Source: an optimization exercise on an open RTL-to-GDS flow (aim: small area and a short achievable clock period). Production flows keep margins and buffers that such runs may drop. RTL that was checked went through simulation tests only; none was proved equivalent to the original. Not every run is shown, and edits may drop behaviour that the tests do not exercise. Function not checked in runs 6 to 8: the RTL went through the layout flow alone.

==> run_1/placement.png <==
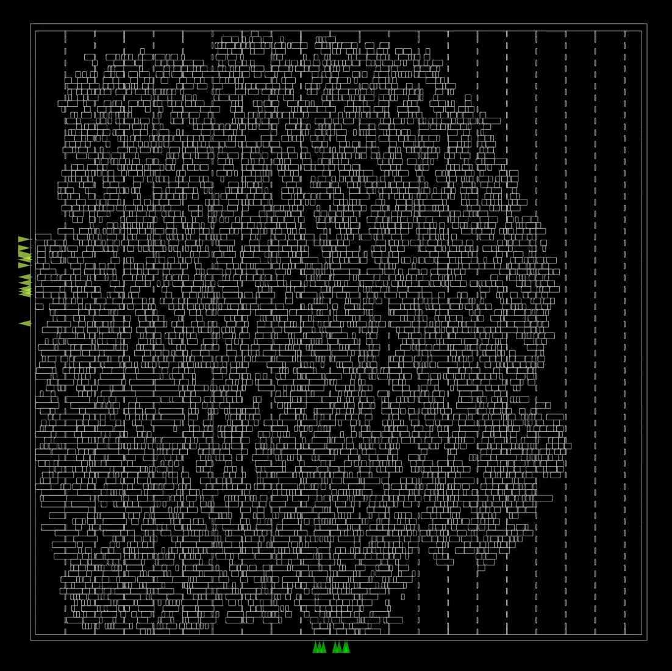
==> run_1/placement_by_type.png <==
Scale: 1.5 px per um.
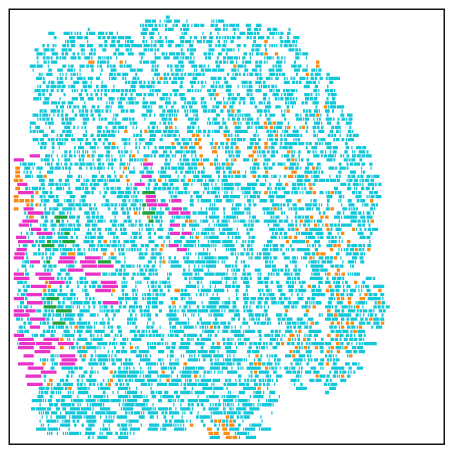
==> run_1/io_fan.png <==
Scale: 1 px per um.
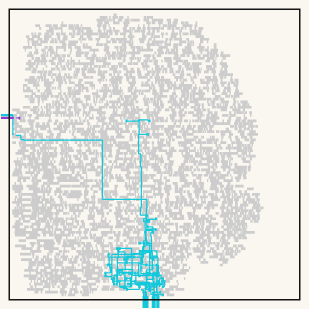
===== flow/run.sh =====
#!/bin/bash
# synth_recipe.tcl (not shown) runs the flow's synth.tcl, then flattens the netlist and writes it again
# the make line also repeats each setting of config.mk as NAME=value (left out here)
make -C /OpenROAD-flow-scripts/flow DESIGN_CONFIG=/design/flow/config.mk WORK_HOME=/design/flow/orfs CLKGATE_MAP_FILE= SYNTH_SCRIPT=/design/flow/synth_recipe.tcl finish

===== flow/config.mk =====
export PLATFORM = sky130hd
export DESIGN_NAME = KalmanFilter
export DESIGN_NICKNAME = KalmanFilter
export VERILOG_FILES = /design/flow/design.v
export SDC_FILE = /design/flow/constraint.sdc
export NUM_CORES = 4
export LEC_CHECK = 0
export CAP_MARGIN = 20
export CORE_MARGIN = 2
export CORE_UTILIZATION = 40
export SLEW_MARGIN = 20

===== flow/constraint.sdc =====
create_clock -name core_clock -period 40.0 [get_ports {clk}]
set_input_delay 8.0000 -clock core_clock [delete_from_list [all_inputs] [get_ports {clk}]]
set_output_delay 8.0000 -clock core_clock [all_outputs]
set_load 0.01 [all_outputs]

===== flow/design.v =====
`timescale 1ns / 1ps
module KalmanFilter(
    input clk,
    input reset,
    input valid_in,
    input [7:0] z_k,
    output reg [7:0] x_k
);
    reg signed [7:0] x_pred; 
    reg [15:0] K_k1,K_k2, P_pred, P_k, test;
    reg [1:0] state;
    parameter Q = 16'd32;     
    parameter R = 16'd64;   
    parameter A = 2'b00, B = 2'b01, C = 2'b10, D = 2'b11;
    always @(posedge clk) begin
        if (reset) begin
            x_k <= 8'd70;  
            x_pred <= 8'd0;
            P_k <= 16'd70;    
            state <= A;
        end else begin
            case (state) 
                A: begin 
                    if (valid_in)
                        state <= B;
                end 
                B: begin
                        x_pred <= x_k;
                        P_pred <= P_k + Q;
                        state <= C;
                end
                C: begin
                    K_k1 <= (P_pred);
                    K_k2 <= (P_pred + R); 
                    state <= D; 
                end 
                D: begin 
                    x_k <= x_pred + ((K_k1*z_k)/K_k2)-((K_k1*x_pred)/K_k2);
                    test <= ((K_k1*P_pred)/K_k2);
                    P_k <= K_k1 - ((K_k1*P_pred)/K_k2);
                    state <= A;
                end 
            endcase
        end
    end
endmodule

==> impl_metrics.ini, run 1 <==
[sta]
setup_viol = 0
drv_slew = 0
worst-slew-pin-transition_ns = 0.8503
relSlewSlack_pct = 42.90
fmax_mhz = 25.84
setup_ws_ns = 1.307
final.setup.tns_ns = 0
rsz0062_at_grt = yes

[synthesis]
postSynthCellCount = 4208
yosysTopAreaCell = ha_1
muxShareOfSynthArea_pct = 5.037
synth_top_family_by_area = adder cells
yosys.area_share.xor_xnor_pct = 8.807
synth_compound_area_share_pct = 20.26
postSynthAreaPerCell_um2 = 7.721
ys_seq_area_share_pct = 5.977
yosysTopAreaCellShare_pct = 20.72
synth.distinct_cells = 94
async_flop_share_pct = 0
synth_edf_count = 42
synth_ff_type = edfxtp_1
ys_top_cells_by_area = ha_1, fa_1, xnor2_1

[clock_tree]
cts_tree = done
ctsHtreeMaxLevel = 3
insertion_delay_ns = 0.36
postCtsHoldBufs = 0
numCtsBuffers = 9
clk_path_buf_depth = 2
cts-resized-gates = 1

[worst_setup_path]
crit_type = primary input to flop
crit_arrival_ns = 38.91
crit_top_cell = ha_1
crit_path_max_fanout = 9
crit_required_ns = 40.22
endpoint_kind = flop
start_kind = primary input

[global_route]
grtUsageTotal_pct = 23.60
grt_max_degree = 37
top_usage_layer = met2
grt_pass1_vias = 29680
gr-usage-met3_pct = 1.945

[layout]
final_common_cell = ha_1
drive_gt1_share_pct = 11.94
fillers = 8161

[run_status]
status = complete, no violations

[route]
wl_met2_um = 46390
drt-total-wl_um = 99800
dr.pass1.iters = 6
via_per_inst = 5.625
top_layer = met4

[run]
drv_cap = 0

[die]
coreArea_um2 = 80420
Notes on placement.png above:
layout sequential cell count: 76
Seq/total area: 5.347%
fin cells: 5,406

Notes on placement_by_type.png above:
cyan -> combinational and other logic  # cells 4,017
orange -> other buffers and delay cells  # cells 236
magenta -> flops  # cells 76
green -> clock drivers and dummy loads  # cells 16
# rows: 104
Final Util: 45.16%

Notes on io_fan.png above:
cyan -> z_k  # bits 8, direction input, edge 7 south, 1 west, end cells 102, buffers 18, wire 1,680 um
purple -> valid_in  # bits 1, direction input, edge west, end cells 1, buffers 1, wire 5.50 um
top-level port count: 19
PortBufs: 18

[run 1: critical path, delay by kind of cell]
kind | cells | cell delay [ns]
XOR/XNOR | 3 | 0.38
AND/OR/NAND/NOR | 30 | 5.04
multiplexers | 8 | 2.27
buffers and inverters | 17 | 2.49
adder cells (fa/ha/maj) | 23 | 7.11
AO/OA/AOI/OAI | 76 | 13.59
[run 1: cells in the mapped netlist, drive strengths merged, types with 8 or more instances]
cell / number
a2111oi: 12
a211o: 13
a211oi: 30
a21boi: 16
a21o: 113
a21oi: 264
a221o: 9
a221oi: 9
a31o: 9
a31oi: 36
a41oi: 8
and2: 171
and3: 21
buf: 11
clkbuf: 104
dfxtp: 34
edfxtp: 42
fa: 207
ha: 538
inv: 437
mux2: 103
mux2i: 46
nand2: 400
nand2b: 38
nand3: 68
nand4: 37
nor2: 329
nor2b: 52
nor3: 119
nor3b: 11
nor4: 14
o2111ai: 9
o211ai: 29
o21a: 120
o21ai: 215
o21bai: 21
o22ai: 10
o31a: 16
o31ai: 23
or2: 31
or3: 27
xnor2: 210
xor2: 109
[run 1: stage by stage]
stage | instances | area, um2
2_1_floorplan | 4208 | 32520
3_3_place_gp | 5352 | 34950
3_5_place_dp | 5352 | 34960
4_1_cts | 5368 | 35280
5_1_grt | 5405 | 36310
6_report | 5406 | 36320
[run 1: logic make-up after synthesis]
logic type | count (synthesis)
simple gates | 1344
compound gates | 1013
fa+ha+maj | 745
flops | 76
mux | 149
buf+inv | 559
xor+xnor | 322
[run 1: cell type report]
type,count,area [um2],share of cell area (%)
antenna,1,2.502,0.006891
multi-input combinational,3573,29180,80.36
clock buffer,9,225.2,0.6202
tap,1060,1326,3.652
timing repair buffer,236,1876,5.165
sequential,76,1942,5.347
inverter,444,1674,4.610
clock inverter,7,87.58,0.2412
[run 1: final timing paths]
kind | start | cells after the start | slack (ns) | endpoint
worst max-delay path | z_k[7] | 157 | 1.31 | x_k[7]
worst min-delay path | P_k[2] | 0 | 0.43 | P_pred[2]
worst max register to register | P_pred[6] | 158 | 2.73 | P_k[14]
worst min register to register | P_k[2] | 0 | 0.43 | P_pred[2]
==> run_1/metal_density.png <==
Scale: 1 px per um. The die is cut into 29 by 29 equal tiles; dark purple is low, yellow is high, scaled to the fullest tile. Values are wire area over tile area, all layers added.
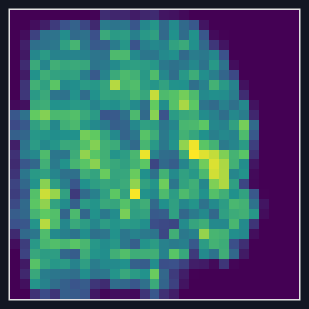

## Run 2: files that changed since run 1, shown whole
==> flow/design.v <==
module KalmanFilter(
    input clk,
    input reset,
    input valid_in,
    input [7:0] z_k,
    output reg [7:0] x_k
);
    reg [1:0] state;   
    reg [1:0] pidx;    
    wire [2:0] rz0, rz1, rz2, rz3, rx1, rx2, rx3;
    kf_r0 uz0(.v(z_k), .r(rz0));
    kf_r1 uz1(.v(z_k), .r(rz1));
    kf_r2 uz2(.v(z_k), .r(rz2));
    kf_r3 uz3(.v(z_k), .r(rz3));
    kf_r1 ux1(.v(x_k), .r(rx1));
    kf_r2 ux2(.v(x_k), .r(rx2));
    kf_r3 ux3(.v(x_k), .r(rx3));
    reg [2:0] rz, rx;
    reg [7:0] gz, gx;
    always @* begin
        case (pidx)
            2'd0: begin rz = rz0; rx = 3'd0; gz = z_k >> 3; gx = 8'd0; end
            2'd1: begin rz = rz1; rx = rx1;  gz = z_k >> 5; gx = x_k >> 5; end
            2'd2: begin rz = rz2; rx = rx2;  gz = 8'd0;     gx = 8'd0; end
            default: begin rz = rz3; rx = rx3; gz = 8'd0;   gx = 8'd0; end
        endcase
    end
    wire [7:0] c = (pidx == 2'd0) ? 8'd24 : x_k - (x_k >> 1) - gx - rx;
    wire [7:0] x_next = c + (z_k >> 1) + gz + rz;
    always @(posedge clk) begin
        if (reset) begin
            x_k   <= 8'd70;
            pidx  <= 2'd0;
            state <= 2'd0;
        end else begin
            if (state != 2'd0 || valid_in)
                state <= state + 2'd1;
            if (state == 2'd3) begin
                x_k <= x_next;
                if (pidx != 2'd3)
                    pidx <= pidx + 2'd1;
            end
        end
    end
endmodule
module kf_r0(input [7:0] v, output [2:0] r);
  wire new_n12, new_n13, new_n14, new_n15, new_n16, new_n17, new_n19,
    new_n20, new_n21, new_n22, new_n23, new_n24, new_n25, new_n26, new_n27,
    new_n28, new_n29, new_n30, new_n31, new_n32, new_n33, new_n34, new_n35,
    new_n36, new_n37, new_n38, new_n39, new_n40, new_n42, new_n43, new_n44,
    new_n45, new_n46, new_n47, new_n48, new_n49, new_n50, new_n51, new_n52,
    new_n53, new_n54, new_n55, new_n56, new_n57, new_n58, new_n59, new_n60,
    new_n61, new_n62, new_n63, new_n64, new_n65, new_n66, new_n67, new_n68,
    new_n69, new_n70, new_n71, new_n72, new_n73, new_n74, new_n75, new_n76,
    new_n77, new_n78;
  assign new_n12 = ~v[4] & ~v[3];
  assign new_n13 = ~v[1] & ~new_n12;
  assign new_n14 = v[0] & ~new_n13;
  assign new_n15 = ~v[5] & v[2];
  assign new_n16 = ~v[7] & ~v[6];
  assign new_n17 = new_n15 & new_n16;
  assign r[2] = new_n14 & new_n17;
  assign new_n19 = ~v[4] & v[1];
  assign new_n20 = v[5] & ~new_n19;
  assign new_n21 = v[0] & ~new_n20;
  assign new_n22 = v[4] & ~v[1];
  assign new_n23 = ~v[5] & ~new_n22;
  assign new_n24 = v[1] & new_n12;
  assign new_n25 = ~v[0] & ~new_n23;
  assign new_n26 = ~new_n24 & new_n25;
  assign new_n27 = v[2] & ~new_n26;
  assign new_n28 = ~new_n21 & ~new_n27;
  assign new_n29 = v[2] & new_n14;
  assign new_n30 = v[6] & ~new_n29;
  assign new_n31 = v[6] & v[5];
  assign new_n32 = ~new_n30 & ~new_n31;
  assign new_n33 = ~new_n28 & new_n32;
  assign new_n34 = v[4] & v[3];
  assign new_n35 = v[1] & ~new_n34;
  assign new_n36 = ~v[2] & ~v[0];
  assign new_n37 = new_n31 & new_n36;
  assign new_n38 = ~new_n35 & new_n37;
  assign new_n39 = ~v[7] & ~new_n38;
  assign new_n40 = ~new_n33 & ~new_n39;
  assign r[1] = ~r[2] & ~new_n40;
  assign new_n42 = v[7] & ~new_n36;
  assign new_n43 = ~v[0] & ~new_n12;
  assign new_n44 = new_n15 & ~new_n43;
  assign new_n45 = ~v[7] & ~v[0];
  assign new_n46 = ~v[5] & ~new_n45;
  assign new_n47 = new_n35 & new_n46;
  assign new_n48 = v[2] & ~v[1];
  assign new_n49 = ~v[5] & ~v[1];
  assign new_n50 = ~v[7] & ~new_n49;
  assign new_n51 = ~new_n48 & ~new_n50;
  assign new_n52 = ~v[0] & ~new_n35;
  assign new_n53 = ~new_n51 & new_n52;
  assign new_n54 = ~new_n42 & ~new_n44;
  assign new_n55 = ~new_n47 & new_n54;
  assign new_n56 = ~new_n53 & new_n55;
  assign new_n57 = new_n30 & new_n56;
  assign new_n58 = ~v[5] & ~new_n34;
  assign new_n59 = ~new_n13 & new_n58;
  assign new_n60 = ~v[6] & new_n21;
  assign new_n61 = v[7] & ~new_n60;
  assign new_n62 = ~new_n31 & new_n36;
  assign new_n63 = ~new_n59 & new_n62;
  assign new_n64 = ~new_n61 & new_n63;
  assign new_n65 = ~v[7] & v[6];
  assign new_n66 = ~new_n19 & new_n65;
  assign new_n67 = v[7] & ~v[6];
  assign new_n68 = v[5] & new_n22;
  assign new_n69 = ~new_n67 & new_n68;
  assign new_n70 = ~new_n66 & ~new_n69;
  assign new_n71 = ~v[0] & ~new_n70;
  assign new_n72 = ~v[5] & ~new_n65;
  assign new_n73 = new_n14 & new_n72;
  assign new_n74 = ~new_n71 & ~new_n73;
  assign new_n75 = v[2] & ~new_n74;
  assign new_n76 = ~new_n28 & new_n67;
  assign new_n77 = ~new_n57 & ~new_n64;
  assign new_n78 = ~new_n75 & ~new_n76;
  assign r[0] = new_n77 & new_n78;
endmodule
module kf_r1(input [7:0] v, output [2:0] r);
  wire new_n13, new_n14, new_n15, new_n16, new_n17, new_n18, new_n19,
    new_n20, new_n21, new_n22, new_n24, new_n25;
  assign new_n13 = v[7] & ~v[3];
  assign new_n14 = v[6] & ~v[2];
  assign new_n15 = v[5] & ~v[1];
  assign new_n16 = ~new_n14 & ~new_n15;
  assign new_n17 = ~v[7] & v[3];
  assign new_n18 = ~v[6] & v[2];
  assign new_n19 = ~new_n17 & ~new_n18;
  assign new_n20 = ~new_n16 & new_n19;
  assign new_n21 = ~new_n13 & ~new_n20;
  assign new_n22 = v[4] & v[0];
  assign r[1] = new_n21 & new_n22;
  assign new_n24 = ~v[4] & ~v[0];
  assign new_n25 = ~new_n21 & new_n24;
  assign r[0] = ~r[1] & ~new_n25;
  assign r[2] = 1'b0;
endmodule
module kf_r2(input [7:0] v, output [2:0] r);
  wire new_n13, new_n14, new_n15, new_n16, new_n17, new_n18, new_n20,
    new_n21, new_n22, new_n23;
  assign new_n13 = v[6] & v[0];
  assign new_n14 = ~v[5] & ~v[4];
  assign new_n15 = ~v[3] & ~v[2];
  assign new_n16 = ~v[1] & new_n15;
  assign new_n17 = new_n14 & new_n16;
  assign new_n18 = v[7] & new_n13;
  assign r[1] = ~new_n17 & new_n18;
  assign new_n20 = ~v[7] & ~new_n13;
  assign new_n21 = ~v[6] & ~v[0];
  assign new_n22 = new_n17 & new_n21;
  assign new_n23 = ~r[1] & ~new_n20;
  assign r[0] = ~new_n22 & new_n23;
  assign r[2] = 1'b0;
endmodule
module kf_r3(input [7:0] v, output [2:0] r);
  assign r[0] = v[7] & v[0];
  assign r[2] = 1'b0;
  assign r[1] = 1'b0;
endmodule
==> run_2/metal_density.png <==
Scale: 4 px per um. The die is cut into 15 by 15 equal tiles; dark purple is low, yellow is high, scaled to the fullest tile. Values are wire area over tile area, all layers added.
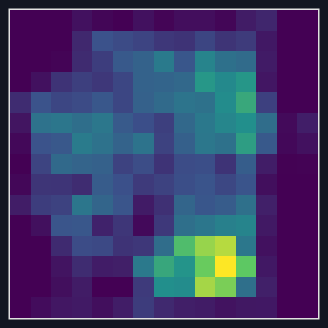
densest ninth of the die = south
nearly empty tiles = 23%
tiles over half the peak = 6.2%
fullest tile = 0.65
routed wire length: 4935 um
vias post-DR: 1,920
WL per Instance: 13.82 um
GRT Total Usage: 17.41%

==> run_2/placement_by_type.png <==
Scale: 6 px per um.
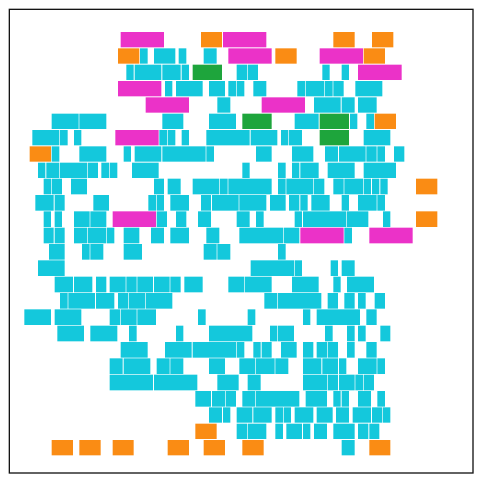
orange -> other buffers and delay cells  # cells 18
magenta -> flops  # cells 12
green -> clock drivers and dummy loads  # cells 4
cyan -> combinational and other logic  # cells 253
Final Util: 47.18%
CORE AREA: 5140 um2

==> run 2 against run 1 <==
Against the previous run: fmax rose to 3.1 times the previous value; still clean on timing, DRC and antenna; critical endpoint unchanged; register-to-register slack improved by 31 ns; cell area decreased by 93%; highest routed layer unchanged; synthesized cell count is 94% lower; die area decreased by 93%; first-iteration DRC count decreased by 92%; setup slack better by 26 ns.
==> impl_metrics.ini, run 2 <==
[run_status]
status = complete, no violations

[synthesis]
ys_warn_count = 1
synth.distinct_cells = 52
postSynthAreaPerCell_um2 = 7.814
yosysMostFrequentCell = inv_1
synth.top_cells.by_count = inv_1, ha_1, nor2_1, nand2_1, o21ai_0
yosysTopAreaCell = ha_1
ys_seq_area_share_pct = 11.26
ys_seq_elements = 12
postSynthCellCount = 273
synth_edf_count = 0
ys_top_cells_by_area = ha_1, fa_1, dfxtp_1
yosysTopAreaCellShare_pct = 18.77
async_flop_share_pct = 0
synth_ff_type = dfxtp_1

[placement]
place_inst = 353
placed_cell_area_um2 = 2370
port-buffer-count = 18

[layout]
fin_cells = 357
final_common_cell = inv_1
multi_input_area_um2 = 1715
largest_reg_flops = 8
seqCellArea_um2 = 240.2
diodes = 0
regMostFlops = x_k
drive_gt1_share_pct = 3.833
fillers = 549
fin_area_um2 = 2425

[global_route]
grt_max_degree = 18
grt_pass1_vias = 1876
overflow = 0

[clock_tree]
ctsHtreeMaxLevel = 1
numCtsBuffers = 3
cts_tree = done
insertion_delay_ns = 0.25
cts-resized-gates = 0
clk_path_buf_depth = 2
post-cts-setup-buffers = 0
postCtsHoldBufs = 0

[sta]
worst-slew-pin-transition_ns = 0.5781
setup_viol = 0
drv_slew = 0
relSlewSlack_pct = 61.46
rsz0062_at_grt = no
fmax_mhz = 79.90
fin_crit_sh_pct = 31.29
final.setup.tns_ns = 0

[worst_setup_path]
rrSetupSlack_ns = 34.03
r2r_end = x_k[7]
r2r-start = x_k[4]
crit_start = z_k[6]
crit_required_ns = 40.18
rr_worst_depth = 22
crit_type = primary input to flop
endpoint_kind = flop
crit_end = x_k[7]
crit_arrival_ns = 12.70
crit_path_max_fanout = 15
start_kind = primary input

[die]
fp.dieArea_um2 = 5934
io_pins = 19
rows = 26

[run]
drv_cap = 0

[route]
via_per_inst = 5.378
dr.pass1.iters = 4
run 2: critical path: stages:
cell and delay, ns:
clkdlybuf4s50_1 0.78, nand2b_1 0.21, o21ai_0 0.10, maj3_1 0.39
and3_1 0.20, o221ai_1 0.19, o21ai_0 0.14, fa_1 0.37
inv_1 0.08, fa_1 0.42, ha_1 0.24, fa_1 0.44
a211oi_1 0.31, o21bai_1 0.11, a21oi_1 0.17, xnor2_1 0.11
or3_1 0.35, nand4b_1 0.09
run 2: worst min path at each step:
stage             start       end  slack (ns)  cells after the start
3_5_place_dp   state[1]  state[1]        0.52                      2
6_report       state[1]  state[1]        0.53                      2
3_3_place_gp   state[1]  state[1]        0.51                      2
4_1_cts        state[1]  state[1]        0.54                      2
2_1_floorplan  state[1]  state[1]        0.49                      2
5_1_grt        state[0]  state[0]        0.60                      2
run 2: metrics by stage:
stage,worst slack [ns]
finish,27.48
CTS,27.52
global route,27.22
floorplan,28.17
global placement,27.24
detailed placement,27.27
run 2: per-layer routing:
metal	track usage [%]	wire length [um]	part of all wire, %	vias to the layer above
met3	2.471	184	3.7	9
met4	4.643	67	1.4	0
li1	-	-	-	971
met1	24.18	2447	50	884
met5	0	0	0	-
met2	28.33	2235	45	56
run 2: cell type report:
class                      count  share of cell area [%]
clock buffer                   4                   2.270
sequential                    12                   9.907
tap                           70                   3.612
timing repair buffer          18                   7.430
inverter                      39                   6.037
multi-input combinational    214                   70.74
run 2: logic make-up after synthesis:
family | Yosys count | share of synthesized area [%]
simple gates | 84 | 20.76
mux | 4 | 1.877
xor+xnor | 11 | 4.516
buf+inv | 47 | 8.328
flops | 12 | 11.26
fa+ha+maj | 48 | 32.43
compound gates | 67 | 20.82
==> run_2/layout.png <==
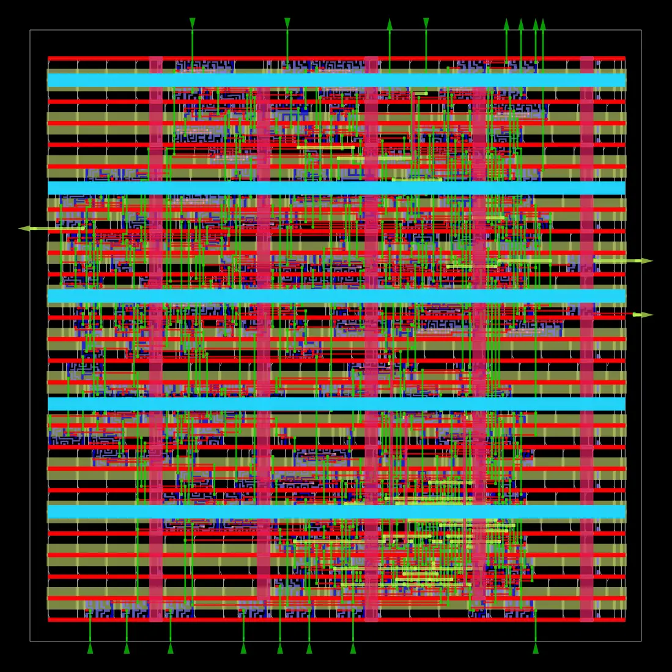

==> run 3: a larger rewrite; changed files in full <==
removed: flow/run.sh
==> flow/design.v <==
module KalmanFilter(
    input clk,
    input reset,
    input valid_in,
    input [7:0] z_k,
    output reg [7:0] x_k
);
    reg [1:0] state;   
    reg [1:0] pidx;    
    wire [7:0] x_next;
    kf_next u_next(.p(pidx), .x(x_k), .z(z_k), .y(x_next));
    always @(posedge clk) begin
        if (reset) begin
            x_k   <= 8'd70;
            pidx  <= 2'd0;
            state <= 2'd0;
        end else begin
            if (state != 2'd0 || valid_in)
                state <= state + 2'd1;
            if (state == 2'd3) begin
                x_k <= x_next;
                if (pidx != 2'd3)
                    pidx <= pidx + 2'd1;
            end
        end
    end
endmodule
module kf_next(input [1:0] p, input [7:0] x, input [7:0] z, output [7:0] y);
    wire new_n27, new_n28, new_n29, new_n30, new_n31, new_n32, new_n33, new_n34, new_n35, new_n36;
    wire new_n37, new_n38, new_n39, new_n40, new_n41, new_n42, new_n43, new_n44, new_n45, new_n46;
    wire new_n47, new_n48, new_n49, new_n50, new_n51, new_n52, new_n53, new_n54, new_n55, new_n56;
    wire new_n57, new_n58, new_n59, new_n60, new_n61, new_n62, new_n63, new_n64, new_n65, new_n66;
    wire new_n67, new_n68, new_n69, new_n70, new_n71, new_n72, new_n73, new_n74, new_n75, new_n76;
    wire new_n77, new_n78, new_n79, new_n80, new_n81, new_n82, new_n83, new_n84, new_n85, new_n86;
    wire new_n87, new_n88, new_n89, new_n90, new_n91, new_n92, new_n93, new_n94, new_n95, new_n96;
    wire new_n97, new_n98, new_n99, new_n100, new_n101, new_n102, new_n103, new_n104, new_n105, new_n106;
    wire new_n107, new_n108, new_n109, new_n110, new_n111, new_n112, new_n113, new_n114, new_n115, new_n116;
    wire new_n117, new_n118, new_n119, new_n120, new_n121, new_n122, new_n123, new_n124, new_n125, new_n126;
    wire new_n127, new_n128, new_n129, new_n130, new_n131, new_n132, new_n133, new_n134, new_n135, new_n136;
    wire new_n137, new_n138, new_n139, new_n140, new_n141, new_n142, new_n143, new_n144, new_n145, new_n146;
    wire new_n147, new_n148, new_n150, new_n151, new_n152, new_n153, new_n154, new_n155, new_n156, new_n157;
    wire new_n158, new_n159, new_n160, new_n161, new_n162, new_n163, new_n164, new_n165, new_n166, new_n167;
    wire new_n168, new_n169, new_n170, new_n171, new_n172, new_n173, new_n174, new_n175, new_n176, new_n177;
    wire new_n178, new_n179, new_n180, new_n181, new_n182, new_n183, new_n184, new_n186, new_n187, new_n188;
    wire new_n189, new_n190, new_n191, new_n192, new_n193, new_n194, new_n195, new_n196, new_n197, new_n198;
    wire new_n199, new_n200, new_n201, new_n202, new_n203, new_n204, new_n205, new_n206, new_n207, new_n208;
    wire new_n209, new_n210, new_n211, new_n212, new_n213, new_n214, new_n215, new_n216, new_n217, new_n218;
    wire new_n219, new_n221, new_n222, new_n223, new_n224, new_n225, new_n226, new_n227, new_n228, new_n229;
    wire new_n230, new_n231, new_n232, new_n233, new_n234, new_n235, new_n236, new_n237, new_n238, new_n239;
    wire new_n240, new_n241, new_n242, new_n243, new_n244, new_n245, new_n246, new_n247, new_n249, new_n250;
    wire new_n251, new_n252, new_n253, new_n254, new_n255, new_n256, new_n257, new_n258, new_n259, new_n260;
    wire new_n261, new_n262, new_n263, new_n264, new_n265, new_n266, new_n267, new_n268, new_n270, new_n271;
    wire new_n272, new_n273, new_n274, new_n275, new_n276, new_n277, new_n278, new_n279, new_n280, new_n281;
    wire new_n282, new_n283, new_n285, new_n286, new_n287, new_n288, new_n289, new_n290, new_n291, new_n292;
    wire new_n293, new_n294, new_n295, new_n296, new_n297, new_n298, new_n299, new_n301, new_n302, new_n303;
    wire new_n304, new_n305, new_n306;
    assign new_n27 = p[0] & ~p[1];
    assign new_n28 = z[5] & new_n27;
    assign new_n29 = ~p[0] & ~p[1];
    assign new_n30 = z[3] & new_n29;
    assign new_n31 = ~new_n28 & ~new_n30;
    assign new_n32 = ~z[1] & new_n31;
    assign new_n33 = z[1] & ~new_n31;
    assign new_n34 = ~new_n32 & ~new_n33;
    assign new_n35 = ~x[2] & x[6];
    assign new_n36 = ~x[3] & x[7];
    assign new_n37 = ~new_n35 & ~new_n36;
    assign new_n38 = x[3] & ~x[7];
    assign new_n39 = ~x[0] & x[4];
    assign new_n40 = ~new_n38 & ~new_n39;
    assign new_n41 = ~new_n37 & new_n40;
    assign new_n42 = x[0] & ~x[4];
    assign new_n43 = ~new_n41 & ~new_n42;
    assign new_n44 = ~x[5] & ~new_n43;
    assign new_n45 = x[2] & ~x[6];
    assign new_n46 = ~x[1] & ~new_n45;
    assign new_n47 = new_n40 & new_n46;
    assign new_n48 = x[5] & ~new_n47;
    assign new_n49 = new_n43 & new_n48;
    assign new_n50 = ~new_n44 & ~new_n49;
    assign new_n51 = new_n27 & ~new_n50;
    assign new_n52 = ~x[3] & ~x[4];
    assign new_n53 = ~x[5] & new_n52;
    assign new_n54 = ~x[0] & x[6];
    assign new_n55 = ~x[1] & ~x[2];
    assign new_n56 = ~new_n54 & new_n55;
    assign new_n57 = new_n53 & new_n56;
    assign new_n58 = x[0] & ~x[6];
    assign new_n59 = ~p[0] & p[1];
    assign new_n60 = x[7] & new_n59;
    assign new_n61 = ~new_n58 & new_n60;
    assign new_n62 = ~new_n57 & new_n61;
    assign new_n63 = p[1] & ~new_n62;
    assign new_n64 = ~p[0] & x[6];
    assign new_n65 = x[0] & ~x[7];
    assign new_n66 = ~new_n64 & new_n65;
    assign new_n67 = new_n63 & ~new_n66;
    assign new_n68 = ~new_n51 & ~new_n67;
    assign new_n69 = x[1] & new_n68;
    assign new_n70 = ~x[1] & ~new_n68;
    assign new_n71 = ~new_n69 & ~new_n70;
    assign new_n72 = ~new_n34 & new_n71;
    assign new_n73 = new_n34 & ~new_n71;
    assign new_n74 = ~new_n72 & ~new_n73;
    assign new_n75 = ~z[3] & ~z[4];
    assign new_n76 = ~z[1] & z[5];
    assign new_n77 = z[4] & new_n76;
    assign new_n78 = z[2] & ~new_n77;
    assign new_n79 = z[3] & z[4];
    assign new_n80 = z[1] & ~new_n79;
    assign new_n81 = ~z[5] & new_n80;
    assign new_n82 = ~new_n78 & ~new_n81;
    assign new_n83 = z[6] & ~z[7];
    assign new_n84 = ~z[0] & new_n83;
    assign new_n85 = ~new_n82 & ~new_n84;
    assign new_n86 = ~z[0] & ~z[5];
    assign new_n87 = ~new_n85 & new_n86;
    assign new_n88 = new_n75 & new_n87;
    assign new_n89 = z[0] & z[6];
    assign new_n90 = ~new_n88 & ~new_n89;
    assign new_n91 = z[2] & ~z[6];
    assign new_n92 = ~z[2] & z[6];
    assign new_n93 = ~new_n76 & ~new_n92;
    assign new_n94 = ~new_n91 & ~new_n93;
    assign new_n95 = ~new_n90 & ~new_n94;
    assign new_n96 = z[3] & z[5];
    assign new_n97 = new_n83 & new_n96;
    assign new_n98 = new_n85 & ~new_n97;
    assign new_n99 = ~new_n80 & new_n84;
    assign new_n100 = z[5] & new_n99;
    assign new_n101 = ~z[6] & z[7];
    assign new_n102 = z[0] & ~new_n83;
    assign new_n103 = ~new_n101 & ~new_n102;
    assign new_n104 = new_n29 & new_n103;
    assign new_n105 = ~new_n100 & new_n104;
    assign new_n106 = ~new_n98 & new_n105;
    assign new_n107 = ~new_n95 & new_n106;
    assign new_n108 = ~z[1] & ~new_n75;
    assign new_n109 = ~z[5] & ~new_n108;
    assign new_n110 = ~z[1] & new_n92;
    assign new_n111 = new_n109 & new_n110;
    assign new_n112 = z[7] & new_n59;
    assign new_n113 = ~new_n111 & new_n112;
    assign new_n114 = ~new_n90 & new_n113;
    assign new_n115 = ~z[4] & ~new_n76;
    assign new_n116 = ~new_n96 & new_n115;
    assign new_n117 = ~z[0] & ~new_n116;
    assign new_n118 = new_n101 & ~new_n117;
    assign new_n119 = ~new_n103 & new_n109;
    assign new_n120 = ~new_n99 & ~new_n119;
    assign new_n121 = ~new_n118 & new_n120;
    assign new_n122 = z[5] & ~new_n115;
    assign new_n123 = z[0] & new_n101;
    assign new_n124 = ~new_n122 & new_n123;
    assign new_n125 = ~z[2] & ~new_n124;
    assign new_n126 = new_n29 & ~new_n125;
    assign new_n127 = ~new_n121 & new_n126;
    assign new_n128 = z[3] & ~z[7];
    assign new_n129 = ~z[3] & z[7];
    assign new_n130 = ~new_n94 & ~new_n129;
    assign new_n131 = ~new_n128 & ~new_n130;
    assign new_n132 = z[0] & z[4];
    assign new_n133 = new_n27 & new_n132;
    assign new_n134 = ~new_n131 & new_n133;
    assign new_n135 = ~new_n127 & ~new_n134;
    assign new_n136 = ~new_n114 & new_n135;
    assign new_n137 = ~z[4] & new_n131;
    assign new_n138 = ~p[1] & ~new_n137;
    assign new_n139 = p[0] & ~z[0];
    assign new_n140 = ~p[0] & new_n89;
    assign new_n141 = p[1] & ~z[7];
    assign new_n142 = ~new_n140 & new_n141;
    assign new_n143 = ~new_n139 & ~new_n142;
    assign new_n144 = ~new_n138 & ~new_n143;
    assign new_n145 = new_n136 & ~new_n144;
    assign new_n146 = ~new_n107 & new_n145;
    assign new_n147 = ~new_n74 & new_n146;
    assign new_n148 = new_n74 & ~new_n146;
    assign y[0] = ~new_n147 & ~new_n148;
    assign new_n150 = x[6] & ~new_n44;
    assign new_n151 = ~x[6] & new_n44;
    assign new_n152 = new_n27 & ~new_n151;
    assign new_n153 = ~new_n150 & new_n152;
    assign new_n154 = ~new_n62 & ~new_n153;
    assign new_n155 = ~x[2] & new_n154;
    assign new_n156 = x[2] & ~new_n154;
    assign new_n157 = ~new_n155 & ~new_n156;
    assign new_n158 = ~new_n69 & ~new_n157;
    assign new_n159 = new_n69 & new_n157;
    assign new_n160 = ~new_n158 & ~new_n159;
    assign new_n161 = z[4] & new_n29;
    assign new_n162 = z[6] & new_n27;
    assign new_n163 = ~new_n161 & ~new_n162;
    assign new_n164 = ~z[2] & new_n163;
    assign new_n165 = z[2] & ~new_n163;
    assign new_n166 = ~new_n164 & ~new_n165;
    assign new_n167 = ~new_n160 & new_n166;
    assign new_n168 = new_n160 & ~new_n166;
    assign new_n169 = ~new_n167 & ~new_n168;
    assign new_n170 = ~new_n32 & ~new_n73;
    assign new_n171 = ~new_n169 & new_n170;
    assign new_n172 = new_n169 & ~new_n170;
    assign new_n173 = ~new_n171 & ~new_n172;
    assign new_n174 = ~z[7] & new_n29;
    assign new_n175 = ~new_n100 & new_n174;
    assign new_n176 = new_n147 & new_n175;
    assign new_n177 = ~new_n87 & ~new_n136;
    assign new_n178 = ~new_n175 & ~new_n177;
    assign new_n179 = ~new_n147 & new_n178;
    assign new_n180 = new_n175 & new_n177;
    assign new_n181 = ~new_n179 & ~new_n180;
    assign new_n182 = ~new_n176 & new_n181;
    assign new_n183 = new_n173 & new_n182;
    assign new_n184 = ~new_n173 & ~new_n182;
    assign y[1] = ~new_n183 & ~new_n184;
    assign new_n186 = ~x[7] & new_n151;
    assign new_n187 = x[7] & ~new_n151;
    assign new_n188 = ~new_n186 & ~new_n187;
    assign new_n189 = p[0] & ~new_n188;
    assign new_n190 = ~new_n63 & ~new_n189;
    assign new_n191 = x[3] & new_n190;
    assign new_n192 = ~x[3] & ~new_n190;
    assign new_n193 = ~new_n191 & ~new_n192;
    assign new_n194 = ~new_n156 & ~new_n159;
    assign new_n195 = new_n193 & ~new_n194;
    assign new_n196 = ~new_n193 & new_n194;
    assign new_n197 = ~new_n195 & ~new_n196;
    assign new_n198 = z[7] & new_n27;
    assign new_n199 = z[5] & new_n29;
    assign new_n200 = ~new_n198 & ~new_n199;
    assign new_n201 = ~z[3] & new_n200;
    assign new_n202 = z[3] & ~new_n200;
    assign new_n203 = ~new_n201 & ~new_n202;
    assign new_n204 = ~new_n197 & new_n203;
    assign new_n205 = new_n197 & ~new_n203;
    assign new_n206 = ~new_n204 & ~new_n205;
    assign new_n207 = ~new_n167 & new_n180;
    assign new_n208 = ~new_n164 & ~new_n167;
    assign new_n209 = ~new_n180 & ~new_n208;
    assign new_n210 = ~new_n207 & ~new_n209;
    assign new_n211 = ~new_n206 & new_n210;
    assign new_n212 = new_n206 & ~new_n210;
    assign new_n213 = ~new_n211 & ~new_n212;
    assign new_n214 = ~new_n176 & ~new_n183;
    assign new_n215 = new_n213 & ~new_n214;
    assign new_n216 = ~new_n213 & new_n214;
    assign new_n217 = ~new_n215 & ~new_n216;
    assign new_n218 = ~new_n171 & new_n217;
    assign new_n219 = new_n171 & ~new_n217;
    assign y[2] = new_n218 | new_n219;
    assign new_n221 = ~new_n191 & ~new_n195;
    assign new_n222 = ~new_n29 & ~new_n63;
    assign new_n223 = ~new_n186 & new_n222;
    assign new_n224 = ~x[4] & new_n223;
    assign new_n225 = x[4] & ~new_n223;
    assign new_n226 = ~new_n224 & ~new_n225;
    assign new_n227 = ~new_n221 & ~new_n226;
    assign new_n228 = new_n221 & new_n226;
    assign new_n229 = ~new_n227 & ~new_n228;
    assign new_n230 = z[6] & new_n29;
    assign new_n231 = ~z[4] & ~new_n230;
    assign new_n232 = z[4] & new_n230;
    assign new_n233 = ~new_n231 & ~new_n232;
    assign new_n234 = new_n229 & ~new_n233;
    assign new_n235 = ~new_n229 & new_n233;
    assign new_n236 = ~new_n234 & ~new_n235;
    assign new_n237 = ~new_n201 & ~new_n204;
    assign new_n238 = ~new_n236 & new_n237;
    assign new_n239 = new_n236 & ~new_n237;
    assign new_n240 = ~new_n238 & ~new_n239;
    assign new_n241 = ~new_n207 & ~new_n211;
    assign new_n242 = ~new_n216 & ~new_n218;
    assign new_n243 = ~new_n241 & new_n242;
    assign new_n244 = new_n241 & ~new_n242;
    assign new_n245 = ~new_n243 & ~new_n244;
    assign new_n246 = new_n240 & new_n245;
    assign new_n247 = ~new_n240 & ~new_n245;
    assign y[3] = ~new_n246 & ~new_n247;
    assign new_n249 = new_n238 & new_n243;
    assign new_n250 = ~new_n238 & ~new_n243;
    assign new_n251 = ~new_n249 & ~new_n250;
    assign new_n252 = ~new_n246 & ~new_n251;
    assign new_n253 = x[5] & z[5];
    assign new_n254 = ~x[5] & ~z[5];
    assign new_n255 = ~new_n253 & ~new_n254;
    assign new_n256 = ~new_n174 & ~new_n224;
    assign new_n257 = ~new_n227 & ~new_n256;
    assign new_n258 = new_n227 & new_n256;
    assign new_n259 = ~new_n257 & ~new_n258;
    assign new_n260 = new_n255 & new_n259;
    assign new_n261 = ~new_n255 & ~new_n259;
    assign new_n262 = ~new_n260 & ~new_n261;
    assign new_n263 = ~new_n231 & ~new_n235;
    assign new_n264 = new_n262 & ~new_n263;
    assign new_n265 = ~new_n262 & new_n263;
    assign new_n266 = ~new_n264 & ~new_n265;
    assign new_n267 = ~new_n252 & ~new_n266;
    assign new_n268 = new_n252 & new_n266;
    assign y[4] = new_n267 | new_n268;
    assign new_n270 = x[6] & z[6];
    assign new_n271 = ~x[6] & ~z[6];
    assign new_n272 = ~new_n270 & ~new_n271;
    assign new_n273 = new_n254 & new_n257;
    assign new_n274 = ~new_n254 & ~new_n257;
    assign new_n275 = ~new_n273 & ~new_n274;
    assign new_n276 = ~new_n260 & ~new_n275;
    assign new_n277 = ~new_n249 & ~new_n276;
    assign new_n278 = ~new_n264 & ~new_n268;
    assign new_n279 = new_n277 & ~new_n278;
    assign new_n280 = ~new_n277 & new_n278;
    assign new_n281 = ~new_n279 & ~new_n280;
    assign new_n282 = ~new_n272 & new_n281;
    assign new_n283 = new_n272 & ~new_n281;
    assign y[5] = new_n282 | new_n283;
    assign new_n285 = new_n272 & new_n276;
    assign new_n286 = ~new_n270 & ~new_n285;
    assign new_n287 = ~new_n273 & ~new_n286;
    assign new_n288 = new_n271 & new_n273;
    assign new_n289 = ~new_n287 & ~new_n288;
    assign new_n290 = x[7] & z[7];
    assign new_n291 = ~x[7] & ~z[7];
    assign new_n292 = ~new_n290 & ~new_n291;
    assign new_n293 = new_n289 & ~new_n292;
    assign new_n294 = ~new_n289 & new_n292;
    assign new_n295 = ~new_n293 & ~new_n294;
    assign new_n296 = ~new_n279 & ~new_n285;
    assign new_n297 = ~new_n282 & new_n296;
    assign new_n298 = new_n295 & ~new_n297;
    assign new_n299 = ~new_n295 & new_n297;
    assign y[6] = new_n298 | new_n299;
    assign new_n301 = ~new_n287 & new_n290;
    assign new_n302 = ~new_n288 & ~new_n290;
    assign new_n303 = ~new_n293 & new_n302;
    assign new_n304 = ~new_n301 & ~new_n303;
    assign new_n305 = new_n298 & ~new_n304;
    assign new_n306 = ~new_n298 & new_n304;
    assign y[7] = ~new_n305 & ~new_n306;
endmodule
==> flow/flow/run.sh <==
#!/bin/bash
# Layout flow: the standard flow (standard.sh) with three changes:
#  - synthesis maps the logic with flow/light.abc (strash; dch -f; amap), an
#    area mapping that keeps the structure of the pre-optimised RTL, instead
#    of ORFS's ABC script;
#  - full/half-adder extraction is skipped (ADDER_MAP_FILE left empty);
#  - ports are buffered with buf_2 cells.
# Registers, their names and cell types are those of the standard synthesis.
set -euo pipefail
here=$(pwd)
cat > my_synth.tcl <<EOT
proc abc {args} {
  set i [lsearch -exact \$args -script]
  if {\$i >= 0} { lset args [expr {\$i + 1}] $here/flow/light.abc }
  yosys abc {*}\$args
}
source $here/synth_recipe.tcl
EOT
sed -e "s#SYNTH_SCRIPT=[^ ]*#SYNTH_SCRIPT=$here/my_synth.tcl ADDER_MAP_FILE=#" standard.sh > my_standard.sh
grep -q "my_synth.tcl ADDER_MAP_FILE=" my_standard.sh
export SETUP_SLACK_MARGIN=29
export BUFFER_PORTS_ARGS="-buffer_cell sky130_fd_sc_hd__buf_2"
bash my_standard.sh > flow.log 2>&1
==> flow/flow/light.abc <==
strash
dch -f
amap
topo
stime -p
==> flow/standard.sh <==
#!/bin/bash
# synth_recipe.tcl (not shown) runs the flow's synth.tcl, then flattens the netlist and writes it again
# the make line also repeats each setting of config.mk as NAME=value (left out here)
make -C /OpenROAD-flow-scripts/flow DESIGN_CONFIG=/design/flow/config.mk WORK_HOME=/design/flow/orfs CLKGATE_MAP_FILE= SYNTH_SCRIPT=/design/flow/synth_recipe.tcl "${@:-finish}"
==> flow/config.mk <==
export PLATFORM = sky130hd
export DESIGN_NAME = KalmanFilter
export DESIGN_NICKNAME = KalmanFilter
export VERILOG_FILES = /design/flow/design.v
export SDC_FILE = /design/flow/constraint.sdc
export NUM_CORES = 4
export LEC_CHECK = 0
export CAP_MARGIN = 20
export CORE_MARGIN = 2
export CORE_UTILIZATION = 40
export CTS_BUF_LIST = sky130_fd_sc_hd__clkbuf_4
export SLEW_MARGIN = 20
==> run_3/layout.png <==
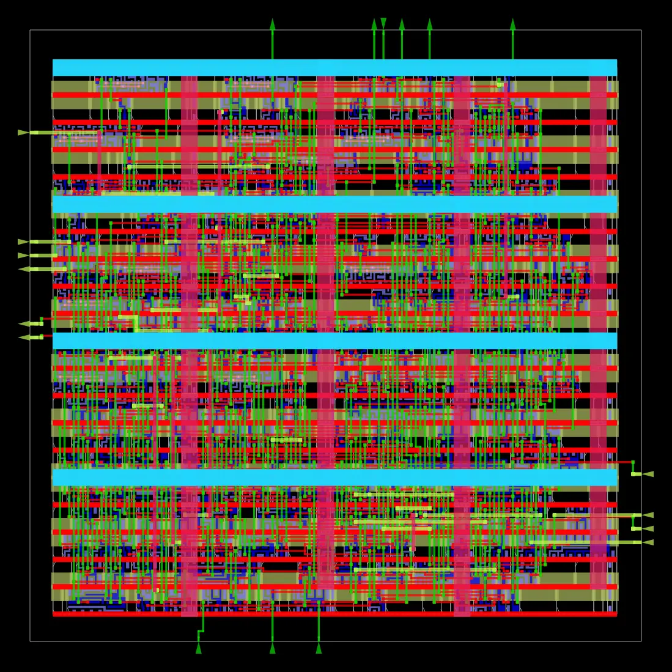
DIE HEIGHT: 60.87 um
fin cells: 336

==> run_3/placement_by_type.png <==
Scale: 8 px per um.
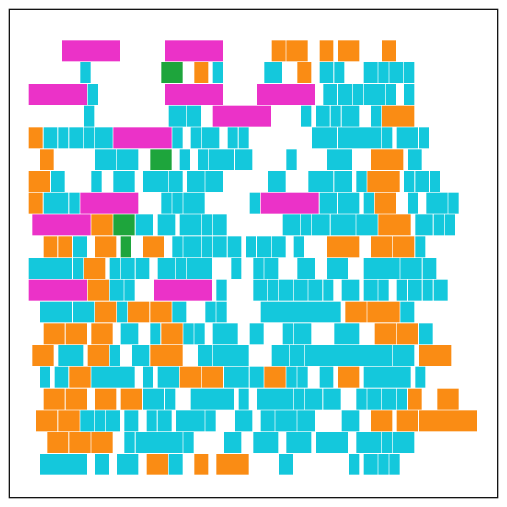
orange -> other buffers and delay cells  # cells 63
magenta -> flops  # cells 12
cyan -> combinational and other logic  # cells 213
green -> clock drivers and dummy loads  # cells 4
CORE AREA: 3053 um2
Final Util: 67.99%

==> run 3 against run 2 <==
Against the previous run: fmax is 6.2% higher; cell count is 5.9% lower; critical endpoint is now x_k[2]; worst hold slack worse by 0.050 ns; register-to-register slack better by 0.67 ns; count of clock-buffer cells in the layout is 1 lower; wire length hardly changed; via count is 3.1% lower; setup slack better by 0.73 ns; highest routed layer unchanged; first-iteration DRC count is 27% lower; non-clock buffer count is 45 higher; critical path type unchanged.
==> impl_metrics.ini, run 3 <==
[run_status]
status = complete, no violations

[worst_setup_path]
endpoint_kind = flop
crit_path_top_delay_cell = a2111oi_4
cp_slowest_stage_delay_ns = 0.31
start_kind = primary input
crit_required_ns = 40.16
crit_top_cell = buf_4
path_buf_inv = 13
crit_arrival_ns = 11.95
crit_family = compound AO/OA/AOI/OAI gates
crit_type = primary input to flop
crit_path_max_fanout = 4

[global_route]
grt_pass1_wl_um = 7693
grt_antenna_before_repair = 0
overflow = 0
grt_pass1_vias = 1691
grt_max_degree = 10
grtUsageTotal_pct = 27.82

[sta]
setup_viol = 0
hold_viol = 0
fin_crit_sh_pct = 29.47
rsz0062_at_grt = yes
final.setup.tns_ns = 0
relSlewSlack_pct = 58.19
fmax_mhz = 84.84
worst-slew-pin-transition_ns = 0.6113
drv_slew = 0

[clock_tree]
cts.sinks = 12
numCtsBuffers = 3
insertion_delay_ns = 0.28
clk_pin_slew_ns = 0.08
clk_path_buf_depth = 2
cts_tree = done
postCtsHoldBufs = 0
ctsHtreeMaxLevel = 1
cts_root_buffer = clkbuf_4

[placement]
gp_congestion = 0.8481
port-buffer-count = 18

[layout]
drive_gt1_share_pct = 35.27
regMostFlops = x_k
fillers = 278
multi_input_area_um2 = 1124
reg_top3 = x_k (8), pidx (2), state (2)
layout.nets = 304
diodes = 0
largest_reg_flops = 8
final_common_cell = buf_4
seqCellArea_um2 = 240.2

[route]
drt-total-wl_um = 4931
vias = 1860
drc = 0
via_per_inst = 5.536
dr.pass1.iters = 4
wl_per_cell_um = 14.68
drt_iter0_drc = 111
ant_nets = 0

[die]
rows = 20
fp.dieArea_um2 = 3705
io_pins = 19

[synthesis]
ys_seq_elements = 12
ys_warn_count = 1
yosysTopAreaCell = dfxtp_1
ys_top_cells_by_area = dfxtp_1, nor2_1, o21ai_0
synth_ff_type = dfxtp_1
postSynthAreaPerCell_um2 = 5.750
synth.distinct_cells = 26
postSynthCellCount = 225
yosysMostFrequentCell = nor2_1
yosysTopAreaCellShare_pct = 18.57
ys_seq_area_share_pct = 18.57
synth.top_cells.by_count = nor2_1, nand2_1, o21ai_0, a21oi_1, clkinv_1
synth_edf_count = 0
async_flop_share_pct = 0

[run]
drv_cap = 0

[min_path]
holdCritPathClass = flop to flop
-- run 3: cell types whose count changed in the layout (fill, tap and decap cells not counted), moves of 13 or more --
cell,delta
buf_4,+41
inv_1,-39
ha_1,-32
clkinv_1,+19
clkdlybuf4s50_1,-18
nor2_1,+14
o22ai_1,+14
fa_1,-13
-- run 3: stage by stage --
| step | cell area, um2 | cells | util (%) | setup slack [ns] |
|---|---|---|---|---|
| after floorplan | 1360 | 225 | - | 28.39 |
| after global placement | 1505 | 287 | 49.30 | 27.63 |
| after detailed placement | 1505 | 287 | 49.30 | 27.54 |
| after CTS | 1969 | 330 | 64.51 | 28.43 |
| after global routing | 2076 | 336 | 67.99 | 27.91 |
| final | 2076 | 336 | 67.99 | 28.21 |
-- run 3: worst paths after layout --
| check | startpoint | slack, ns | cells past startpoint | endpoint |
|---|---|---|---|---|
| max | z_k[5] | 28.21 | 32 | x_k[2] |
| min | state[0] | 0.48 | 1 | state[0] |
| max reg2reg | x_k[6] | 34.70 | 28 | x_k[2] |
| min reg2reg | state[0] | 0.48 | 1 | state[0] |
-- run 3: what timing repair did --
| item | in CTS | in global routing |
|---|---|---|
| pin swaps | 20 | 3 |
| buffers inserted | 39 | 6 |
| endpoints found under the setup margin | 5 | 6 |
| resized for setup | 40 | 16 |
-- run 3: layer usage --
layer | part of all wire [%] | global-route usage [%] | wire, um | vias up
met5 | 0 | 0 | 0 | -
met4 | 2.2 | 8.385 | 110 | 0
met3 | 3.3 | 2.345 | 164 | 15
met2 | 50 | 48.69 | 2470 | 49
met1 | 44 | 36.25 | 2186 | 842
li1 | - | - | - | 954
-- run 3: cell type report --
class,count,area share (%)
Clock buffer,3,1.085
Clock inverter,1,0.1808
Inverter,25,6.811
Multi-Input combinational cell,188,54.13
Sequential cell,12,11.57
Tap cell,44,2.652
Timing Repair Buffer,63,23.57
-- run 3: cell families after synthesis --
family	share of synthesized area, %
compound gates	46.33
simple gates	27.85
buf+inv	7.253
flops	18.57
==> run_3/placement.png <==
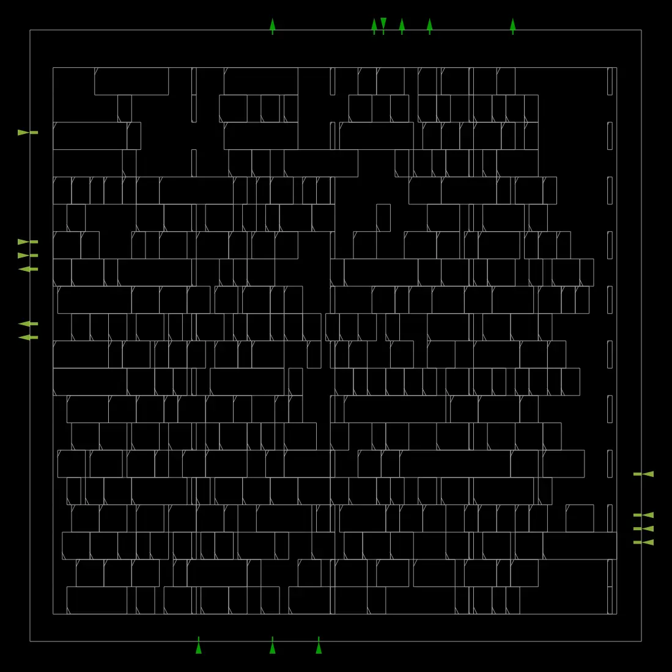

## Run 4: what changed since run 3
--- a/flow/flow/run.sh
+++ b/flow/flow/run.sh
@@ -20,3 +20,3 @@
 grep -q "my_synth.tcl ADDER_MAP_FILE=" my_standard.sh
-export SETUP_SLACK_MARGIN=29
+export SETUP_SLACK_MARGIN=28
 export BUFFER_PORTS_ARGS="-buffer_cell sky130_fd_sc_hd__buf_2"
==> run_4/placement.png <==
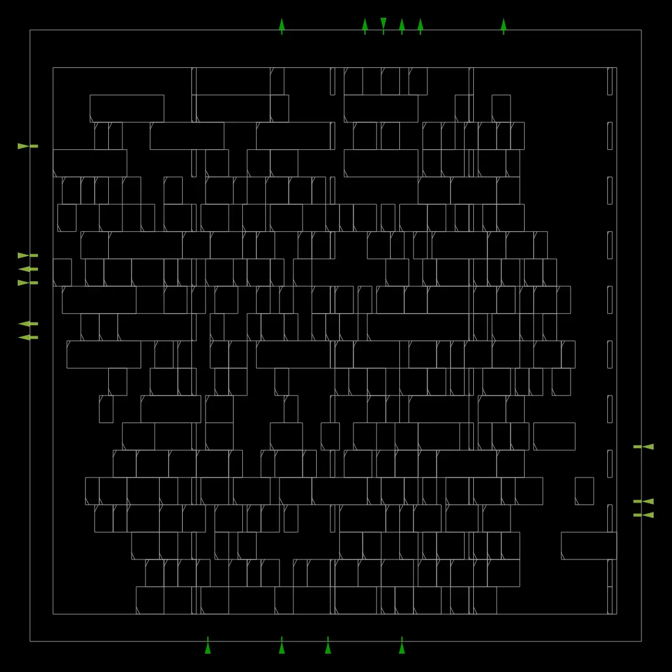
Final Util: 58.20%
layout sequential cell count: 12
# rows: 20

==> run_4/layout.png <==
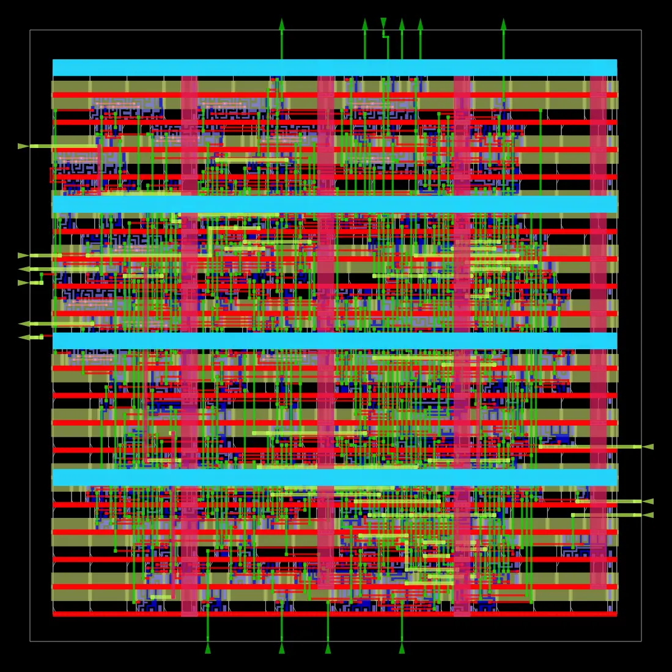
routed wire length: 4310 um
fin cells: 306
Die ar.: 3705 um2

==> run 4 against run 3 <==
Against the previous run: still clean on timing, DRC and antenna; fmax shrank 1.3%; clock skew grew 0.0013 ns; synthesized cell count is the same; critical path depth shrank 1; first-iteration DRC count grew 35%; worst hold slack lost 0.0050 ns; via count shrank 4.9%; non-clock buffer count shrank 29.
==> impl_metrics.ini, run 4 <==
[worst_setup_path]
r2r-start = x_k[6]
endpoint_kind = flop
crit_required_ns = 40.13
r2r_end = x_k[7]
crit_top_cell = nand2_2
path_buf_inv = 3
rrSetupSlack_ns = 34.94
crit_path_top_delay_cell = nor4_1

[placement]
port-buffer-count = 18
dp_slack_ns = 27.30

[sta]
relSlewSlack_pct = 59.85
hold_viol = 0
final.setup.tns_ns = 0
drv_slew = 0
worst-slew-pin-transition_ns = 0.5960

[global_route]
grt_pass1_vias = 1485
grtUsageTotal_pct = 23.28
grt_antenna_before_repair = 0

[run_status]
status = complete, no violations

[die]
die_y_um = 60.87

[synthesis]
synth.top_cells.by_count = nor2_1, nand2_1, o21ai_0, a21oi_1, clkinv_1
yosysTopAreaCellShare_pct = 18.57
ys_seq_elements = 12
yosysTopAreaCell = dfxtp_1
synth.distinct_cells = 26
synth_ff_type = dfxtp_1

[min_path]
holdPathStages = 1
holdCritPathClass = flop to flop

[layout]
drive_gt1_share_pct = 27.86
fillers = 303
largest_reg_flops = 8
final_common_cell = nor2_1
seqCellArea_um2 = 240.2
reg_top3 = x_k (8), pidx (2), state (2)
layout.nets = 275

[clock_tree]
insertion_delay_ns = 0.27
cts.sinks = 12
ctsHtreeMaxLevel = 1
postCtsHoldBufs = 0
numCtsBuffers = 3
cts_root_buffer = clkbuf_4

[route]
wl_per_cell_um = 14.08
dr.pass1.iters = 5
via_per_inst = 5.781
[run 4: area by class of cell]
type	instances	share of cell area [%]
clock buffer	3	1.268
inverter	25	6.056
sequential	12	13.52
tap	44	3.099
multi-input combinational	188	62.82
timing repair buffer	34	13.24
[run 4: layer usage]
metal	share of wire [%]	vias up	wire [um]	global-route usage (%)
met1	43	772	1850	32.90
met3	6.8	10	295	3.412
met4	1.3	0	55	3.727
met2	49	86	2108	38.25
li1	-	901	-	-
met5	0	-	0	0
[run 4: how the worst max path moves through the flow]
stage / start / endpoint / cells after the start / slack [ns]
global placement: z_k[5] / x_k[6] / 34 / 27.33
CTS: z_k[5] / x_k[6] / 34 / 28.02
finish: z_k[6] / x_k[7] / 31 / 28.06
floorplan: z_k[5] / x_k[7] / 32 / 28.18
global route: z_k[6] / x_k[7] / 31 / 27.71
detailed placement: z_k[5] / x_k[6] / 35 / 27.30
[run 4: kinds of logic (layout without fill, tap and decap cells)]
| family | count (synthesis) | after routing | synth area share (%) |
|---|---|---|---|
| buffers and inverters | 25 | 62 | 7.253 |
| flip-flops | 12 | 12 | 18.57 |
| AO/OA/AOI/OAI | 99 | 99 | 46.33 |
| AND/OR/NAND/NOR | 89 | 89 | 27.85 |
[run 4: what timing repair did]
action	in CTS	in global routing
setup buffers	1	15
resized for setup	13	57
pin swaps	5	17
setup endpoints to repair	3	4
[run 4: through the flow]
step | hold WS, ns | area [um2]
2_1_floorplan | 0.4430 | 1294
3_3_place_gp | 0.4678 | 1439
3_5_place_dp | 0.4690 | 1439
4_1_cts | 0.4774 | 1494
5_1_grt | 0.4961 | 1777
6_report | 0.4756 | 1777
==> run_4/io_fan.png <==
Scale: 6 px per um.
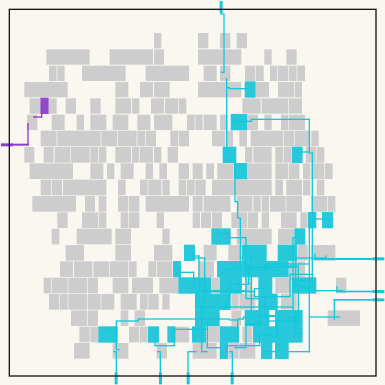

## Run 5: what changed since run 4
--- a/flow/flow/run.sh
+++ b/flow/flow/run.sh
@@ -20,3 +20,2 @@
 grep -q "my_synth.tcl ADDER_MAP_FILE=" my_standard.sh
-export SETUP_SLACK_MARGIN=28
 export BUFFER_PORTS_ARGS="-buffer_cell sky130_fd_sc_hd__buf_2"
==> run_5/io_fan.png <==
Scale: 6 px per um.
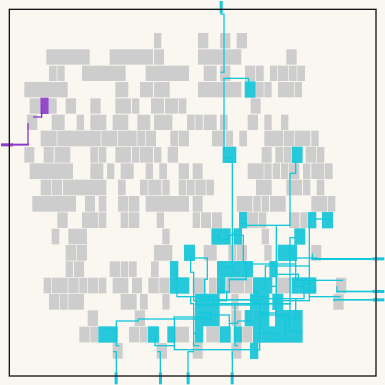
cyan -> z_k  # bits 8, direction input, edge 4 south, 3 east, 1 north, end cells 48, buffers 8, wire 441 um
purple -> valid_in  # bits 1, direction input, edge west, end cells 1, buffers 1, wire 9.50 um

==> run_5/metal_density.png <==
Scale: 6 px per um. The die is cut into 12 by 12 equal tiles; dark purple is low, yellow is high, scaled to the fullest tile. Values are wire area over tile area, all layers added.
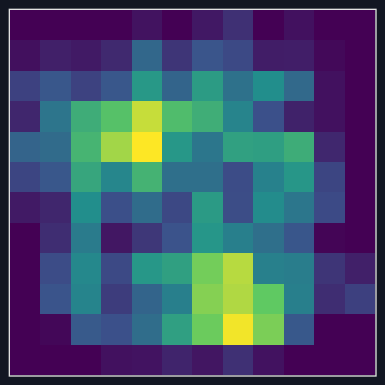
mean over tiles = 0.16
fullest tile = 0.56
tiles over half the peak = 21%
emptiest ninth of the die = north-east
nearly empty tiles = 20%
vias post-DR: 1,621
GRT Total Usage: 22.23%
WL per Instance: 12.49 um
routed wire length: 3621 um

==> run 5 against run 4 <==
Against the previous run: still clean; setup slack got worse by 0.61 ns; area after synthesis unchanged; flip-flop and latch count did not move; synthesized cell count stayed put; critical path depth is 3 higher; wire length shrank 16%; die area stayed put; via count fell by 8.4%.
==> impl_metrics.ini, run 5 <==
[layout]
largest_reg_flops = 8
diodes = 0
drive_gt1_share_pct = 8.537
regMostFlops = x_k
final_util_pct = 47.87
final_common_cell = nor2_1
layout.nets = 259
layout_common_cells = nor2_1, nand2_1, o21ai_0
reg_top3 = x_k (8), pidx (2), state (2)

[worst_setup_path]
crit_top_cell = nand2_1
start_kind = primary input
r2r_end = x_k[6]
path_buf_inv = 2
crit_start = z_k[5]
endpoint_kind = flop
crit_path_max_fanout = 6
crit_path_top_delay_cell = nor3_1
rrSetupSlack_ns = 34.81
crit_type = primary input to flop
critical_path_cell_count = 34
crit_end = x_k[6]
cp_slowest_stage_delay_ns = 0.37
crit_family = compound AO/OA/AOI/OAI gates
r2r-start = x_k[6]
crit_required_ns = 40.21

[die]
rows = 20
initial_core_util_pct = 42.38
fp.dieArea_um2 = 3705
die_y_um = 60.87

[clock_tree]
cts_root_buffer = clkbuf_4
post-cts-setup-buffers = 0
postCtsHoldBufs = 0
cts.sinks = 12
clk_path_buf_depth = 2
cts-resized-gates = 0
insertion_delay_ns = 0.27
clk_pin_slew_ns = 0.07
numCtsBuffers = 3
ctsHtreeMaxLevel = 1

[sta]
fmax_mhz = 79.70
setup_ws_ns = 27.45
worst-slew-pin-transition_ns = 0.5352
period_needed_ns = 12.55
finClkSkew_ns = 0.009195
hold_viol = 0
fin_crit_sh_pct = 31.37
drv_slew = 0
final.setup.tns_ns = 0
relSlewSlack_pct = 63.40

[placement]
dp_slack_ns = 27.30
port-buffer-count = 18
gp_congestion = 0.8320
hpwl_um = 2950

[route]
drc = 0
dr.pass1.iters = 4
via_per_inst = 5.590
ant_nets = 0

[synthesis]
yosysTopAreaCell = dfxtp_1
synth_area_um2 = 1294
yosysTopAreaCellShare_pct = 18.57
synth.distinct_cells = 26
syn_nets = 236
synth_edf_count = 0
synth.top_cells.by_count = nor2_1, nand2_1, o21ai_0, a21oi_1, clkinv_1
ys_seq_area_share_pct = 18.57
postSynthAreaPerCell_um2 = 5.750
yosysMostFrequentCell = nor2_1
ys_seq_elements = 12
postSynthCellCount = 225
synth_ff_type = dfxtp_1
ys_top_cells_by_area = dfxtp_1, nor2_1, o21ai_0
async_flop_share_pct = 0
ys_warn_count = 1

[global_route]
grt_antenna_before_repair = 0
grt_pass1_vias = 1447

[min_path]
holdCritPathClass = flop to flop

[run_status]
status = complete, no violations
[run 5: cell counts after synthesis]
No cell type changed its count.
[run 5: logic make-up after synthesis]
logic type | count (synthesis) | synth area share [%]
AO/OA/AOI/OAI | 99 | 46.33
buffers and inverters | 25 | 7.253
flip-flops | 12 | 18.57
AND/OR/NAND/NOR | 89 | 27.85
[run 5: metal layers]
layer	up-vias	part of all wire (%)	GRT usage, %
met3	4	7.5	3.412
met1	684	47	32.01
met2	57	45	36.41
met5	-	0	0
met4	0	0.28	2.174
li1	876	-	-
[run 5: worst min-delay path by stage]
stage / slack, ns / cells after the start / from / to
after global placement: 0.47 / 1 / state[0] / state[0]
after CTS: 0.48 / 1 / state[0] / state[0]
after detailed placement: 0.47 / 1 / state[0] / state[0]
final: 0.48 / 1 / state[0] / state[0]
after global routing: 0.50 / 1 / state[0] / state[0]
after floorplan: 0.44 / 1 / state[0] / state[0]
[run 5: worst register-to-register path, delay by kind of cell (launching register included)]
family	cells	cell delay, ns
buf+inv	2	0.33
simple gates	11	1.05
flops	1	0.47
compound gates	16	3.24
[run 5: layout make-up]
type | count | area (um2)
tap | 44 | 55.05
inverter | 25 | 93.84
timing repair buffer | 18 | 90.09
sequential | 12 | 240.2
multi-input combinational | 188 | 959.7
clock buffer | 3 | 22.52
fill | 346 | 1592
[run 5: metrics by stage]
stage | instances | hold WS, ns | instance area (um2)
5_1_grt | 290 | 0.4961 | 1461
2_1_floorplan | 225 | 0.4430 | 1294
6_report | 290 | 0.4755 | 1461
3_5_place_dp | 287 | 0.4690 | 1439
3_3_place_gp | 287 | 0.4678 | 1439
4_1_cts | 290 | 0.4774 | 1461
==> run_5/placement.png <==
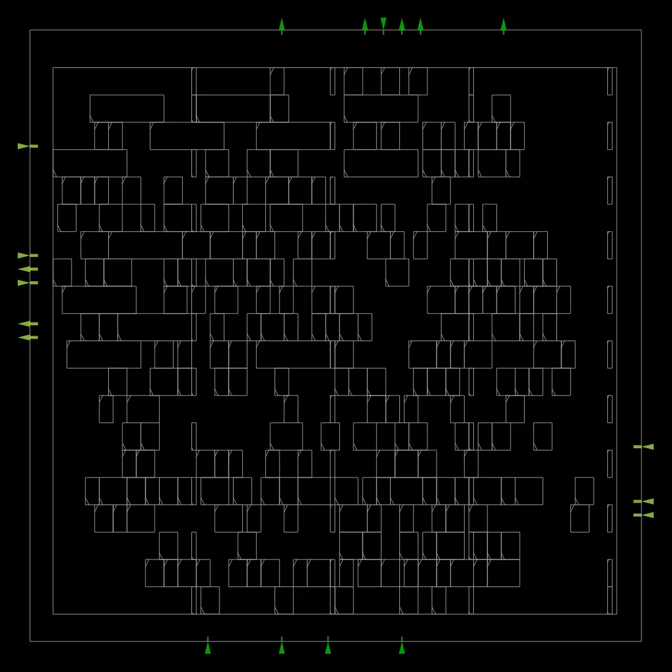

==> run 6: a larger rewrite; changed files in full <==
removed: flow/flow/light.abc
==> flow/design.v <==
module KalmanFilter(
    input clk,
    input reset,
    input valid_in,
    input [7:0] z_k,
    output reg [7:0] x_k
);
    reg [1:0] state;   
    reg [1:0] pidx;    
    wire [7:0] c, x_next;
    kf_x u_x(.p(pidx), .x(x_k), .c(c));
    kf_z u_z(.p(pidx), .c(c), .z(z_k), .y(x_next));
    always @(posedge clk) begin
        if (reset) begin
            x_k   <= 8'd70;
            pidx  <= 2'd0;
            state <= 2'd0;
        end else begin
            state <= {state[0], ~state[1] & (state[0] | valid_in)};
            if (state == 2'b10) begin
                x_k <= x_next;
                if (pidx != 2'd3)
                    pidx <= pidx + 2'd1;
            end
        end
    end
endmodule
module kf_x(input [1:0] p, input [7:0] x, output [7:0] c);
    wire new_n19, new_n20, new_n21, new_n22, new_n23, new_n24, new_n25, new_n26, new_n27, new_n28;
    wire new_n29, new_n30, new_n31, new_n32, new_n33, new_n34, new_n35, new_n36, new_n37, new_n38;
    wire new_n39, new_n40, new_n41, new_n42, new_n43, new_n44, new_n45, new_n46, new_n47, new_n48;
    wire new_n49, new_n50, new_n51, new_n52, new_n53, new_n54, new_n56, new_n57, new_n58, new_n59;
    wire new_n60, new_n61, new_n62, new_n63, new_n64, new_n65, new_n66, new_n67, new_n68, new_n70;
    wire new_n71, new_n72, new_n73, new_n74, new_n75, new_n76, new_n77, new_n78, new_n79, new_n80;
    wire new_n81, new_n83, new_n84, new_n85, new_n86, new_n87, new_n88, new_n89, new_n91, new_n92;
    wire new_n93, new_n94, new_n95, new_n96, new_n98, new_n99, new_n100, new_n101, new_n102, new_n104;
    wire new_n105, new_n106, new_n107, new_n108;
    assign new_n19 = x[0] & ~x[4];
    assign new_n20 = ~x[3] & x[7];
    assign new_n21 = ~x[2] & x[6];
    assign new_n22 = ~new_n20 & ~new_n21;
    assign new_n23 = x[3] & ~x[7];
    assign new_n24 = ~x[0] & x[4];
    assign new_n25 = ~new_n23 & ~new_n24;
    assign new_n26 = ~new_n22 & new_n25;
    assign new_n27 = ~new_n19 & ~new_n26;
    assign new_n28 = x[2] & ~x[6];
    assign new_n29 = ~x[1] & ~new_n28;
    assign new_n30 = new_n25 & new_n29;
    assign new_n31 = x[5] & ~new_n30;
    assign new_n32 = new_n27 & new_n31;
    assign new_n33 = ~x[5] & ~new_n27;
    assign new_n34 = ~p[1] & ~new_n33;
    assign new_n35 = ~new_n32 & new_n34;
    assign new_n36 = ~x[3] & ~x[4];
    assign new_n37 = ~x[5] & new_n36;
    assign new_n38 = ~x[0] & x[6];
    assign new_n39 = ~x[1] & ~x[2];
    assign new_n40 = ~new_n38 & new_n39;
    assign new_n41 = new_n37 & new_n40;
    assign new_n42 = x[0] & ~x[6];
    assign new_n43 = x[7] & ~new_n42;
    assign new_n44 = ~new_n41 & new_n43;
    assign new_n45 = p[1] & ~new_n44;
    assign new_n46 = ~p[0] & ~new_n45;
    assign new_n47 = ~p[0] & x[6];
    assign new_n48 = p[1] & x[0];
    assign new_n49 = ~x[7] & new_n48;
    assign new_n50 = ~new_n47 & new_n49;
    assign new_n51 = ~new_n46 & ~new_n50;
    assign new_n52 = ~new_n35 & new_n51;
    assign new_n53 = x[1] & ~new_n52;
    assign new_n54 = ~x[1] & new_n52;
    assign c[0] = ~new_n53 & ~new_n54;
    assign new_n56 = p[1] & new_n46;
    assign new_n57 = x[6] & ~new_n33;
    assign new_n58 = p[0] & ~p[1];
    assign new_n59 = ~x[5] & ~x[6];
    assign new_n60 = ~new_n27 & new_n59;
    assign new_n61 = new_n58 & ~new_n60;
    assign new_n62 = ~new_n57 & new_n61;
    assign new_n63 = ~new_n56 & ~new_n62;
    assign new_n64 = ~x[2] & new_n63;
    assign new_n65 = x[2] & ~new_n63;
    assign new_n66 = ~new_n64 & ~new_n65;
    assign new_n67 = new_n53 & new_n66;
    assign new_n68 = ~new_n53 & ~new_n66;
    assign c[1] = ~new_n67 & ~new_n68;
    assign new_n70 = ~new_n65 & ~new_n67;
    assign new_n71 = ~x[7] & new_n59;
    assign new_n72 = new_n19 & new_n71;
    assign new_n73 = new_n58 & ~new_n72;
    assign new_n74 = ~new_n46 & ~new_n73;
    assign new_n75 = x[7] & new_n61;
    assign new_n76 = ~new_n74 & ~new_n75;
    assign new_n77 = ~x[3] & ~new_n76;
    assign new_n78 = x[3] & new_n76;
    assign new_n79 = ~new_n77 & ~new_n78;
    assign new_n80 = ~new_n70 & new_n79;
    assign new_n81 = new_n70 & ~new_n79;
    assign c[2] = ~new_n80 & ~new_n81;
    assign new_n83 = ~new_n78 & ~new_n80;
    assign new_n84 = ~new_n56 & ~new_n73;
    assign new_n85 = ~x[4] & new_n84;
    assign new_n86 = x[4] & ~new_n84;
    assign new_n87 = ~new_n85 & ~new_n86;
    assign new_n88 = new_n83 & new_n87;
    assign new_n89 = ~new_n83 & ~new_n87;
    assign c[3] = new_n88 | new_n89;
    assign new_n91 = ~new_n85 & ~new_n88;
    assign new_n92 = ~x[5] & ~new_n74;
    assign new_n93 = x[5] & new_n74;
    assign new_n94 = ~new_n92 & ~new_n93;
    assign new_n95 = new_n91 & ~new_n94;
    assign new_n96 = ~new_n91 & new_n94;
    assign c[4] = ~new_n95 & ~new_n96;
    assign new_n98 = ~new_n91 & ~new_n92;
    assign new_n99 = new_n91 & ~new_n93;
    assign new_n100 = ~new_n98 & ~new_n99;
    assign new_n101 = x[6] & new_n100;
    assign new_n102 = ~x[6] & ~new_n100;
    assign c[5] = ~new_n101 & ~new_n102;
    assign new_n104 = x[5] & x[6];
    assign new_n105 = ~new_n59 & ~new_n104;
    assign new_n106 = new_n100 & ~new_n105;
    assign new_n107 = ~x[7] & new_n106;
    assign new_n108 = x[7] & ~new_n106;
    assign c[6] = new_n107 | new_n108;
    assign c[7] = new_n71 & new_n100;
endmodule
module kf_z(input [7:0] c, input [1:0] p, input [7:0] z, output [7:0] y);
    wire new_n27, new_n28, new_n29, new_n30, new_n31, new_n32, new_n33, new_n34, new_n35, new_n36;
    wire new_n37, new_n38, new_n39, new_n40, new_n41, new_n42, new_n43, new_n44, new_n45, new_n46;
    wire new_n47, new_n48, new_n49, new_n50, new_n51, new_n52, new_n53, new_n54, new_n55, new_n56;
    wire new_n57, new_n58, new_n59, new_n60, new_n61, new_n62, new_n63, new_n64, new_n65, new_n66;
    wire new_n67, new_n68, new_n69, new_n70, new_n71, new_n72, new_n73, new_n74, new_n75, new_n76;
    wire new_n77, new_n78, new_n79, new_n80, new_n81, new_n82, new_n83, new_n84, new_n85, new_n86;
    wire new_n87, new_n88, new_n89, new_n90, new_n91, new_n92, new_n93, new_n94, new_n95, new_n96;
    wire new_n97, new_n98, new_n99, new_n100, new_n101, new_n102, new_n103, new_n104, new_n105, new_n106;
    wire new_n107, new_n108, new_n109, new_n110, new_n111, new_n112, new_n113, new_n115, new_n116, new_n117;
    wire new_n118, new_n119, new_n120, new_n121, new_n122, new_n123, new_n124, new_n125, new_n126, new_n127;
    wire new_n128, new_n129, new_n130, new_n131, new_n132, new_n133, new_n134, new_n135, new_n136, new_n137;
    wire new_n139, new_n140, new_n141, new_n142, new_n143, new_n144, new_n145, new_n146, new_n147, new_n148;
    wire new_n149, new_n150, new_n151, new_n152, new_n153, new_n154, new_n155, new_n156, new_n158, new_n159;
    wire new_n160, new_n161, new_n162, new_n163, new_n164, new_n165, new_n166, new_n167, new_n168, new_n169;
    wire new_n170, new_n171, new_n172, new_n173, new_n174, new_n175, new_n176, new_n178, new_n179, new_n180;
    wire new_n181, new_n182, new_n183, new_n184, new_n185, new_n186, new_n187, new_n188, new_n189, new_n190;
    wire new_n191, new_n192, new_n193, new_n195, new_n196, new_n197, new_n198, new_n199, new_n200, new_n201;
    wire new_n202, new_n203, new_n204, new_n206, new_n207, new_n208, new_n209, new_n210, new_n211, new_n212;
    wire new_n213, new_n214, new_n216, new_n217, new_n218, new_n219, new_n220, new_n221;
    assign new_n27 = p[0] & ~p[1];
    assign new_n28 = z[5] & new_n27;
    assign new_n29 = ~p[0] & ~p[1];
    assign new_n30 = z[3] & new_n29;
    assign new_n31 = ~new_n28 & ~new_n30;
    assign new_n32 = c[0] & z[1];
    assign new_n33 = ~c[0] & ~z[1];
    assign new_n34 = ~new_n32 & ~new_n33;
    assign new_n35 = new_n31 & new_n34;
    assign new_n36 = ~new_n31 & ~new_n34;
    assign new_n37 = ~new_n35 & ~new_n36;
    assign new_n38 = ~z[3] & z[7];
    assign new_n39 = z[3] & ~z[7];
    assign new_n40 = z[2] & ~z[6];
    assign new_n41 = ~z[1] & z[5];
    assign new_n42 = ~new_n40 & new_n41;
    assign new_n43 = ~z[2] & z[6];
    assign new_n44 = ~new_n42 & ~new_n43;
    assign new_n45 = ~new_n39 & ~new_n44;
    assign new_n46 = ~new_n38 & ~new_n45;
    assign new_n47 = ~z[0] & new_n46;
    assign new_n48 = z[4] & ~new_n46;
    assign new_n49 = z[0] & ~z[4];
    assign new_n50 = ~new_n48 & ~new_n49;
    assign new_n51 = ~new_n47 & new_n50;
    assign new_n52 = new_n27 & ~new_n51;
    assign new_n53 = ~z[6] & z[7];
    assign new_n54 = ~z[3] & ~z[4];
    assign new_n55 = z[2] & new_n54;
    assign new_n56 = ~new_n49 & ~new_n55;
    assign new_n57 = z[1] & ~new_n56;
    assign new_n58 = z[0] & z[2];
    assign new_n59 = ~new_n57 & ~new_n58;
    assign new_n60 = new_n53 & ~new_n59;
    assign new_n61 = z[6] & ~z[7];
    assign new_n62 = ~z[0] & new_n61;
    assign new_n63 = ~new_n57 & new_n62;
    assign new_n64 = new_n29 & ~new_n63;
    assign new_n65 = ~new_n60 & new_n64;
    assign new_n66 = z[3] & z[4];
    assign new_n67 = z[1] & ~new_n66;
    assign new_n68 = ~z[2] & ~new_n67;
    assign new_n69 = ~z[6] & new_n54;
    assign new_n70 = new_n68 & ~new_n69;
    assign new_n71 = ~z[5] & ~new_n70;
    assign new_n72 = ~z[1] & ~new_n54;
    assign new_n73 = new_n58 & ~new_n72;
    assign new_n74 = ~new_n53 & ~new_n73;
    assign new_n75 = ~z[1] & z[4];
    assign new_n76 = z[2] & ~new_n75;
    assign new_n77 = ~z[0] & ~new_n76;
    assign new_n78 = ~new_n61 & ~new_n77;
    assign new_n79 = new_n74 & ~new_n78;
    assign new_n80 = ~new_n71 & new_n79;
    assign new_n81 = ~z[5] & ~new_n74;
    assign new_n82 = new_n78 & new_n81;
    assign new_n83 = ~new_n80 & ~new_n82;
    assign new_n84 = new_n65 & new_n83;
    assign new_n85 = z[7] & new_n27;
    assign new_n86 = z[5] & new_n29;
    assign new_n87 = ~new_n85 & ~new_n86;
    assign new_n88 = new_n62 & ~new_n87;
    assign new_n89 = new_n68 & new_n88;
    assign new_n90 = z[6] & z[7];
    assign new_n91 = ~z[0] & ~new_n90;
    assign new_n92 = ~z[5] & new_n54;
    assign new_n93 = new_n68 & new_n92;
    assign new_n94 = z[7] & ~new_n93;
    assign new_n95 = new_n91 & ~new_n94;
    assign new_n96 = ~p[0] & z[6];
    assign new_n97 = ~new_n27 & ~new_n96;
    assign new_n98 = z[0] & ~new_n97;
    assign new_n99 = ~new_n53 & ~new_n91;
    assign new_n100 = new_n29 & ~new_n99;
    assign new_n101 = ~new_n98 & ~new_n100;
    assign new_n102 = new_n94 & ~new_n101;
    assign new_n103 = p[0] & ~z[0];
    assign new_n104 = z[7] & ~new_n103;
    assign new_n105 = ~new_n96 & ~new_n104;
    assign new_n106 = p[1] & ~new_n105;
    assign new_n107 = ~new_n102 & new_n106;
    assign new_n108 = ~new_n95 & new_n107;
    assign new_n109 = ~new_n89 & ~new_n108;
    assign new_n110 = ~new_n84 & new_n109;
    assign new_n111 = ~new_n52 & new_n110;
    assign new_n112 = new_n37 & ~new_n111;
    assign new_n113 = ~new_n37 & new_n111;
    assign y[0] = new_n112 | new_n113;
    assign new_n115 = z[6] & new_n27;
    assign new_n116 = z[4] & new_n29;
    assign new_n117 = ~new_n115 & ~new_n116;
    assign new_n118 = ~c[1] & ~z[2];
    assign new_n119 = c[1] & z[2];
    assign new_n120 = ~new_n118 & ~new_n119;
    assign new_n121 = ~new_n117 & ~new_n120;
    assign new_n122 = new_n117 & new_n120;
    assign new_n123 = ~new_n121 & ~new_n122;
    assign new_n124 = ~new_n33 & ~new_n35;
    assign new_n125 = ~new_n123 & new_n124;
    assign new_n126 = new_n123 & ~new_n124;
    assign new_n127 = ~new_n125 & ~new_n126;
    assign new_n128 = ~new_n101 & new_n111;
    assign new_n129 = ~z[7] & new_n29;
    assign new_n130 = ~new_n88 & new_n129;
    assign new_n131 = new_n37 & ~new_n130;
    assign new_n132 = ~new_n37 & new_n130;
    assign new_n133 = ~new_n131 & ~new_n132;
    assign new_n134 = ~new_n111 & new_n133;
    assign new_n135 = ~new_n128 & ~new_n134;
    assign new_n136 = new_n127 & ~new_n135;
    assign new_n137 = ~new_n127 & new_n135;
    assign y[1] = ~new_n136 & ~new_n137;
    assign new_n139 = ~c[2] & ~z[3];
    assign new_n140 = c[2] & z[3];
    assign new_n141 = ~new_n139 & ~new_n140;
    assign new_n142 = new_n87 & ~new_n141;
    assign new_n143 = ~new_n87 & new_n141;
    assign new_n144 = ~new_n142 & ~new_n143;
    assign new_n145 = ~new_n118 & ~new_n122;
    assign new_n146 = new_n144 & new_n145;
    assign new_n147 = ~new_n144 & ~new_n145;
    assign new_n148 = ~new_n146 & ~new_n147;
    assign new_n149 = new_n126 & ~new_n135;
    assign new_n150 = new_n125 & ~new_n130;
    assign new_n151 = ~new_n125 & new_n130;
    assign new_n152 = ~new_n150 & ~new_n151;
    assign new_n153 = new_n135 & new_n152;
    assign new_n154 = ~new_n149 & ~new_n153;
    assign new_n155 = new_n148 & new_n154;
    assign new_n156 = ~new_n148 & ~new_n154;
    assign y[2] = ~new_n155 & ~new_n156;
    assign new_n158 = ~c[3] & ~z[4];
    assign new_n159 = c[3] & z[4];
    assign new_n160 = ~new_n158 & ~new_n159;
    assign new_n161 = z[6] & new_n29;
    assign new_n162 = ~new_n160 & ~new_n161;
    assign new_n163 = new_n160 & new_n161;
    assign new_n164 = ~new_n162 & ~new_n163;
    assign new_n165 = ~new_n140 & ~new_n143;
    assign new_n166 = ~new_n164 & new_n165;
    assign new_n167 = new_n164 & ~new_n165;
    assign new_n168 = ~new_n166 & ~new_n167;
    assign new_n169 = ~new_n147 & new_n154;
    assign new_n170 = new_n125 & new_n146;
    assign new_n171 = ~new_n125 & ~new_n146;
    assign new_n172 = ~new_n170 & ~new_n171;
    assign new_n173 = ~new_n154 & new_n172;
    assign new_n174 = ~new_n169 & ~new_n173;
    assign new_n175 = ~new_n168 & ~new_n174;
    assign new_n176 = new_n168 & new_n174;
    assign y[3] = new_n175 | new_n176;
    assign new_n178 = new_n135 & new_n170;
    assign new_n179 = ~z[7] & ~new_n178;
    assign new_n180 = new_n29 & ~new_n179;
    assign new_n181 = c[4] & z[5];
    assign new_n182 = ~c[4] & ~z[5];
    assign new_n183 = ~new_n181 & ~new_n182;
    assign new_n184 = ~new_n159 & ~new_n163;
    assign new_n185 = ~new_n183 & ~new_n184;
    assign new_n186 = new_n183 & new_n184;
    assign new_n187 = ~new_n185 & ~new_n186;
    assign new_n188 = ~new_n180 & new_n187;
    assign new_n189 = new_n180 & ~new_n187;
    assign new_n190 = ~new_n188 & ~new_n189;
    assign new_n191 = ~new_n166 & ~new_n176;
    assign new_n192 = ~new_n190 & ~new_n191;
    assign new_n193 = new_n190 & new_n191;
    assign y[4] = ~new_n192 & ~new_n193;
    assign new_n195 = c[5] & z[6];
    assign new_n196 = ~c[5] & ~z[6];
    assign new_n197 = ~new_n195 & ~new_n196;
    assign new_n198 = ~new_n189 & ~new_n193;
    assign new_n199 = ~new_n182 & ~new_n186;
    assign new_n200 = new_n198 & ~new_n199;
    assign new_n201 = ~new_n198 & new_n199;
    assign new_n202 = ~new_n200 & ~new_n201;
    assign new_n203 = new_n197 & ~new_n202;
    assign new_n204 = ~new_n197 & new_n202;
    assign y[5] = new_n203 | new_n204;
    assign new_n206 = ~c[6] & ~z[7];
    assign new_n207 = c[6] & z[7];
    assign new_n208 = ~new_n206 & ~new_n207;
    assign new_n209 = new_n195 & new_n201;
    assign new_n210 = ~new_n196 & ~new_n203;
    assign new_n211 = ~new_n201 & ~new_n210;
    assign new_n212 = ~new_n209 & ~new_n211;
    assign new_n213 = ~new_n208 & new_n212;
    assign new_n214 = new_n208 & ~new_n212;
    assign y[6] = new_n213 | new_n214;
    assign new_n216 = ~new_n211 & ~new_n213;
    assign new_n217 = c[7] & ~new_n207;
    assign new_n218 = ~c[7] & new_n207;
    assign new_n219 = ~new_n217 & ~new_n218;
    assign new_n220 = new_n216 & new_n219;
    assign new_n221 = ~new_n216 & ~new_n219;
    assign y[7] = new_n220 | new_n221;
endmodule
==> flow/flow/run.sh <==
#!/bin/bash
# Layout flow: the standard flow (standard.sh) with these changes:
#  - synthesis keeps module kf_x (the logic that only depends on registers)
#    separate until technology mapping, maps it for area (flow/area.abc) and
#    the rest of the design for delay with area recovery (flow/delay.abc),
#    instead of ORFS's single ABC script; the design is flattened afterwards
#    exactly as in the standard synthesis;
#  - full/half-adder extraction is skipped (ADDER_MAP_FILE left empty);
#  - ports are buffered with buf_2 cells.
# Registers, their names and cell types are those of the standard synthesis.
set -euo pipefail
here=$(pwd)
cat > my_synth.tcl <<EOT
proc abc {args} {
  set i [lsearch -exact \$args -script]
  set ax \$args; lset ax [expr {\$i + 1}] $here/flow/area.abc
  set at \$args; lset at [expr {\$i + 1}] $here/flow/delay.abc
  yosys abc {*}\$ax kf_x
  yosys abc {*}\$at KalmanFilter
}
source $here/synth_recipe.tcl
EOT
sed -e "s#SYNTH_SCRIPT=[^ ]*#SYNTH_SCRIPT=$here/my_synth.tcl ADDER_MAP_FILE=#" standard.sh > my_standard.sh
grep -q "my_synth.tcl ADDER_MAP_FILE=" my_standard.sh
export SYNTH_KEEP_MODULES=kf_x
export BUFFER_PORTS_ARGS="-buffer_cell sky130_fd_sc_hd__buf_2"
bash my_standard.sh > flow.log 2>&1
==> flow/flow/area.abc <==
strash
dch -f
amap
topo
stime -p
==> flow/flow/delay.abc <==
strash
dch -f
map -D 2500
topo
stime -p
==> flow/config.mk <==
export PLATFORM = sky130hd
export DESIGN_NAME = KalmanFilter
export DESIGN_NICKNAME = KalmanFilter
export VERILOG_FILES = /design/flow/design.v
export SDC_FILE = /design/flow/constraint.sdc
export NUM_CORES = 4
export LEC_CHECK = 0
export CAP_MARGIN = 20
export CORE_MARGIN = 2
export CORE_UTILIZATION = 60
export CTS_BUF_LIST = sky130_fd_sc_hd__clkbuf_4
export SLEW_MARGIN = 20
==> run_6/placement.png <==
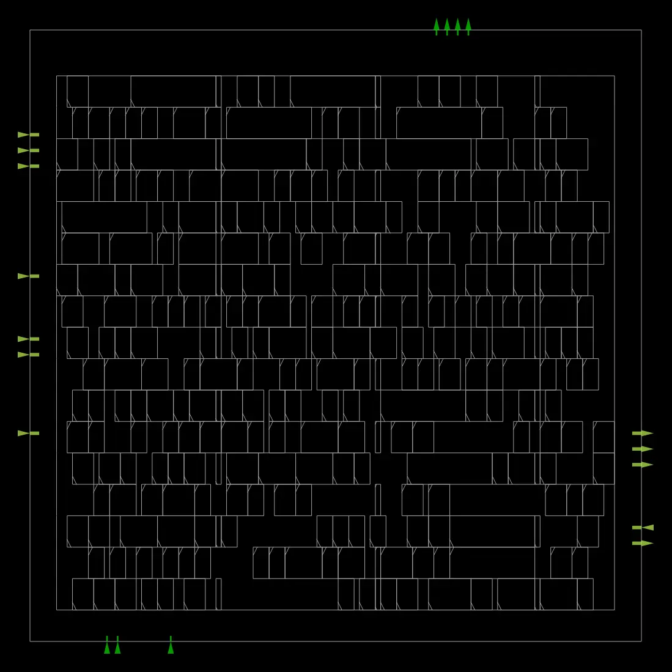
# rows: 17
fin cells: 300
fillers: 222
CORE AREA: 2233 um2

==> run_6/logic_types.png <==
Scale: 8 px per um.
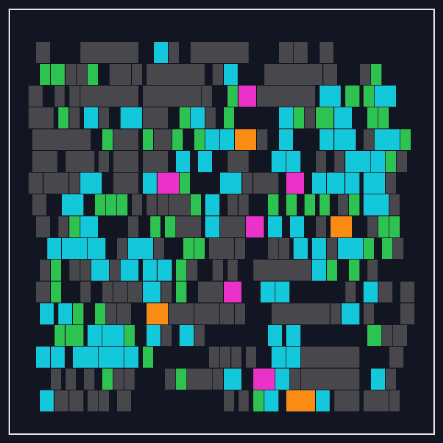
magenta -> AND and OR gates  # cells 6
cyan -> inverting AOI/OAI gates  # cells 73
green -> NOR gates  # cells 55
orange -> AND-OR and OR-AND gates  # cells 4
multi-input combinational area share: 66.12%
most common cell after layout, fill and taps aside: nor2_1

==> run 6 against run 5 <==
Against the previous run: fmax grew 12%; register-to-register slack gained 0.54 ns; flip-flop and latch count is the same; still clean; count of clock-buffer cells in the layout is the same; worst hold slack lost 0.034 ns; critical path depth shrank 13; critical path type unchanged; largest cell class unchanged; via count grew 5.7%; sequential share of layout area shrank 1.3 points; cell area grew 8.6%.
==> impl_metrics.ini, run 6 <==
[worst_setup_path]
cp_slowest_stage_delay_ns = 0.43
cp_cell_sequence = buf_2 -> clkinv_1 -> nor2_1 -> a21oi_1 -> o221ai_1 -> o41ai_1 -> o31ai_1 -> nor2_1 -> o21ai_0 -> nor2_1 -> a21oi_1 -> a21oi_1 -> a21boi_0 -> nand2_1 -> nand2_1 -> nand2_1 -> a31oi_1 -> nand2_1 -> a21oi_1 -> o21ai_0 -> a21oi_1
crit_path_max_fanout = 8
r2r_end = x_k[7]
crit_required_ns = 40.21
crit_start = z_k[7]
rrSetupSlack_ns = 35.35
crit_type = primary input to flop
r2r-start = x_k[0]
endpoint_kind = flop
crit_arrival_ns = 11.44
crit_path_top_delay_cell = o21ai_0
crit_end = x_k[7]
rr_worst_depth = 25
crit_top_cell = a21oi_1
start_kind = primary input

[sta]
fmax_mhz = 89.04
final.setup.tns_ns = 0
hold_viol = 0
worst-slew-pin-transition_ns = 0.4824
finClkSkew_ns = 0.004911
period_needed_ns = 11.23
relSlewSlack_pct = 67.50
drv_slew = 0
holdWs_ns = 0.4415
setup_viol = 0
fin_crit_sh_pct = 28.08
rsz0062_at_grt = no

[synthesis]
yosysTopAreaCellShare_pct = 16.72
synth_area_um2 = 1436
synth.top_cells.by_count = nor2_1, clkinv_1, nand2_1, a21oi_1, o21ai_0
ys_warn_count = 1
ys_seq_area_share_pct = 16.72
yosysTopAreaCell = dfxtp_1
yosysMostFrequentCell = nor2_1
synth.distinct_cells = 32
postSynthCellCount = 250
synth_ff_type = dfxtp_1
async_flop_share_pct = 0
ys_top_cells_by_area = dfxtp_1, nor2_1, clkinv_1
syn_nets = 261
postSynthAreaPerCell_um2 = 5.746
ys_seq_elements = 12
synth_edf_count = 0

[clock_tree]
clk_pin_slew_ns = 0.08
cts_tree = done
cts_root_buffer = clkbuf_4
clk_path_buf_depth = 2
postCtsHoldBufs = 0
insertion_delay_ns = 0.28
cts-resized-gates = 0
cts.sinks = 12
post-cts-setup-buffers = 0
ctsHtreeMaxLevel = 1
numCtsBuffers = 3

[route]
vias = 1714
wl_per_cell_um = 11.98
via_per_inst = 5.713
drc = 0
ant_nets = 0
drt-total-wl_um = 3595
dr.pass1.iters = 4
drt_iter0_drc = 57

[layout]
largest_reg_flops = 8
regMostFlops = x_k
layout.nets = 284
syn2layout_area_growth_pct = 10.54
diodes = 0
layout_common_cells = nor2_1, clkinv_1, nand2_1
drive_gt1_share_pct = 9.559
reg_top3 = x_k (8), pidx (2), state (2)

[run_status]
status = complete, no violations

[run]
drv_cap = 0

[global_route]
overflow = 0
grt_antenna_before_repair = 0
grt_max_degree = 12
grtUsageTotal_pct = 28.67
grt_pass1_wl_um = 6016
grt_pass1_vias = 1523

[die]
fp.dieArea_um2 = 2802
die_w_um = 52.93
initial_core_util_pct = 64.31
die_y_um = 52.93
io_pins = 19

[placement]
gp_congestion = 0.9703
hpwl_um = 2933
port-buffer-count = 18

[min_path]
holdPathStages = 2
holdCritPathClass = flop to flop
==> run 6: changes by cell type after synthesis, sizes merged, moves of 6 or more <==
cell / delta
clkinv: +14
xor2: +12
nor2: +9
o21a: -9
o22ai: -7
o21ai: -6
xnor2: +6
==> run 6: worst min-delay path by stage <==
stage | startpoint | end
5_1_grt | state[0] | state[1]
6_report | state[0] | state[1]
3_3_place_gp | state[0] | state[1]
2_1_floorplan | state[1] | state[0]
4_1_cts | state[0] | state[1]
3_5_place_dp | state[1] | state[0]
==> run 6: cell families after synthesis <==
family	share of synthesized area (%)
and+or+nand+nor	29.27
AOI/OAI and AO/OA	32.14
buffers and inverters	10.19
xor gates and xnor gates	10.98
DFF	16.72
adders and majority gates	0.6969
==> run 6: Yosys stat by module, one instance, submodules excluded <==
| module | cells | flops+latches | copies in the design | cell area, um2 |
|---|---|---|---|---|
| kf_x | 68 | 0 | 1 | 327.8 |
| KalmanFilter | 182 | 12 | 1 | 1109 |
==> run 6: critical path: cells and delay by family <==
| kind | cells | cell delay [ns] |
|---|---|---|
| compound gates | 12 | 2.33 |
| simple gates | 7 | 0.73 |
| buf+inv | 2 | 0.39 |
==> run 6: cell type report <==
type | count | area [um2] | share of cell area [%]
clock buffer | 3 | 22.52 | 1.418
clock inverter | 1 | 3.754 | 0.2364
inverter | 39 | 146.4 | 9.220
multi-input combinational | 199 | 1050 | 66.12
sequential | 12 | 240.2 | 15.13
tap | 28 | 35.03 | 2.206
timing repair buffer | 18 | 90.09 | 5.674
==> run 6: through the flow <==
step	utilization, %	worst slack (ns)	cells	instance area [um2]
final	71.09	28.77	300	1588
after CTS	71.09	28.84	300	1588
after global routing	71.09	28.27	300	1588
after detailed placement	69.92	28.57	296	1562
after floorplan	-	29.25	250	1436
after global placement	69.92	28.62	296	1562
==> run 6: metal layers <==
layer	vias up	GRT usage, %	wire [um]
met5	-	0	0
met4	0	11.54	85
met3	13	5.367	230
met2	63	50.63	1706
met1	740	33.74	1572
li1	898	-	-
==> run_6/placement_by_type.png <==
Scale: 10 px per um.
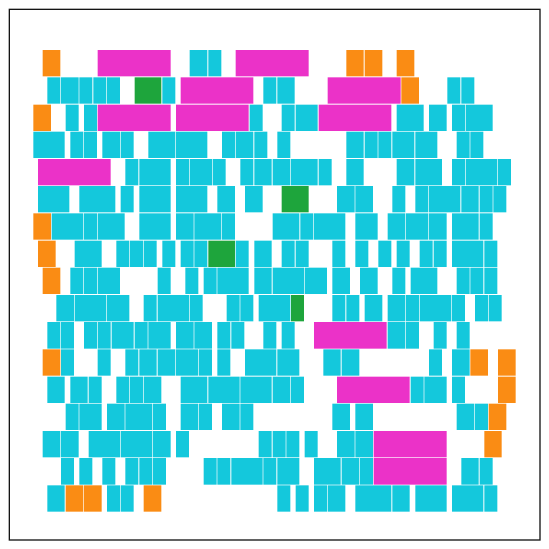

## Run 7: what changed since run 6
--- a/flow/config.mk
+++ b/flow/config.mk
@@ -9,3 +9,3 @@
 export CORE_MARGIN = 2
-export CORE_UTILIZATION = 60
+export CORE_UTILIZATION = 40
 export CTS_BUF_LIST = sky130_fd_sc_hd__clkbuf_4
==> run_7/placement_by_type.png <==
Scale: 8 px per um.
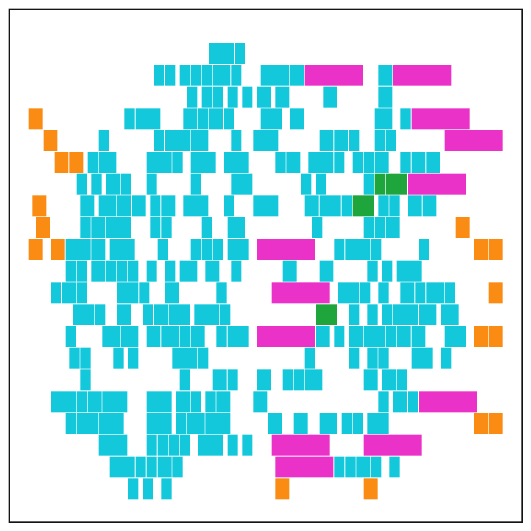
orange -> other buffers and delay cells  # cells 18
cyan -> combinational and other logic  # cells 238
magenta -> flops  # cells 12
green -> clock drivers and dummy loads  # cells 4
design area: 1610 um2
# rows: 21
CORE AREA: 3390 um2
Final Util: 47.51%

==> run 7 against run 6 <==
Against the previous run: still clean; count of clock-buffer cells in the layout unchanged; cell count increased by 6.0%; via count decreased by 0.99%; critical path type unchanged; sequential share of layout area decreased by 0.21 points; first-iteration DRC count increased by 47%; flip-flop and latch count unchanged; fmax increased by 1.1%; register-to-register slack improved by 0.07 ns; worst hold slack got worse by 0.012 ns; critical path depth increased by 2.
==> impl_metrics.ini, run 7 <==
[synthesis]
yosysMostFrequentCell = nor2_1
synth.distinct_cells = 32
postSynthCellCount = 250
synth_edf_count = 0
synth_ff_type = dfxtp_1
yosysTopAreaCell = dfxtp_1
syn_nets = 261
synth.top_cells.by_count = nor2_1, clkinv_1, nand2_1, a21oi_1, o21ai_0
ys_seq_elements = 12
ys_warn_count = 1
ys_top_cells_by_area = dfxtp_1, nor2_1, clkinv_1
ys_seq_area_share_pct = 16.72
postSynthAreaPerCell_um2 = 5.746
synth_area_um2 = 1436
async_flop_share_pct = 0
yosysTopAreaCellShare_pct = 16.72

[run_status]
status = complete, no violations

[sta]
relSlewSlack_pct = 71.61
period_needed_ns = 11.11
final.setup.tns_ns = 0
hold_viol = 0
finClkSkew_ns = 0.009229
worst-slew-pin-transition_ns = 0.4213
drv_slew = 0
fin_crit_sh_pct = 27.79
rsz0062_at_grt = no
setup_viol = 0
fmax_mhz = 89.97

[route]
drt-total-wl_um = 3789
dr.pass1.iters = 15
wl_per_cell_um = 11.92
ant_nets = 0
drt_iter0_drc = 84
drc = 0
via_per_inst = 5.336
vias = 1697

[global_route]
grt_antenna_before_repair = 0
grt_pass1_wl_um = 6803
grt_max_degree = 12
grtUsageTotal_pct = 20.53
grt_pass1_vias = 1566
overflow = 0

[clock_tree]
clk_pin_slew_ns = 0.08
ctsHtreeMaxLevel = 1
clk_path_buf_depth = 2
cts_tree = done
cts.sinks = 12
numCtsBuffers = 3
cts_root_buffer = clkbuf_4
cts-resized-gates = 0
insertion_delay_ns = 0.27
postCtsHoldBufs = 0
post-cts-setup-buffers = 0

[placement]
gp_congestion = 0.9264
port-buffer-count = 18
hpwl_um = 3102

[layout]
fillers = 371
layout_common_cells = nor2_1, clkinv_1, nand2_1
regMostFlops = x_k
final_common_cell = nor2_1
largest_reg_flops = 8
reg_top3 = x_k (8), pidx (2), state (2)
drive_gt1_share_pct = 9.559
diodes = 0
layout.nets = 284
syn2layout_area_growth_pct = 12.11

[worst_setup_path]
rrSetupSlack_ns = 35.42
cp_slowest_stage_delay_ns = 0.24
crit_top_cell = nor2_1
start_kind = primary input
crit_path_top_delay_cell = a21oi_1
crit_required_ns = 40.16
r2r-start = x_k[0]
crit_arrival_ns = 11.27
endpoint_kind = flop
crit_start = z_k[6]
crit_path_max_fanout = 6
crit_type = primary input to flop
cp_cell_sequence = buf_2 -> clkinv_1 -> o22ai_1 -> o221ai_1 -> o21ai_0 -> nor2_1 -> a211oi_1 -> nor2_1 -> nor2_1 -> nand2_1 -> o21ai_0 -> nor2_1 -> a21oi_1 -> nor2_1 -> a21oi_1 -> a21boi_0 -> nand2_1 -> nand3_1 -> a31oi_1 -> nand2_1 -> and3_2 -> o21ai_0 -> nand2_1

[min_path]
hold_start = state[1]
holdCritPathClass = flop to flop

[die]
die_y_um = 63.93
initial_core_util_pct = 42.38
io_pins = 19
die_w_um = 63.93
fp.dieArea_um2 = 4086

[run]
drv_cap = 0
==> run_7/logic_types.png <==
Scale: 6 px per um.
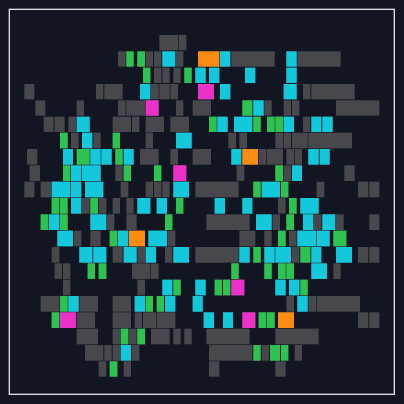
green -> NOR gates  # cells 55
magenta -> AND and OR gates  # cells 6
orange -> AND-OR and OR-AND gates  # cells 4
cyan -> inverting AOI/OAI gates  # cells 73
fin cells: 318
multi-input combinational area share: 65.19%

-- run 7: logic make-up after synthesis --
group,count (synthesis),synth area share [%]
simple gates,103,29.27
fa+ha+maj,1,0.6969
flops,12,16.72
compound gates,77,32.14
xor+xnor,18,10.98
buf+inv,39,10.19
-- run 7: modules after synthesis, one instance, submodules excluded --
module,flops+latches,copies in the design,cell area (um2),cells
kf_x,0,1,327.8,68
KalmanFilter,12,1,1109,182
-- run 7: cell type report --
cell class / instances / area, um2 / share of cell area, %
inverters: 39 / 146.4 / 9.091
clock buffers: 3 / 22.52 / 1.399
flip-flops and latches: 12 / 240.2 / 14.92
multi-input cells: 199 / 1050 / 65.19
clock inverters: 1 / 3.754 / 0.2331
well taps: 46 / 57.56 / 3.574
repair buffers: 18 / 90.09 / 5.594
-- run 7: layer usage --
metal  global-route usage, %  vias to the layer above  wire (um)
met4                   7.337                        0         51
li1                        -                      896          -
met2                   35.68                       58       1700
met1                   25.97                      739       1855
met3                   2.289                        4        182
met5                       0                        -          0
-- run 7: metrics by stage --
| step | cell area, um2 | std cells | setup slack, ns | hold WS (ns) |
|---|---|---|---|---|
| after floorplan | 1436 | 250 | 29.25 | 0.3985 |
| after global placement | 1584 | 314 | 28.57 | 0.4079 |
| after detailed placement | 1584 | 314 | 28.58 | 0.4086 |
| after CTS | 1610 | 318 | 28.85 | 0.4235 |
| after global routing | 1610 | 318 | 28.22 | 0.4717 |
| final | 1610 | 318 | 28.89 | 0.4296 |
-- run 7: worst max-delay path, delay by kind of cell --
| family | cells | cell delay [ns] |
|---|---|---|
| buf+inv | 2 | 0.34 |
| compound gates | 10 | 1.85 |
| simple gates | 11 | 1.06 |
-- run 7: final timing paths --
| kind | endpoint | cells past startpoint |
|---|---|---|
| worst max register to register | x_k[6] | 25 |
| worst min register to register | state[0] | 1 |
| worst max-delay path | x_k[6] | 23 |
| worst min-delay path | state[0] | 1 |
## Run 8: what changed since run 7
--- a/flow/config.mk
+++ b/flow/config.mk
@@ -9,3 +9,3 @@
 export CORE_MARGIN = 2
-export CORE_UTILIZATION = 40
+export CORE_UTILIZATION = 75
 export CTS_BUF_LIST = sky130_fd_sc_hd__clkbuf_4
==> run 8 against run 7 <==
Against the previous run: the flow now stops in global placement (3_3_place_gp); area after synthesis did not move; synthesized cell count did not move.
==> impl_metrics.ini, run 8 <==
[run_status]
haltStage = global placement (3_3_place_gp)
error = [ERROR GPL-0301] Utilization 102.117 % exceeds 100%.
status = stopped before the end

[die]
io_pins = 19
die_w_um = 47.76
die_y_um = 47.76
rows = 15
initial_core_util_pct = 81.42

[synthesis]
synth_area_um2 = 1436
ys_warn_count = 1
synth.distinct_cells = 32
synth.top_cells.by_count = nor2_1, clkinv_1, nand2_1, a21oi_1, o21ai_0
postSynthCellCount = 250
yosysTopAreaCellShare_pct = 16.72
yosysMostFrequentCell = nor2_1
ys_top_cells_by_area = dfxtp_1, nor2_1, clkinv_1
yosysTopAreaCell = dfxtp_1
postSynthAreaPerCell_um2 = 5.746
synth_ff_type = dfxtp_1
syn_nets = 261
ys_seq_elements = 12
synth_edf_count = 0
async_flop_share_pct = 0
ys_seq_area_share_pct = 16.72

[placement]
port-buffer-count = 18
[run 8: cell counts after synthesis]
No cell type changed its count.
[run 8: per-module statistics from Yosys (local to each module, per instance)]
module | flops+latches | copies in the design | cells inside
KalmanFilter | 12 | 1 | 182
kf_x | 0 | 1 | 68
[run 8: cells by family after synthesis]
logic type / Yosys count / share of synthesized area (%)
AOI/OAI and AO/OA: 77 / 32.14
buffers and inverters: 39 / 10.19
and+or+nand+nor: 103 / 29.27
xor gates and xnor gates: 18 / 10.98
adders and majority gates: 1 / 0.6969
DFF: 12 / 16.72
## Run 9: what changed since run 8
--- a/flow/design.v
+++ b/flow/design.v
@@ -18,4 +18,5 @@
         end else begin
-            state <= {state[0], ~state[1] & (state[0] | valid_in)};
-            if (state == 2'b10) begin
+            if (state != 2'd0 || valid_in)
+                state <= state + 2'd1;
+            if (state == 2'd3) begin
                 x_k <= x_next;
--- a/flow/config.mk
+++ b/flow/config.mk
@@ -9,3 +9,3 @@
 export CORE_MARGIN = 2
-export CORE_UTILIZATION = 75
+export CORE_UTILIZATION = 40
 export CTS_BUF_LIST = sky130_fd_sc_hd__clkbuf_4
==> run_9/placement_by_type.png <==
Scale: 8 px per um.
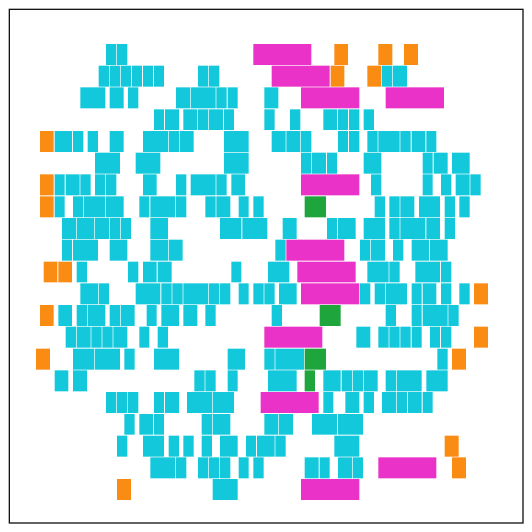
cyan -> combinational and other logic  # cells 242
orange -> other buffers and delay cells  # cells 18
green -> clock drivers and dummy loads  # cells 4
magenta -> flops  # cells 12
Seq/total area: 14.87%
Final Util: 47.66%
design area: 1615 um2

==> run 9 against run 8 <==
Against the previous run: area after synthesis increased by 0.35%; the run now finishes clean; synthesized cell count increased by 1.6%.
==> impl_metrics.ini, run 9 <==
[sta]
hold_viol = 0
fin_crit_sh_pct = 27.73
drv_slew = 0
relSlewSlack_pct = 71.10
finClkSkew_ns = 0.001900
fmax_mhz = 90.17
setup_ws_ns = 28.91
worst-slew-pin-transition_ns = 0.4290
period_needed_ns = 11.09
rsz0062_at_grt = no
setup_viol = 0

[layout]
largest_reg_flops = 8
layout.nets = 288
syn2layout_area_growth_pct = 12.07
drive_gt1_share_pct = 9.783
layout_common_cells = nor2_1, clkinv_1, nand2_1
final_common_cell = nor2_1
fin_cells = 322
multi_input_area_um2 = 1044
regMostFlops = x_k
diodes = 0
reg_top3 = x_k (8), pidx (2), state (2)
fillers = 380

[synthesis]
synth_ff_type = dfxtp_1
synth_area_um2 = 1441
ys_seq_area_share_pct = 16.67
postSynthAreaPerCell_um2 = 5.675
postSynthCellCount = 254
ys_warn_count = 1
synth.distinct_cells = 30
ys_seq_elements = 12
synth_edf_count = 0
ys_top_cells_by_area = dfxtp_1, nor2_1, clkinv_1
yosysMostFrequentCell = nor2_1
yosysTopAreaCell = dfxtp_1
synth.top_cells.by_count = nor2_1, clkinv_1, nand2_1, o21ai_0, a21oi_1
yosysTopAreaCellShare_pct = 16.67
async_flop_share_pct = 0
syn_nets = 265

[route]
vias = 1648
drc = 0
via_per_inst = 5.118
wl_met2_um = 1759
drt_iter0_drc = 151
ant_nets = 0
drt-total-wl_um = 3625
top_layer = met4
dr.pass1.iters = 5
wl_per_cell_um = 11.26
wl_met3_um = 131
wirelength_met1_um = 1714

[die]
initial_core_util_pct = 42.52
die_w_um = 64.03
fp.dieArea_um2 = 4100
die_y_um = 64.03
coreArea_um2 = 3390
rows = 21
io_pins = 19

[worst_setup_path]
crit_path_max_fanout = 7
cp_cell_sequence = buf_2 -> clkinv_1 -> o21ai_0 -> nand2_1 -> o21ai_0 -> nand3_1 -> nand2_1 -> o221ai_1 -> o21ai_0 -> nand2_1 -> o21ai_0 -> a21oi_1 -> nand2_1 -> o21ai_0 -> o21a_1 -> or2_2 -> a31oi_1 -> nand2_1 -> nand3_1 -> nand2_1 -> o22a_2
crit_arrival_ns = 11.26
crit_top_cell = nand2_1
crit_required_ns = 40.17
endpoint_kind = flop
crit_type = primary input to flop
crit_path_top_delay_cell = o21ai_0
start_kind = primary input
cp_slowest_stage_delay_ns = 0.35

[placement]
placed_cell_area_um2 = 1589
dp_slack_ns = 28.64
hpwl_um = 3103
place_inst = 318
port-buffer-count = 18

[global_route]
grtUsageTotal_pct = 18.82
overflow = 0
grt_pass1_vias = 1517
grt_max_degree = 11
grt_pass1_wl_um = 6306
grt_antenna_before_repair = 0

[clock_tree]
post-cts-setup-buffers = 0
numCtsBuffers = 3
cts_tree = done
cts.sinks = 12
clk_pin_slew_ns = 0.07
ctsHtreeMaxLevel = 1
cts-resized-gates = 0
clk_path_buf_depth = 2
postCtsHoldBufs = 0
insertion_delay_ns = 0.27

[run]
drv_cap = 0

[min_path]
holdCritPathClass = flop to flop

[run_status]
status = complete, no violations
==> run_9/io_fan.png <==
Scale: 6 px per um.
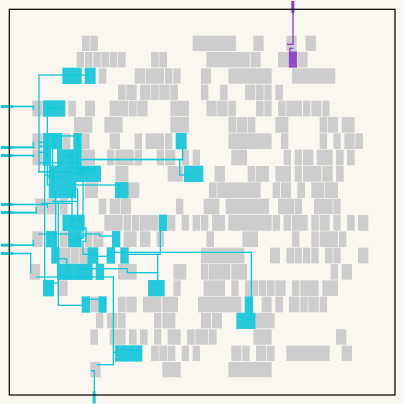
purple -> valid_in  # bits 1, direction input, edge north, end cells 1, buffers 1, wire 8.40 um
cyan -> z_k  # bits 8, direction input, edge 7 west, 1 south, end cells 42, buffers 8, wire 415 um

==> run 9: cell count changes after synthesis, sizes merged, moves of 2 or more <==
cell,previous run,this run
nor2,50,56
a21oi,25,17
nand3,4,6
o22ai,7,10
clkinv,39,42
==> run 9: cell families after synthesis <==
group	Yosys count	synth area share, %
simple gates	112	31.86
flops	12	16.67
compound gates	71	30.21
buf+inv	42	10.94
xor+xnor	17	10.33
==> run 9: cell type report <==
cell class | count | area share (%)
clock buffer | 3 | 1.394
clock inverter | 1 | 0.2324
inverter | 42 | 9.760
multi-input combinational | 200 | 64.60
sequential | 12 | 14.87
tap | 46 | 3.563
timing repair buffer | 18 | 5.577
==> run 9: metal layers <==
| layer | vias to the layer above | global-route usage, % |
|---|---|---|
| li1 | 902 | - |
| met1 | 704 | 23.90 |
| met2 | 40 | 34.38 |
| met3 | 2 | 0.7042 |
| met4 | 0 | 5.163 |
| met5 | - | 0 |
==> run 9: critical path: cells and delay by family <==
| family | cells | cell delay (ns) |
|---|---|---|
| simple gates | 9 | 1.00 |
| compound gates | 10 | 1.96 |
| buf+inv | 2 | 0.30 |
==> run 9: Yosys stat by module (local to each module, per instance) <==
module	copies in the design	area, um2	flip-flops and latches	cells
KalmanFilter	1	1114	12	186
kf_x	1	327.8	0	68
==> run 9: stage by stage <==
stage,hold WS [ns]
2_1_floorplan,0.4061
3_3_place_gp,0.4265
3_5_place_dp,0.4324
4_1_cts,0.4449
5_1_grt,0.4792
6_report,0.4433
==> run 9: worst paths after layout <==
kind	start	end	slack, ns	cells after the start
worst min register to register	state[0]	state[0]	0.44	1
worst max-delay path	z_k[4]	x_k[6]	28.91	21
worst min-delay path	state[0]	state[0]	0.44	1
worst max register to register	x_k[7]	x_k[6]	35.41	27
==> run_9/metal_density.png <==
Scale: 6 px per um. The die is cut into 13 by 13 equal tiles; dark purple is low, yellow is high, scaled to the fullest tile. Values are wire area over tile area, all layers added.
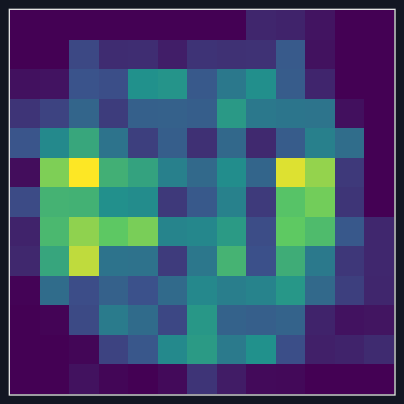

## Run 10: what changed since run 9
--- a/flow/flow/run.sh
+++ b/flow/flow/run.sh
@@ -25,2 +25,3 @@
 export SYNTH_KEEP_MODULES=kf_x
+export PRE_DETAIL_PLACE_TCL=$here/flow/pre_dp.tcl
 export BUFFER_PORTS_ARGS="-buffer_cell sky130_fd_sc_hd__buf_2"
==> flow/flow/pre_dp.tcl (new file) <==
# Output ports only drive the 0.01 pF port load: use buf_1 as their buffers.
foreach inst [[ord::get_db_block] getInsts] {
  set n [$inst getName]
  if {[string match "output*" $n] && [[$inst getMaster] getName] == "sky130_fd_sc_hd__buf_2"} {
    replace_cell $n sky130_fd_sc_hd__buf_1
  }
}
==> run_10/metal_density.png <==
Scale: 6 px per um. The die is cut into 13 by 13 equal tiles; dark purple is low, yellow is high, scaled to the fullest tile. Values are wire area over tile area, all layers added.
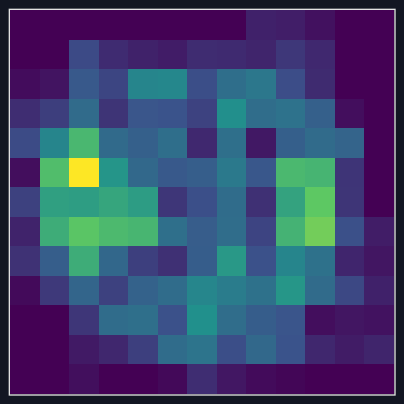
densest ninth of the die = west
mean over tiles = 0.14
tiles over half the peak = 12%
routed wire length: 3659 um
GRT Total Usage: 18.67%
vias post-DR: 1,651

==> run 10 against run 9 <==
Against the previous run: still clean on timing, DRC and antenna; synthesized cell count stayed put; global-route usage fell by 0.15 points; area after synthesis is the same; count of clock-buffer cells in the layout stayed put; wire length rose by 0.94%; critical path depth is 1 lower; die area is the same; largest cell class unchanged.
==> impl_metrics.ini, run 10 <==
[run_status]
status = complete, no violations

[synthesis]
ys_top_cells_by_area = dfxtp_1, nor2_1, clkinv_1
ys_warn_count = 1
syn_nets = 265
yosysTopAreaCellShare_pct = 16.67
postSynthAreaPerCell_um2 = 5.675
yosysTopAreaCell = dfxtp_1
async_flop_share_pct = 0
synth.top_cells.by_count = nor2_1, clkinv_1, nand2_1, o21ai_0, a21oi_1
synth_ff_type = dfxtp_1
ys_seq_elements = 12
synth.distinct_cells = 30
yosysMostFrequentCell = nor2_1
postSynthCellCount = 254

[route]
top_layer = met4
drt_iter0_drc = 132
via_per_inst = 5.127
dr.pass1.iters = 4
wl_met2_um = 1758
wl_per_cell_um = 11.36
drc = 0
ant_nets = 0

[layout]
final_common_cell = nor2_1
diodes = 0
regMostFlops = x_k
reg_top3 = x_k (8), pidx (2), state (2)
drive_gt1_share_pct = 6.884
largest_reg_flops = 8
layout_common_cells = nor2_1, clkinv_1, nand2_1
fillers = 382

[worst_setup_path]
r2r_end = x_k[7]
rr_worst_depth = 26
crit_top_cell = o21ai_0
crit_start = z_k[4]
start_kind = primary input
crit_type = primary input to flop
r2r-start = x_k[7]
cp_cell_sequence = buf_2 -> clkinv_1 -> o21ai_0 -> nand2_1 -> o21ai_0 -> nand3_1 -> nand2_1 -> o221ai_1 -> o21ai_0 -> nand2_1 -> o21ai_0 -> a21oi_1 -> nand2_1 -> o21ai_0 -> o21a_1 -> or2_2 -> a31oi_1 -> o22ai_1 -> xor2_1 -> o21ai_0
crit_family = compound AO/OA/AOI/OAI gates
rrSetupSlack_ns = 35.41
crit_path_max_fanout = 7
crit_arrival_ns = 11.30
endpoint_kind = flop
path_buf_inv = 2

[clock_tree]
cts.sinks = 12
clk_pin_slew_ns = 0.08
postCtsHoldBufs = 0
cts-resized-gates = 0
ctsHtreeMaxLevel = 1

[placement]
place_inst = 318
port-buffer-count = 18

[die]
rows = 21
coreArea_um2 = 3390
io_pins = 19

[min_path]
holdPathStages = 1

[global_route]
grt_antenna_before_repair = 0

[run]
drv_cap = 0

[sta]
finClkSkew_ns = 0.001686
setup_ws_ns = 28.89
period_needed_ns = 11.11
drv_slew = 0
relSlewSlack_pct = 70.00
fmax_mhz = 89.98
setup_viol = 0
fin_crit_sh_pct = 27.78
worst-slew-pin-transition_ns = 0.4454
==> run_10/layout.png <==
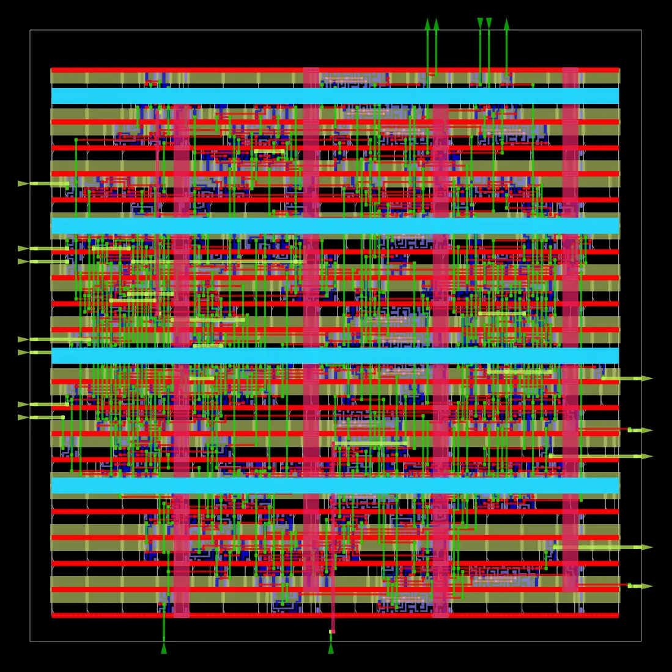
Die ar.: 4100 um2
design area: 1605 um2
fin cells: 322
DIE HEIGHT: 64.03 um

## run 10: modules after synthesis (local to each module, per instance)
| module | times used | flops+latches | area [um2] | cells inside |
|---|---|---|---|---|
| kf_x | 1 | 0 | 327.8 | 68 |
| KalmanFilter | 1 | 12 | 1114 | 186 |
## run 10: worst register-to-register path: cells and delay by family (launching register included)
kind | cells | cell delay (ns)
flip-flops | 1 | 0.54
XOR/XNOR | 3 | 0.52
AO/OA/AOI/OAI | 11 | 2.03
buffers and inverters | 2 | 0.23
AND/OR/NAND/NOR | 10 | 1.20
## run 10: logic make-up (layout without fill, tap and decap cells)
family | after synthesis | after routing | share of synthesized area, %
XOR/XNOR | 17 | 17 | 10.33
AND/OR/NAND/NOR | 112 | 112 | 31.86
flip-flops | 12 | 12 | 16.67
buffers and inverters | 42 | 64 | 10.94
AO/OA/AOI/OAI | 71 | 71 | 30.21
## run 10: layer usage
metal / up-vias / track usage (%)
met5: - / 0
met4: 0 / 7.337
met3: 4 / 0.8803
met2: 39 / 33.33
met1: 709 / 23.36
li1: 899 / -
## run 10: worst max path at each step
stage | end | slack, ns | cells past startpoint
after floorplan | x_k[6] | 29.27 | 22
after global placement | x_k[6] | 28.71 | 21
after detailed placement | x_k[6] | 28.60 | 21
after CTS | x_k[6] | 28.89 | 21
after global routing | x_k[7] | 28.39 | 20
final | x_k[7] | 28.89 | 20
## run 10: area by class of cell
cell class | instances | area [um2] | area share, %
Inverter | 42 | 157.7 | 9.821
Tap cell | 46 | 57.56 | 3.585
Multi-Input combinational cell | 200 | 1044 | 65.00
Timing Repair Buffer | 18 | 80.08 | 4.988
Clock buffer | 3 | 22.52 | 1.403
Sequential cell | 12 | 240.2 | 14.96
Clock inverter | 1 | 3.754 | 0.2338
## run 10: through the flow
| stage | instance area [um2] | hold WS (ns) |
|---|---|---|
| floorplan | 1441 | 0.4061 |
| finish | 1605 | 0.4427 |
| detailed placement | 1579 | 0.4331 |
| global route | 1605 | 0.4800 |
| CTS | 1605 | 0.4456 |
| global placement | 1589 | 0.4265 |

==> notes/layouts.md <==
Pictures saved along the way, in no particular order.

Gate families picked out.
Scale: 6 px per um.
panel A
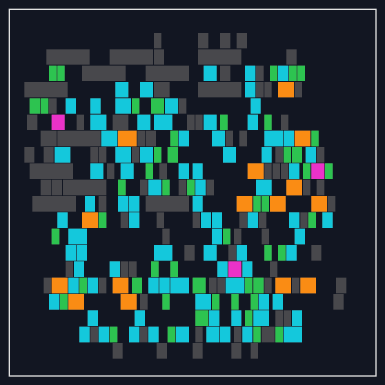
panel B
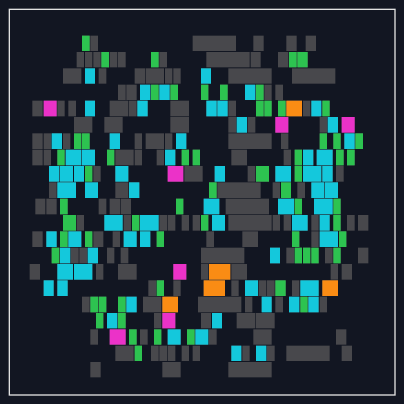
| from | picture |
|---|---|
| run 5 | panel A |
| run 9 | panel B |

Key to panel B:
orange -> AND-OR and OR-AND gates  # cells 5
magenta -> AND and OR gates  # cells 7
green -> NOR gates  # cells 61
cyan -> inverting AOI/OAI gates  # cells 66


==> screenshots <==
Gate families picked out.
Scale: 6 px per um.
shot_01.png
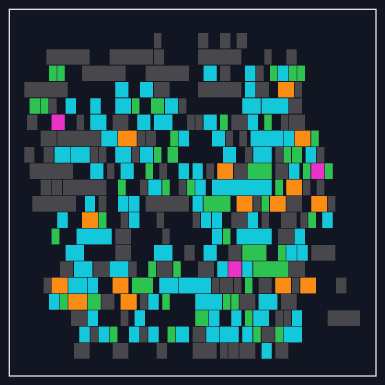
shot_02.png
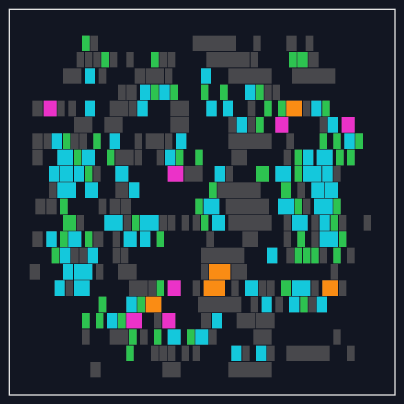
shot_03.png
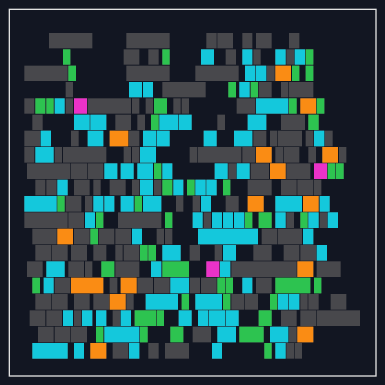
shot_03.png is run 3.
shot_01.png is run 4.
shot_02.png is run 10.

## separate check: timing with driven ports
The flow's constraints put no driver on any port. The routed layouts listed below were extracted and timed again, unchanged, in two steps. Step 1, drivers: a clkbuf_16 drives clk and a buf_2 each remaining input, both assumed. Step 2 adds t to the input delays and takes it off the output delays; t is the mean of the earliest and latest rising clock arrival at the registers after step 1. Input paths then give back, and output paths get back, about the clock's delay inside the block. Three values: ideal ports, drivers, drivers and shift; two values: the first two.
run	t (ns)	slack for setup (ns)	latest minus earliest clock arrival (ns)
run 1	0.397	1.307 / 1.332 / 0.936	0.015 / 0.015
run 2	0.264	27.484 / 27.484 / 27.220	0.007 / 0.007
run 3	0.294	28.213 / 28.182 / 27.888	0.007 / 0.006
run 4	0.284	28.059 / 28.053 / 27.769	0.008 / 0.008
run 5	0.285	27.454 / 27.448 / 27.163	0.009 / 0.009
run 6	0.294	28.768 / 28.768 / 28.473	0.005 / 0.005
run 7	0.290	28.885 / 28.888 / 28.597	0.009 / 0.009
run 9	0.284	28.909 / 28.907 / 28.623	0.002 / 0.002
run 10	0.285	28.887 / 28.885 / 28.600	0.002 / 0.002
After both steps every run listed still meets setup and hold. For run 1, which loses most, drivers alone change the setup slack by +0.025 ns; drivers and shift together by -0.371 ns.
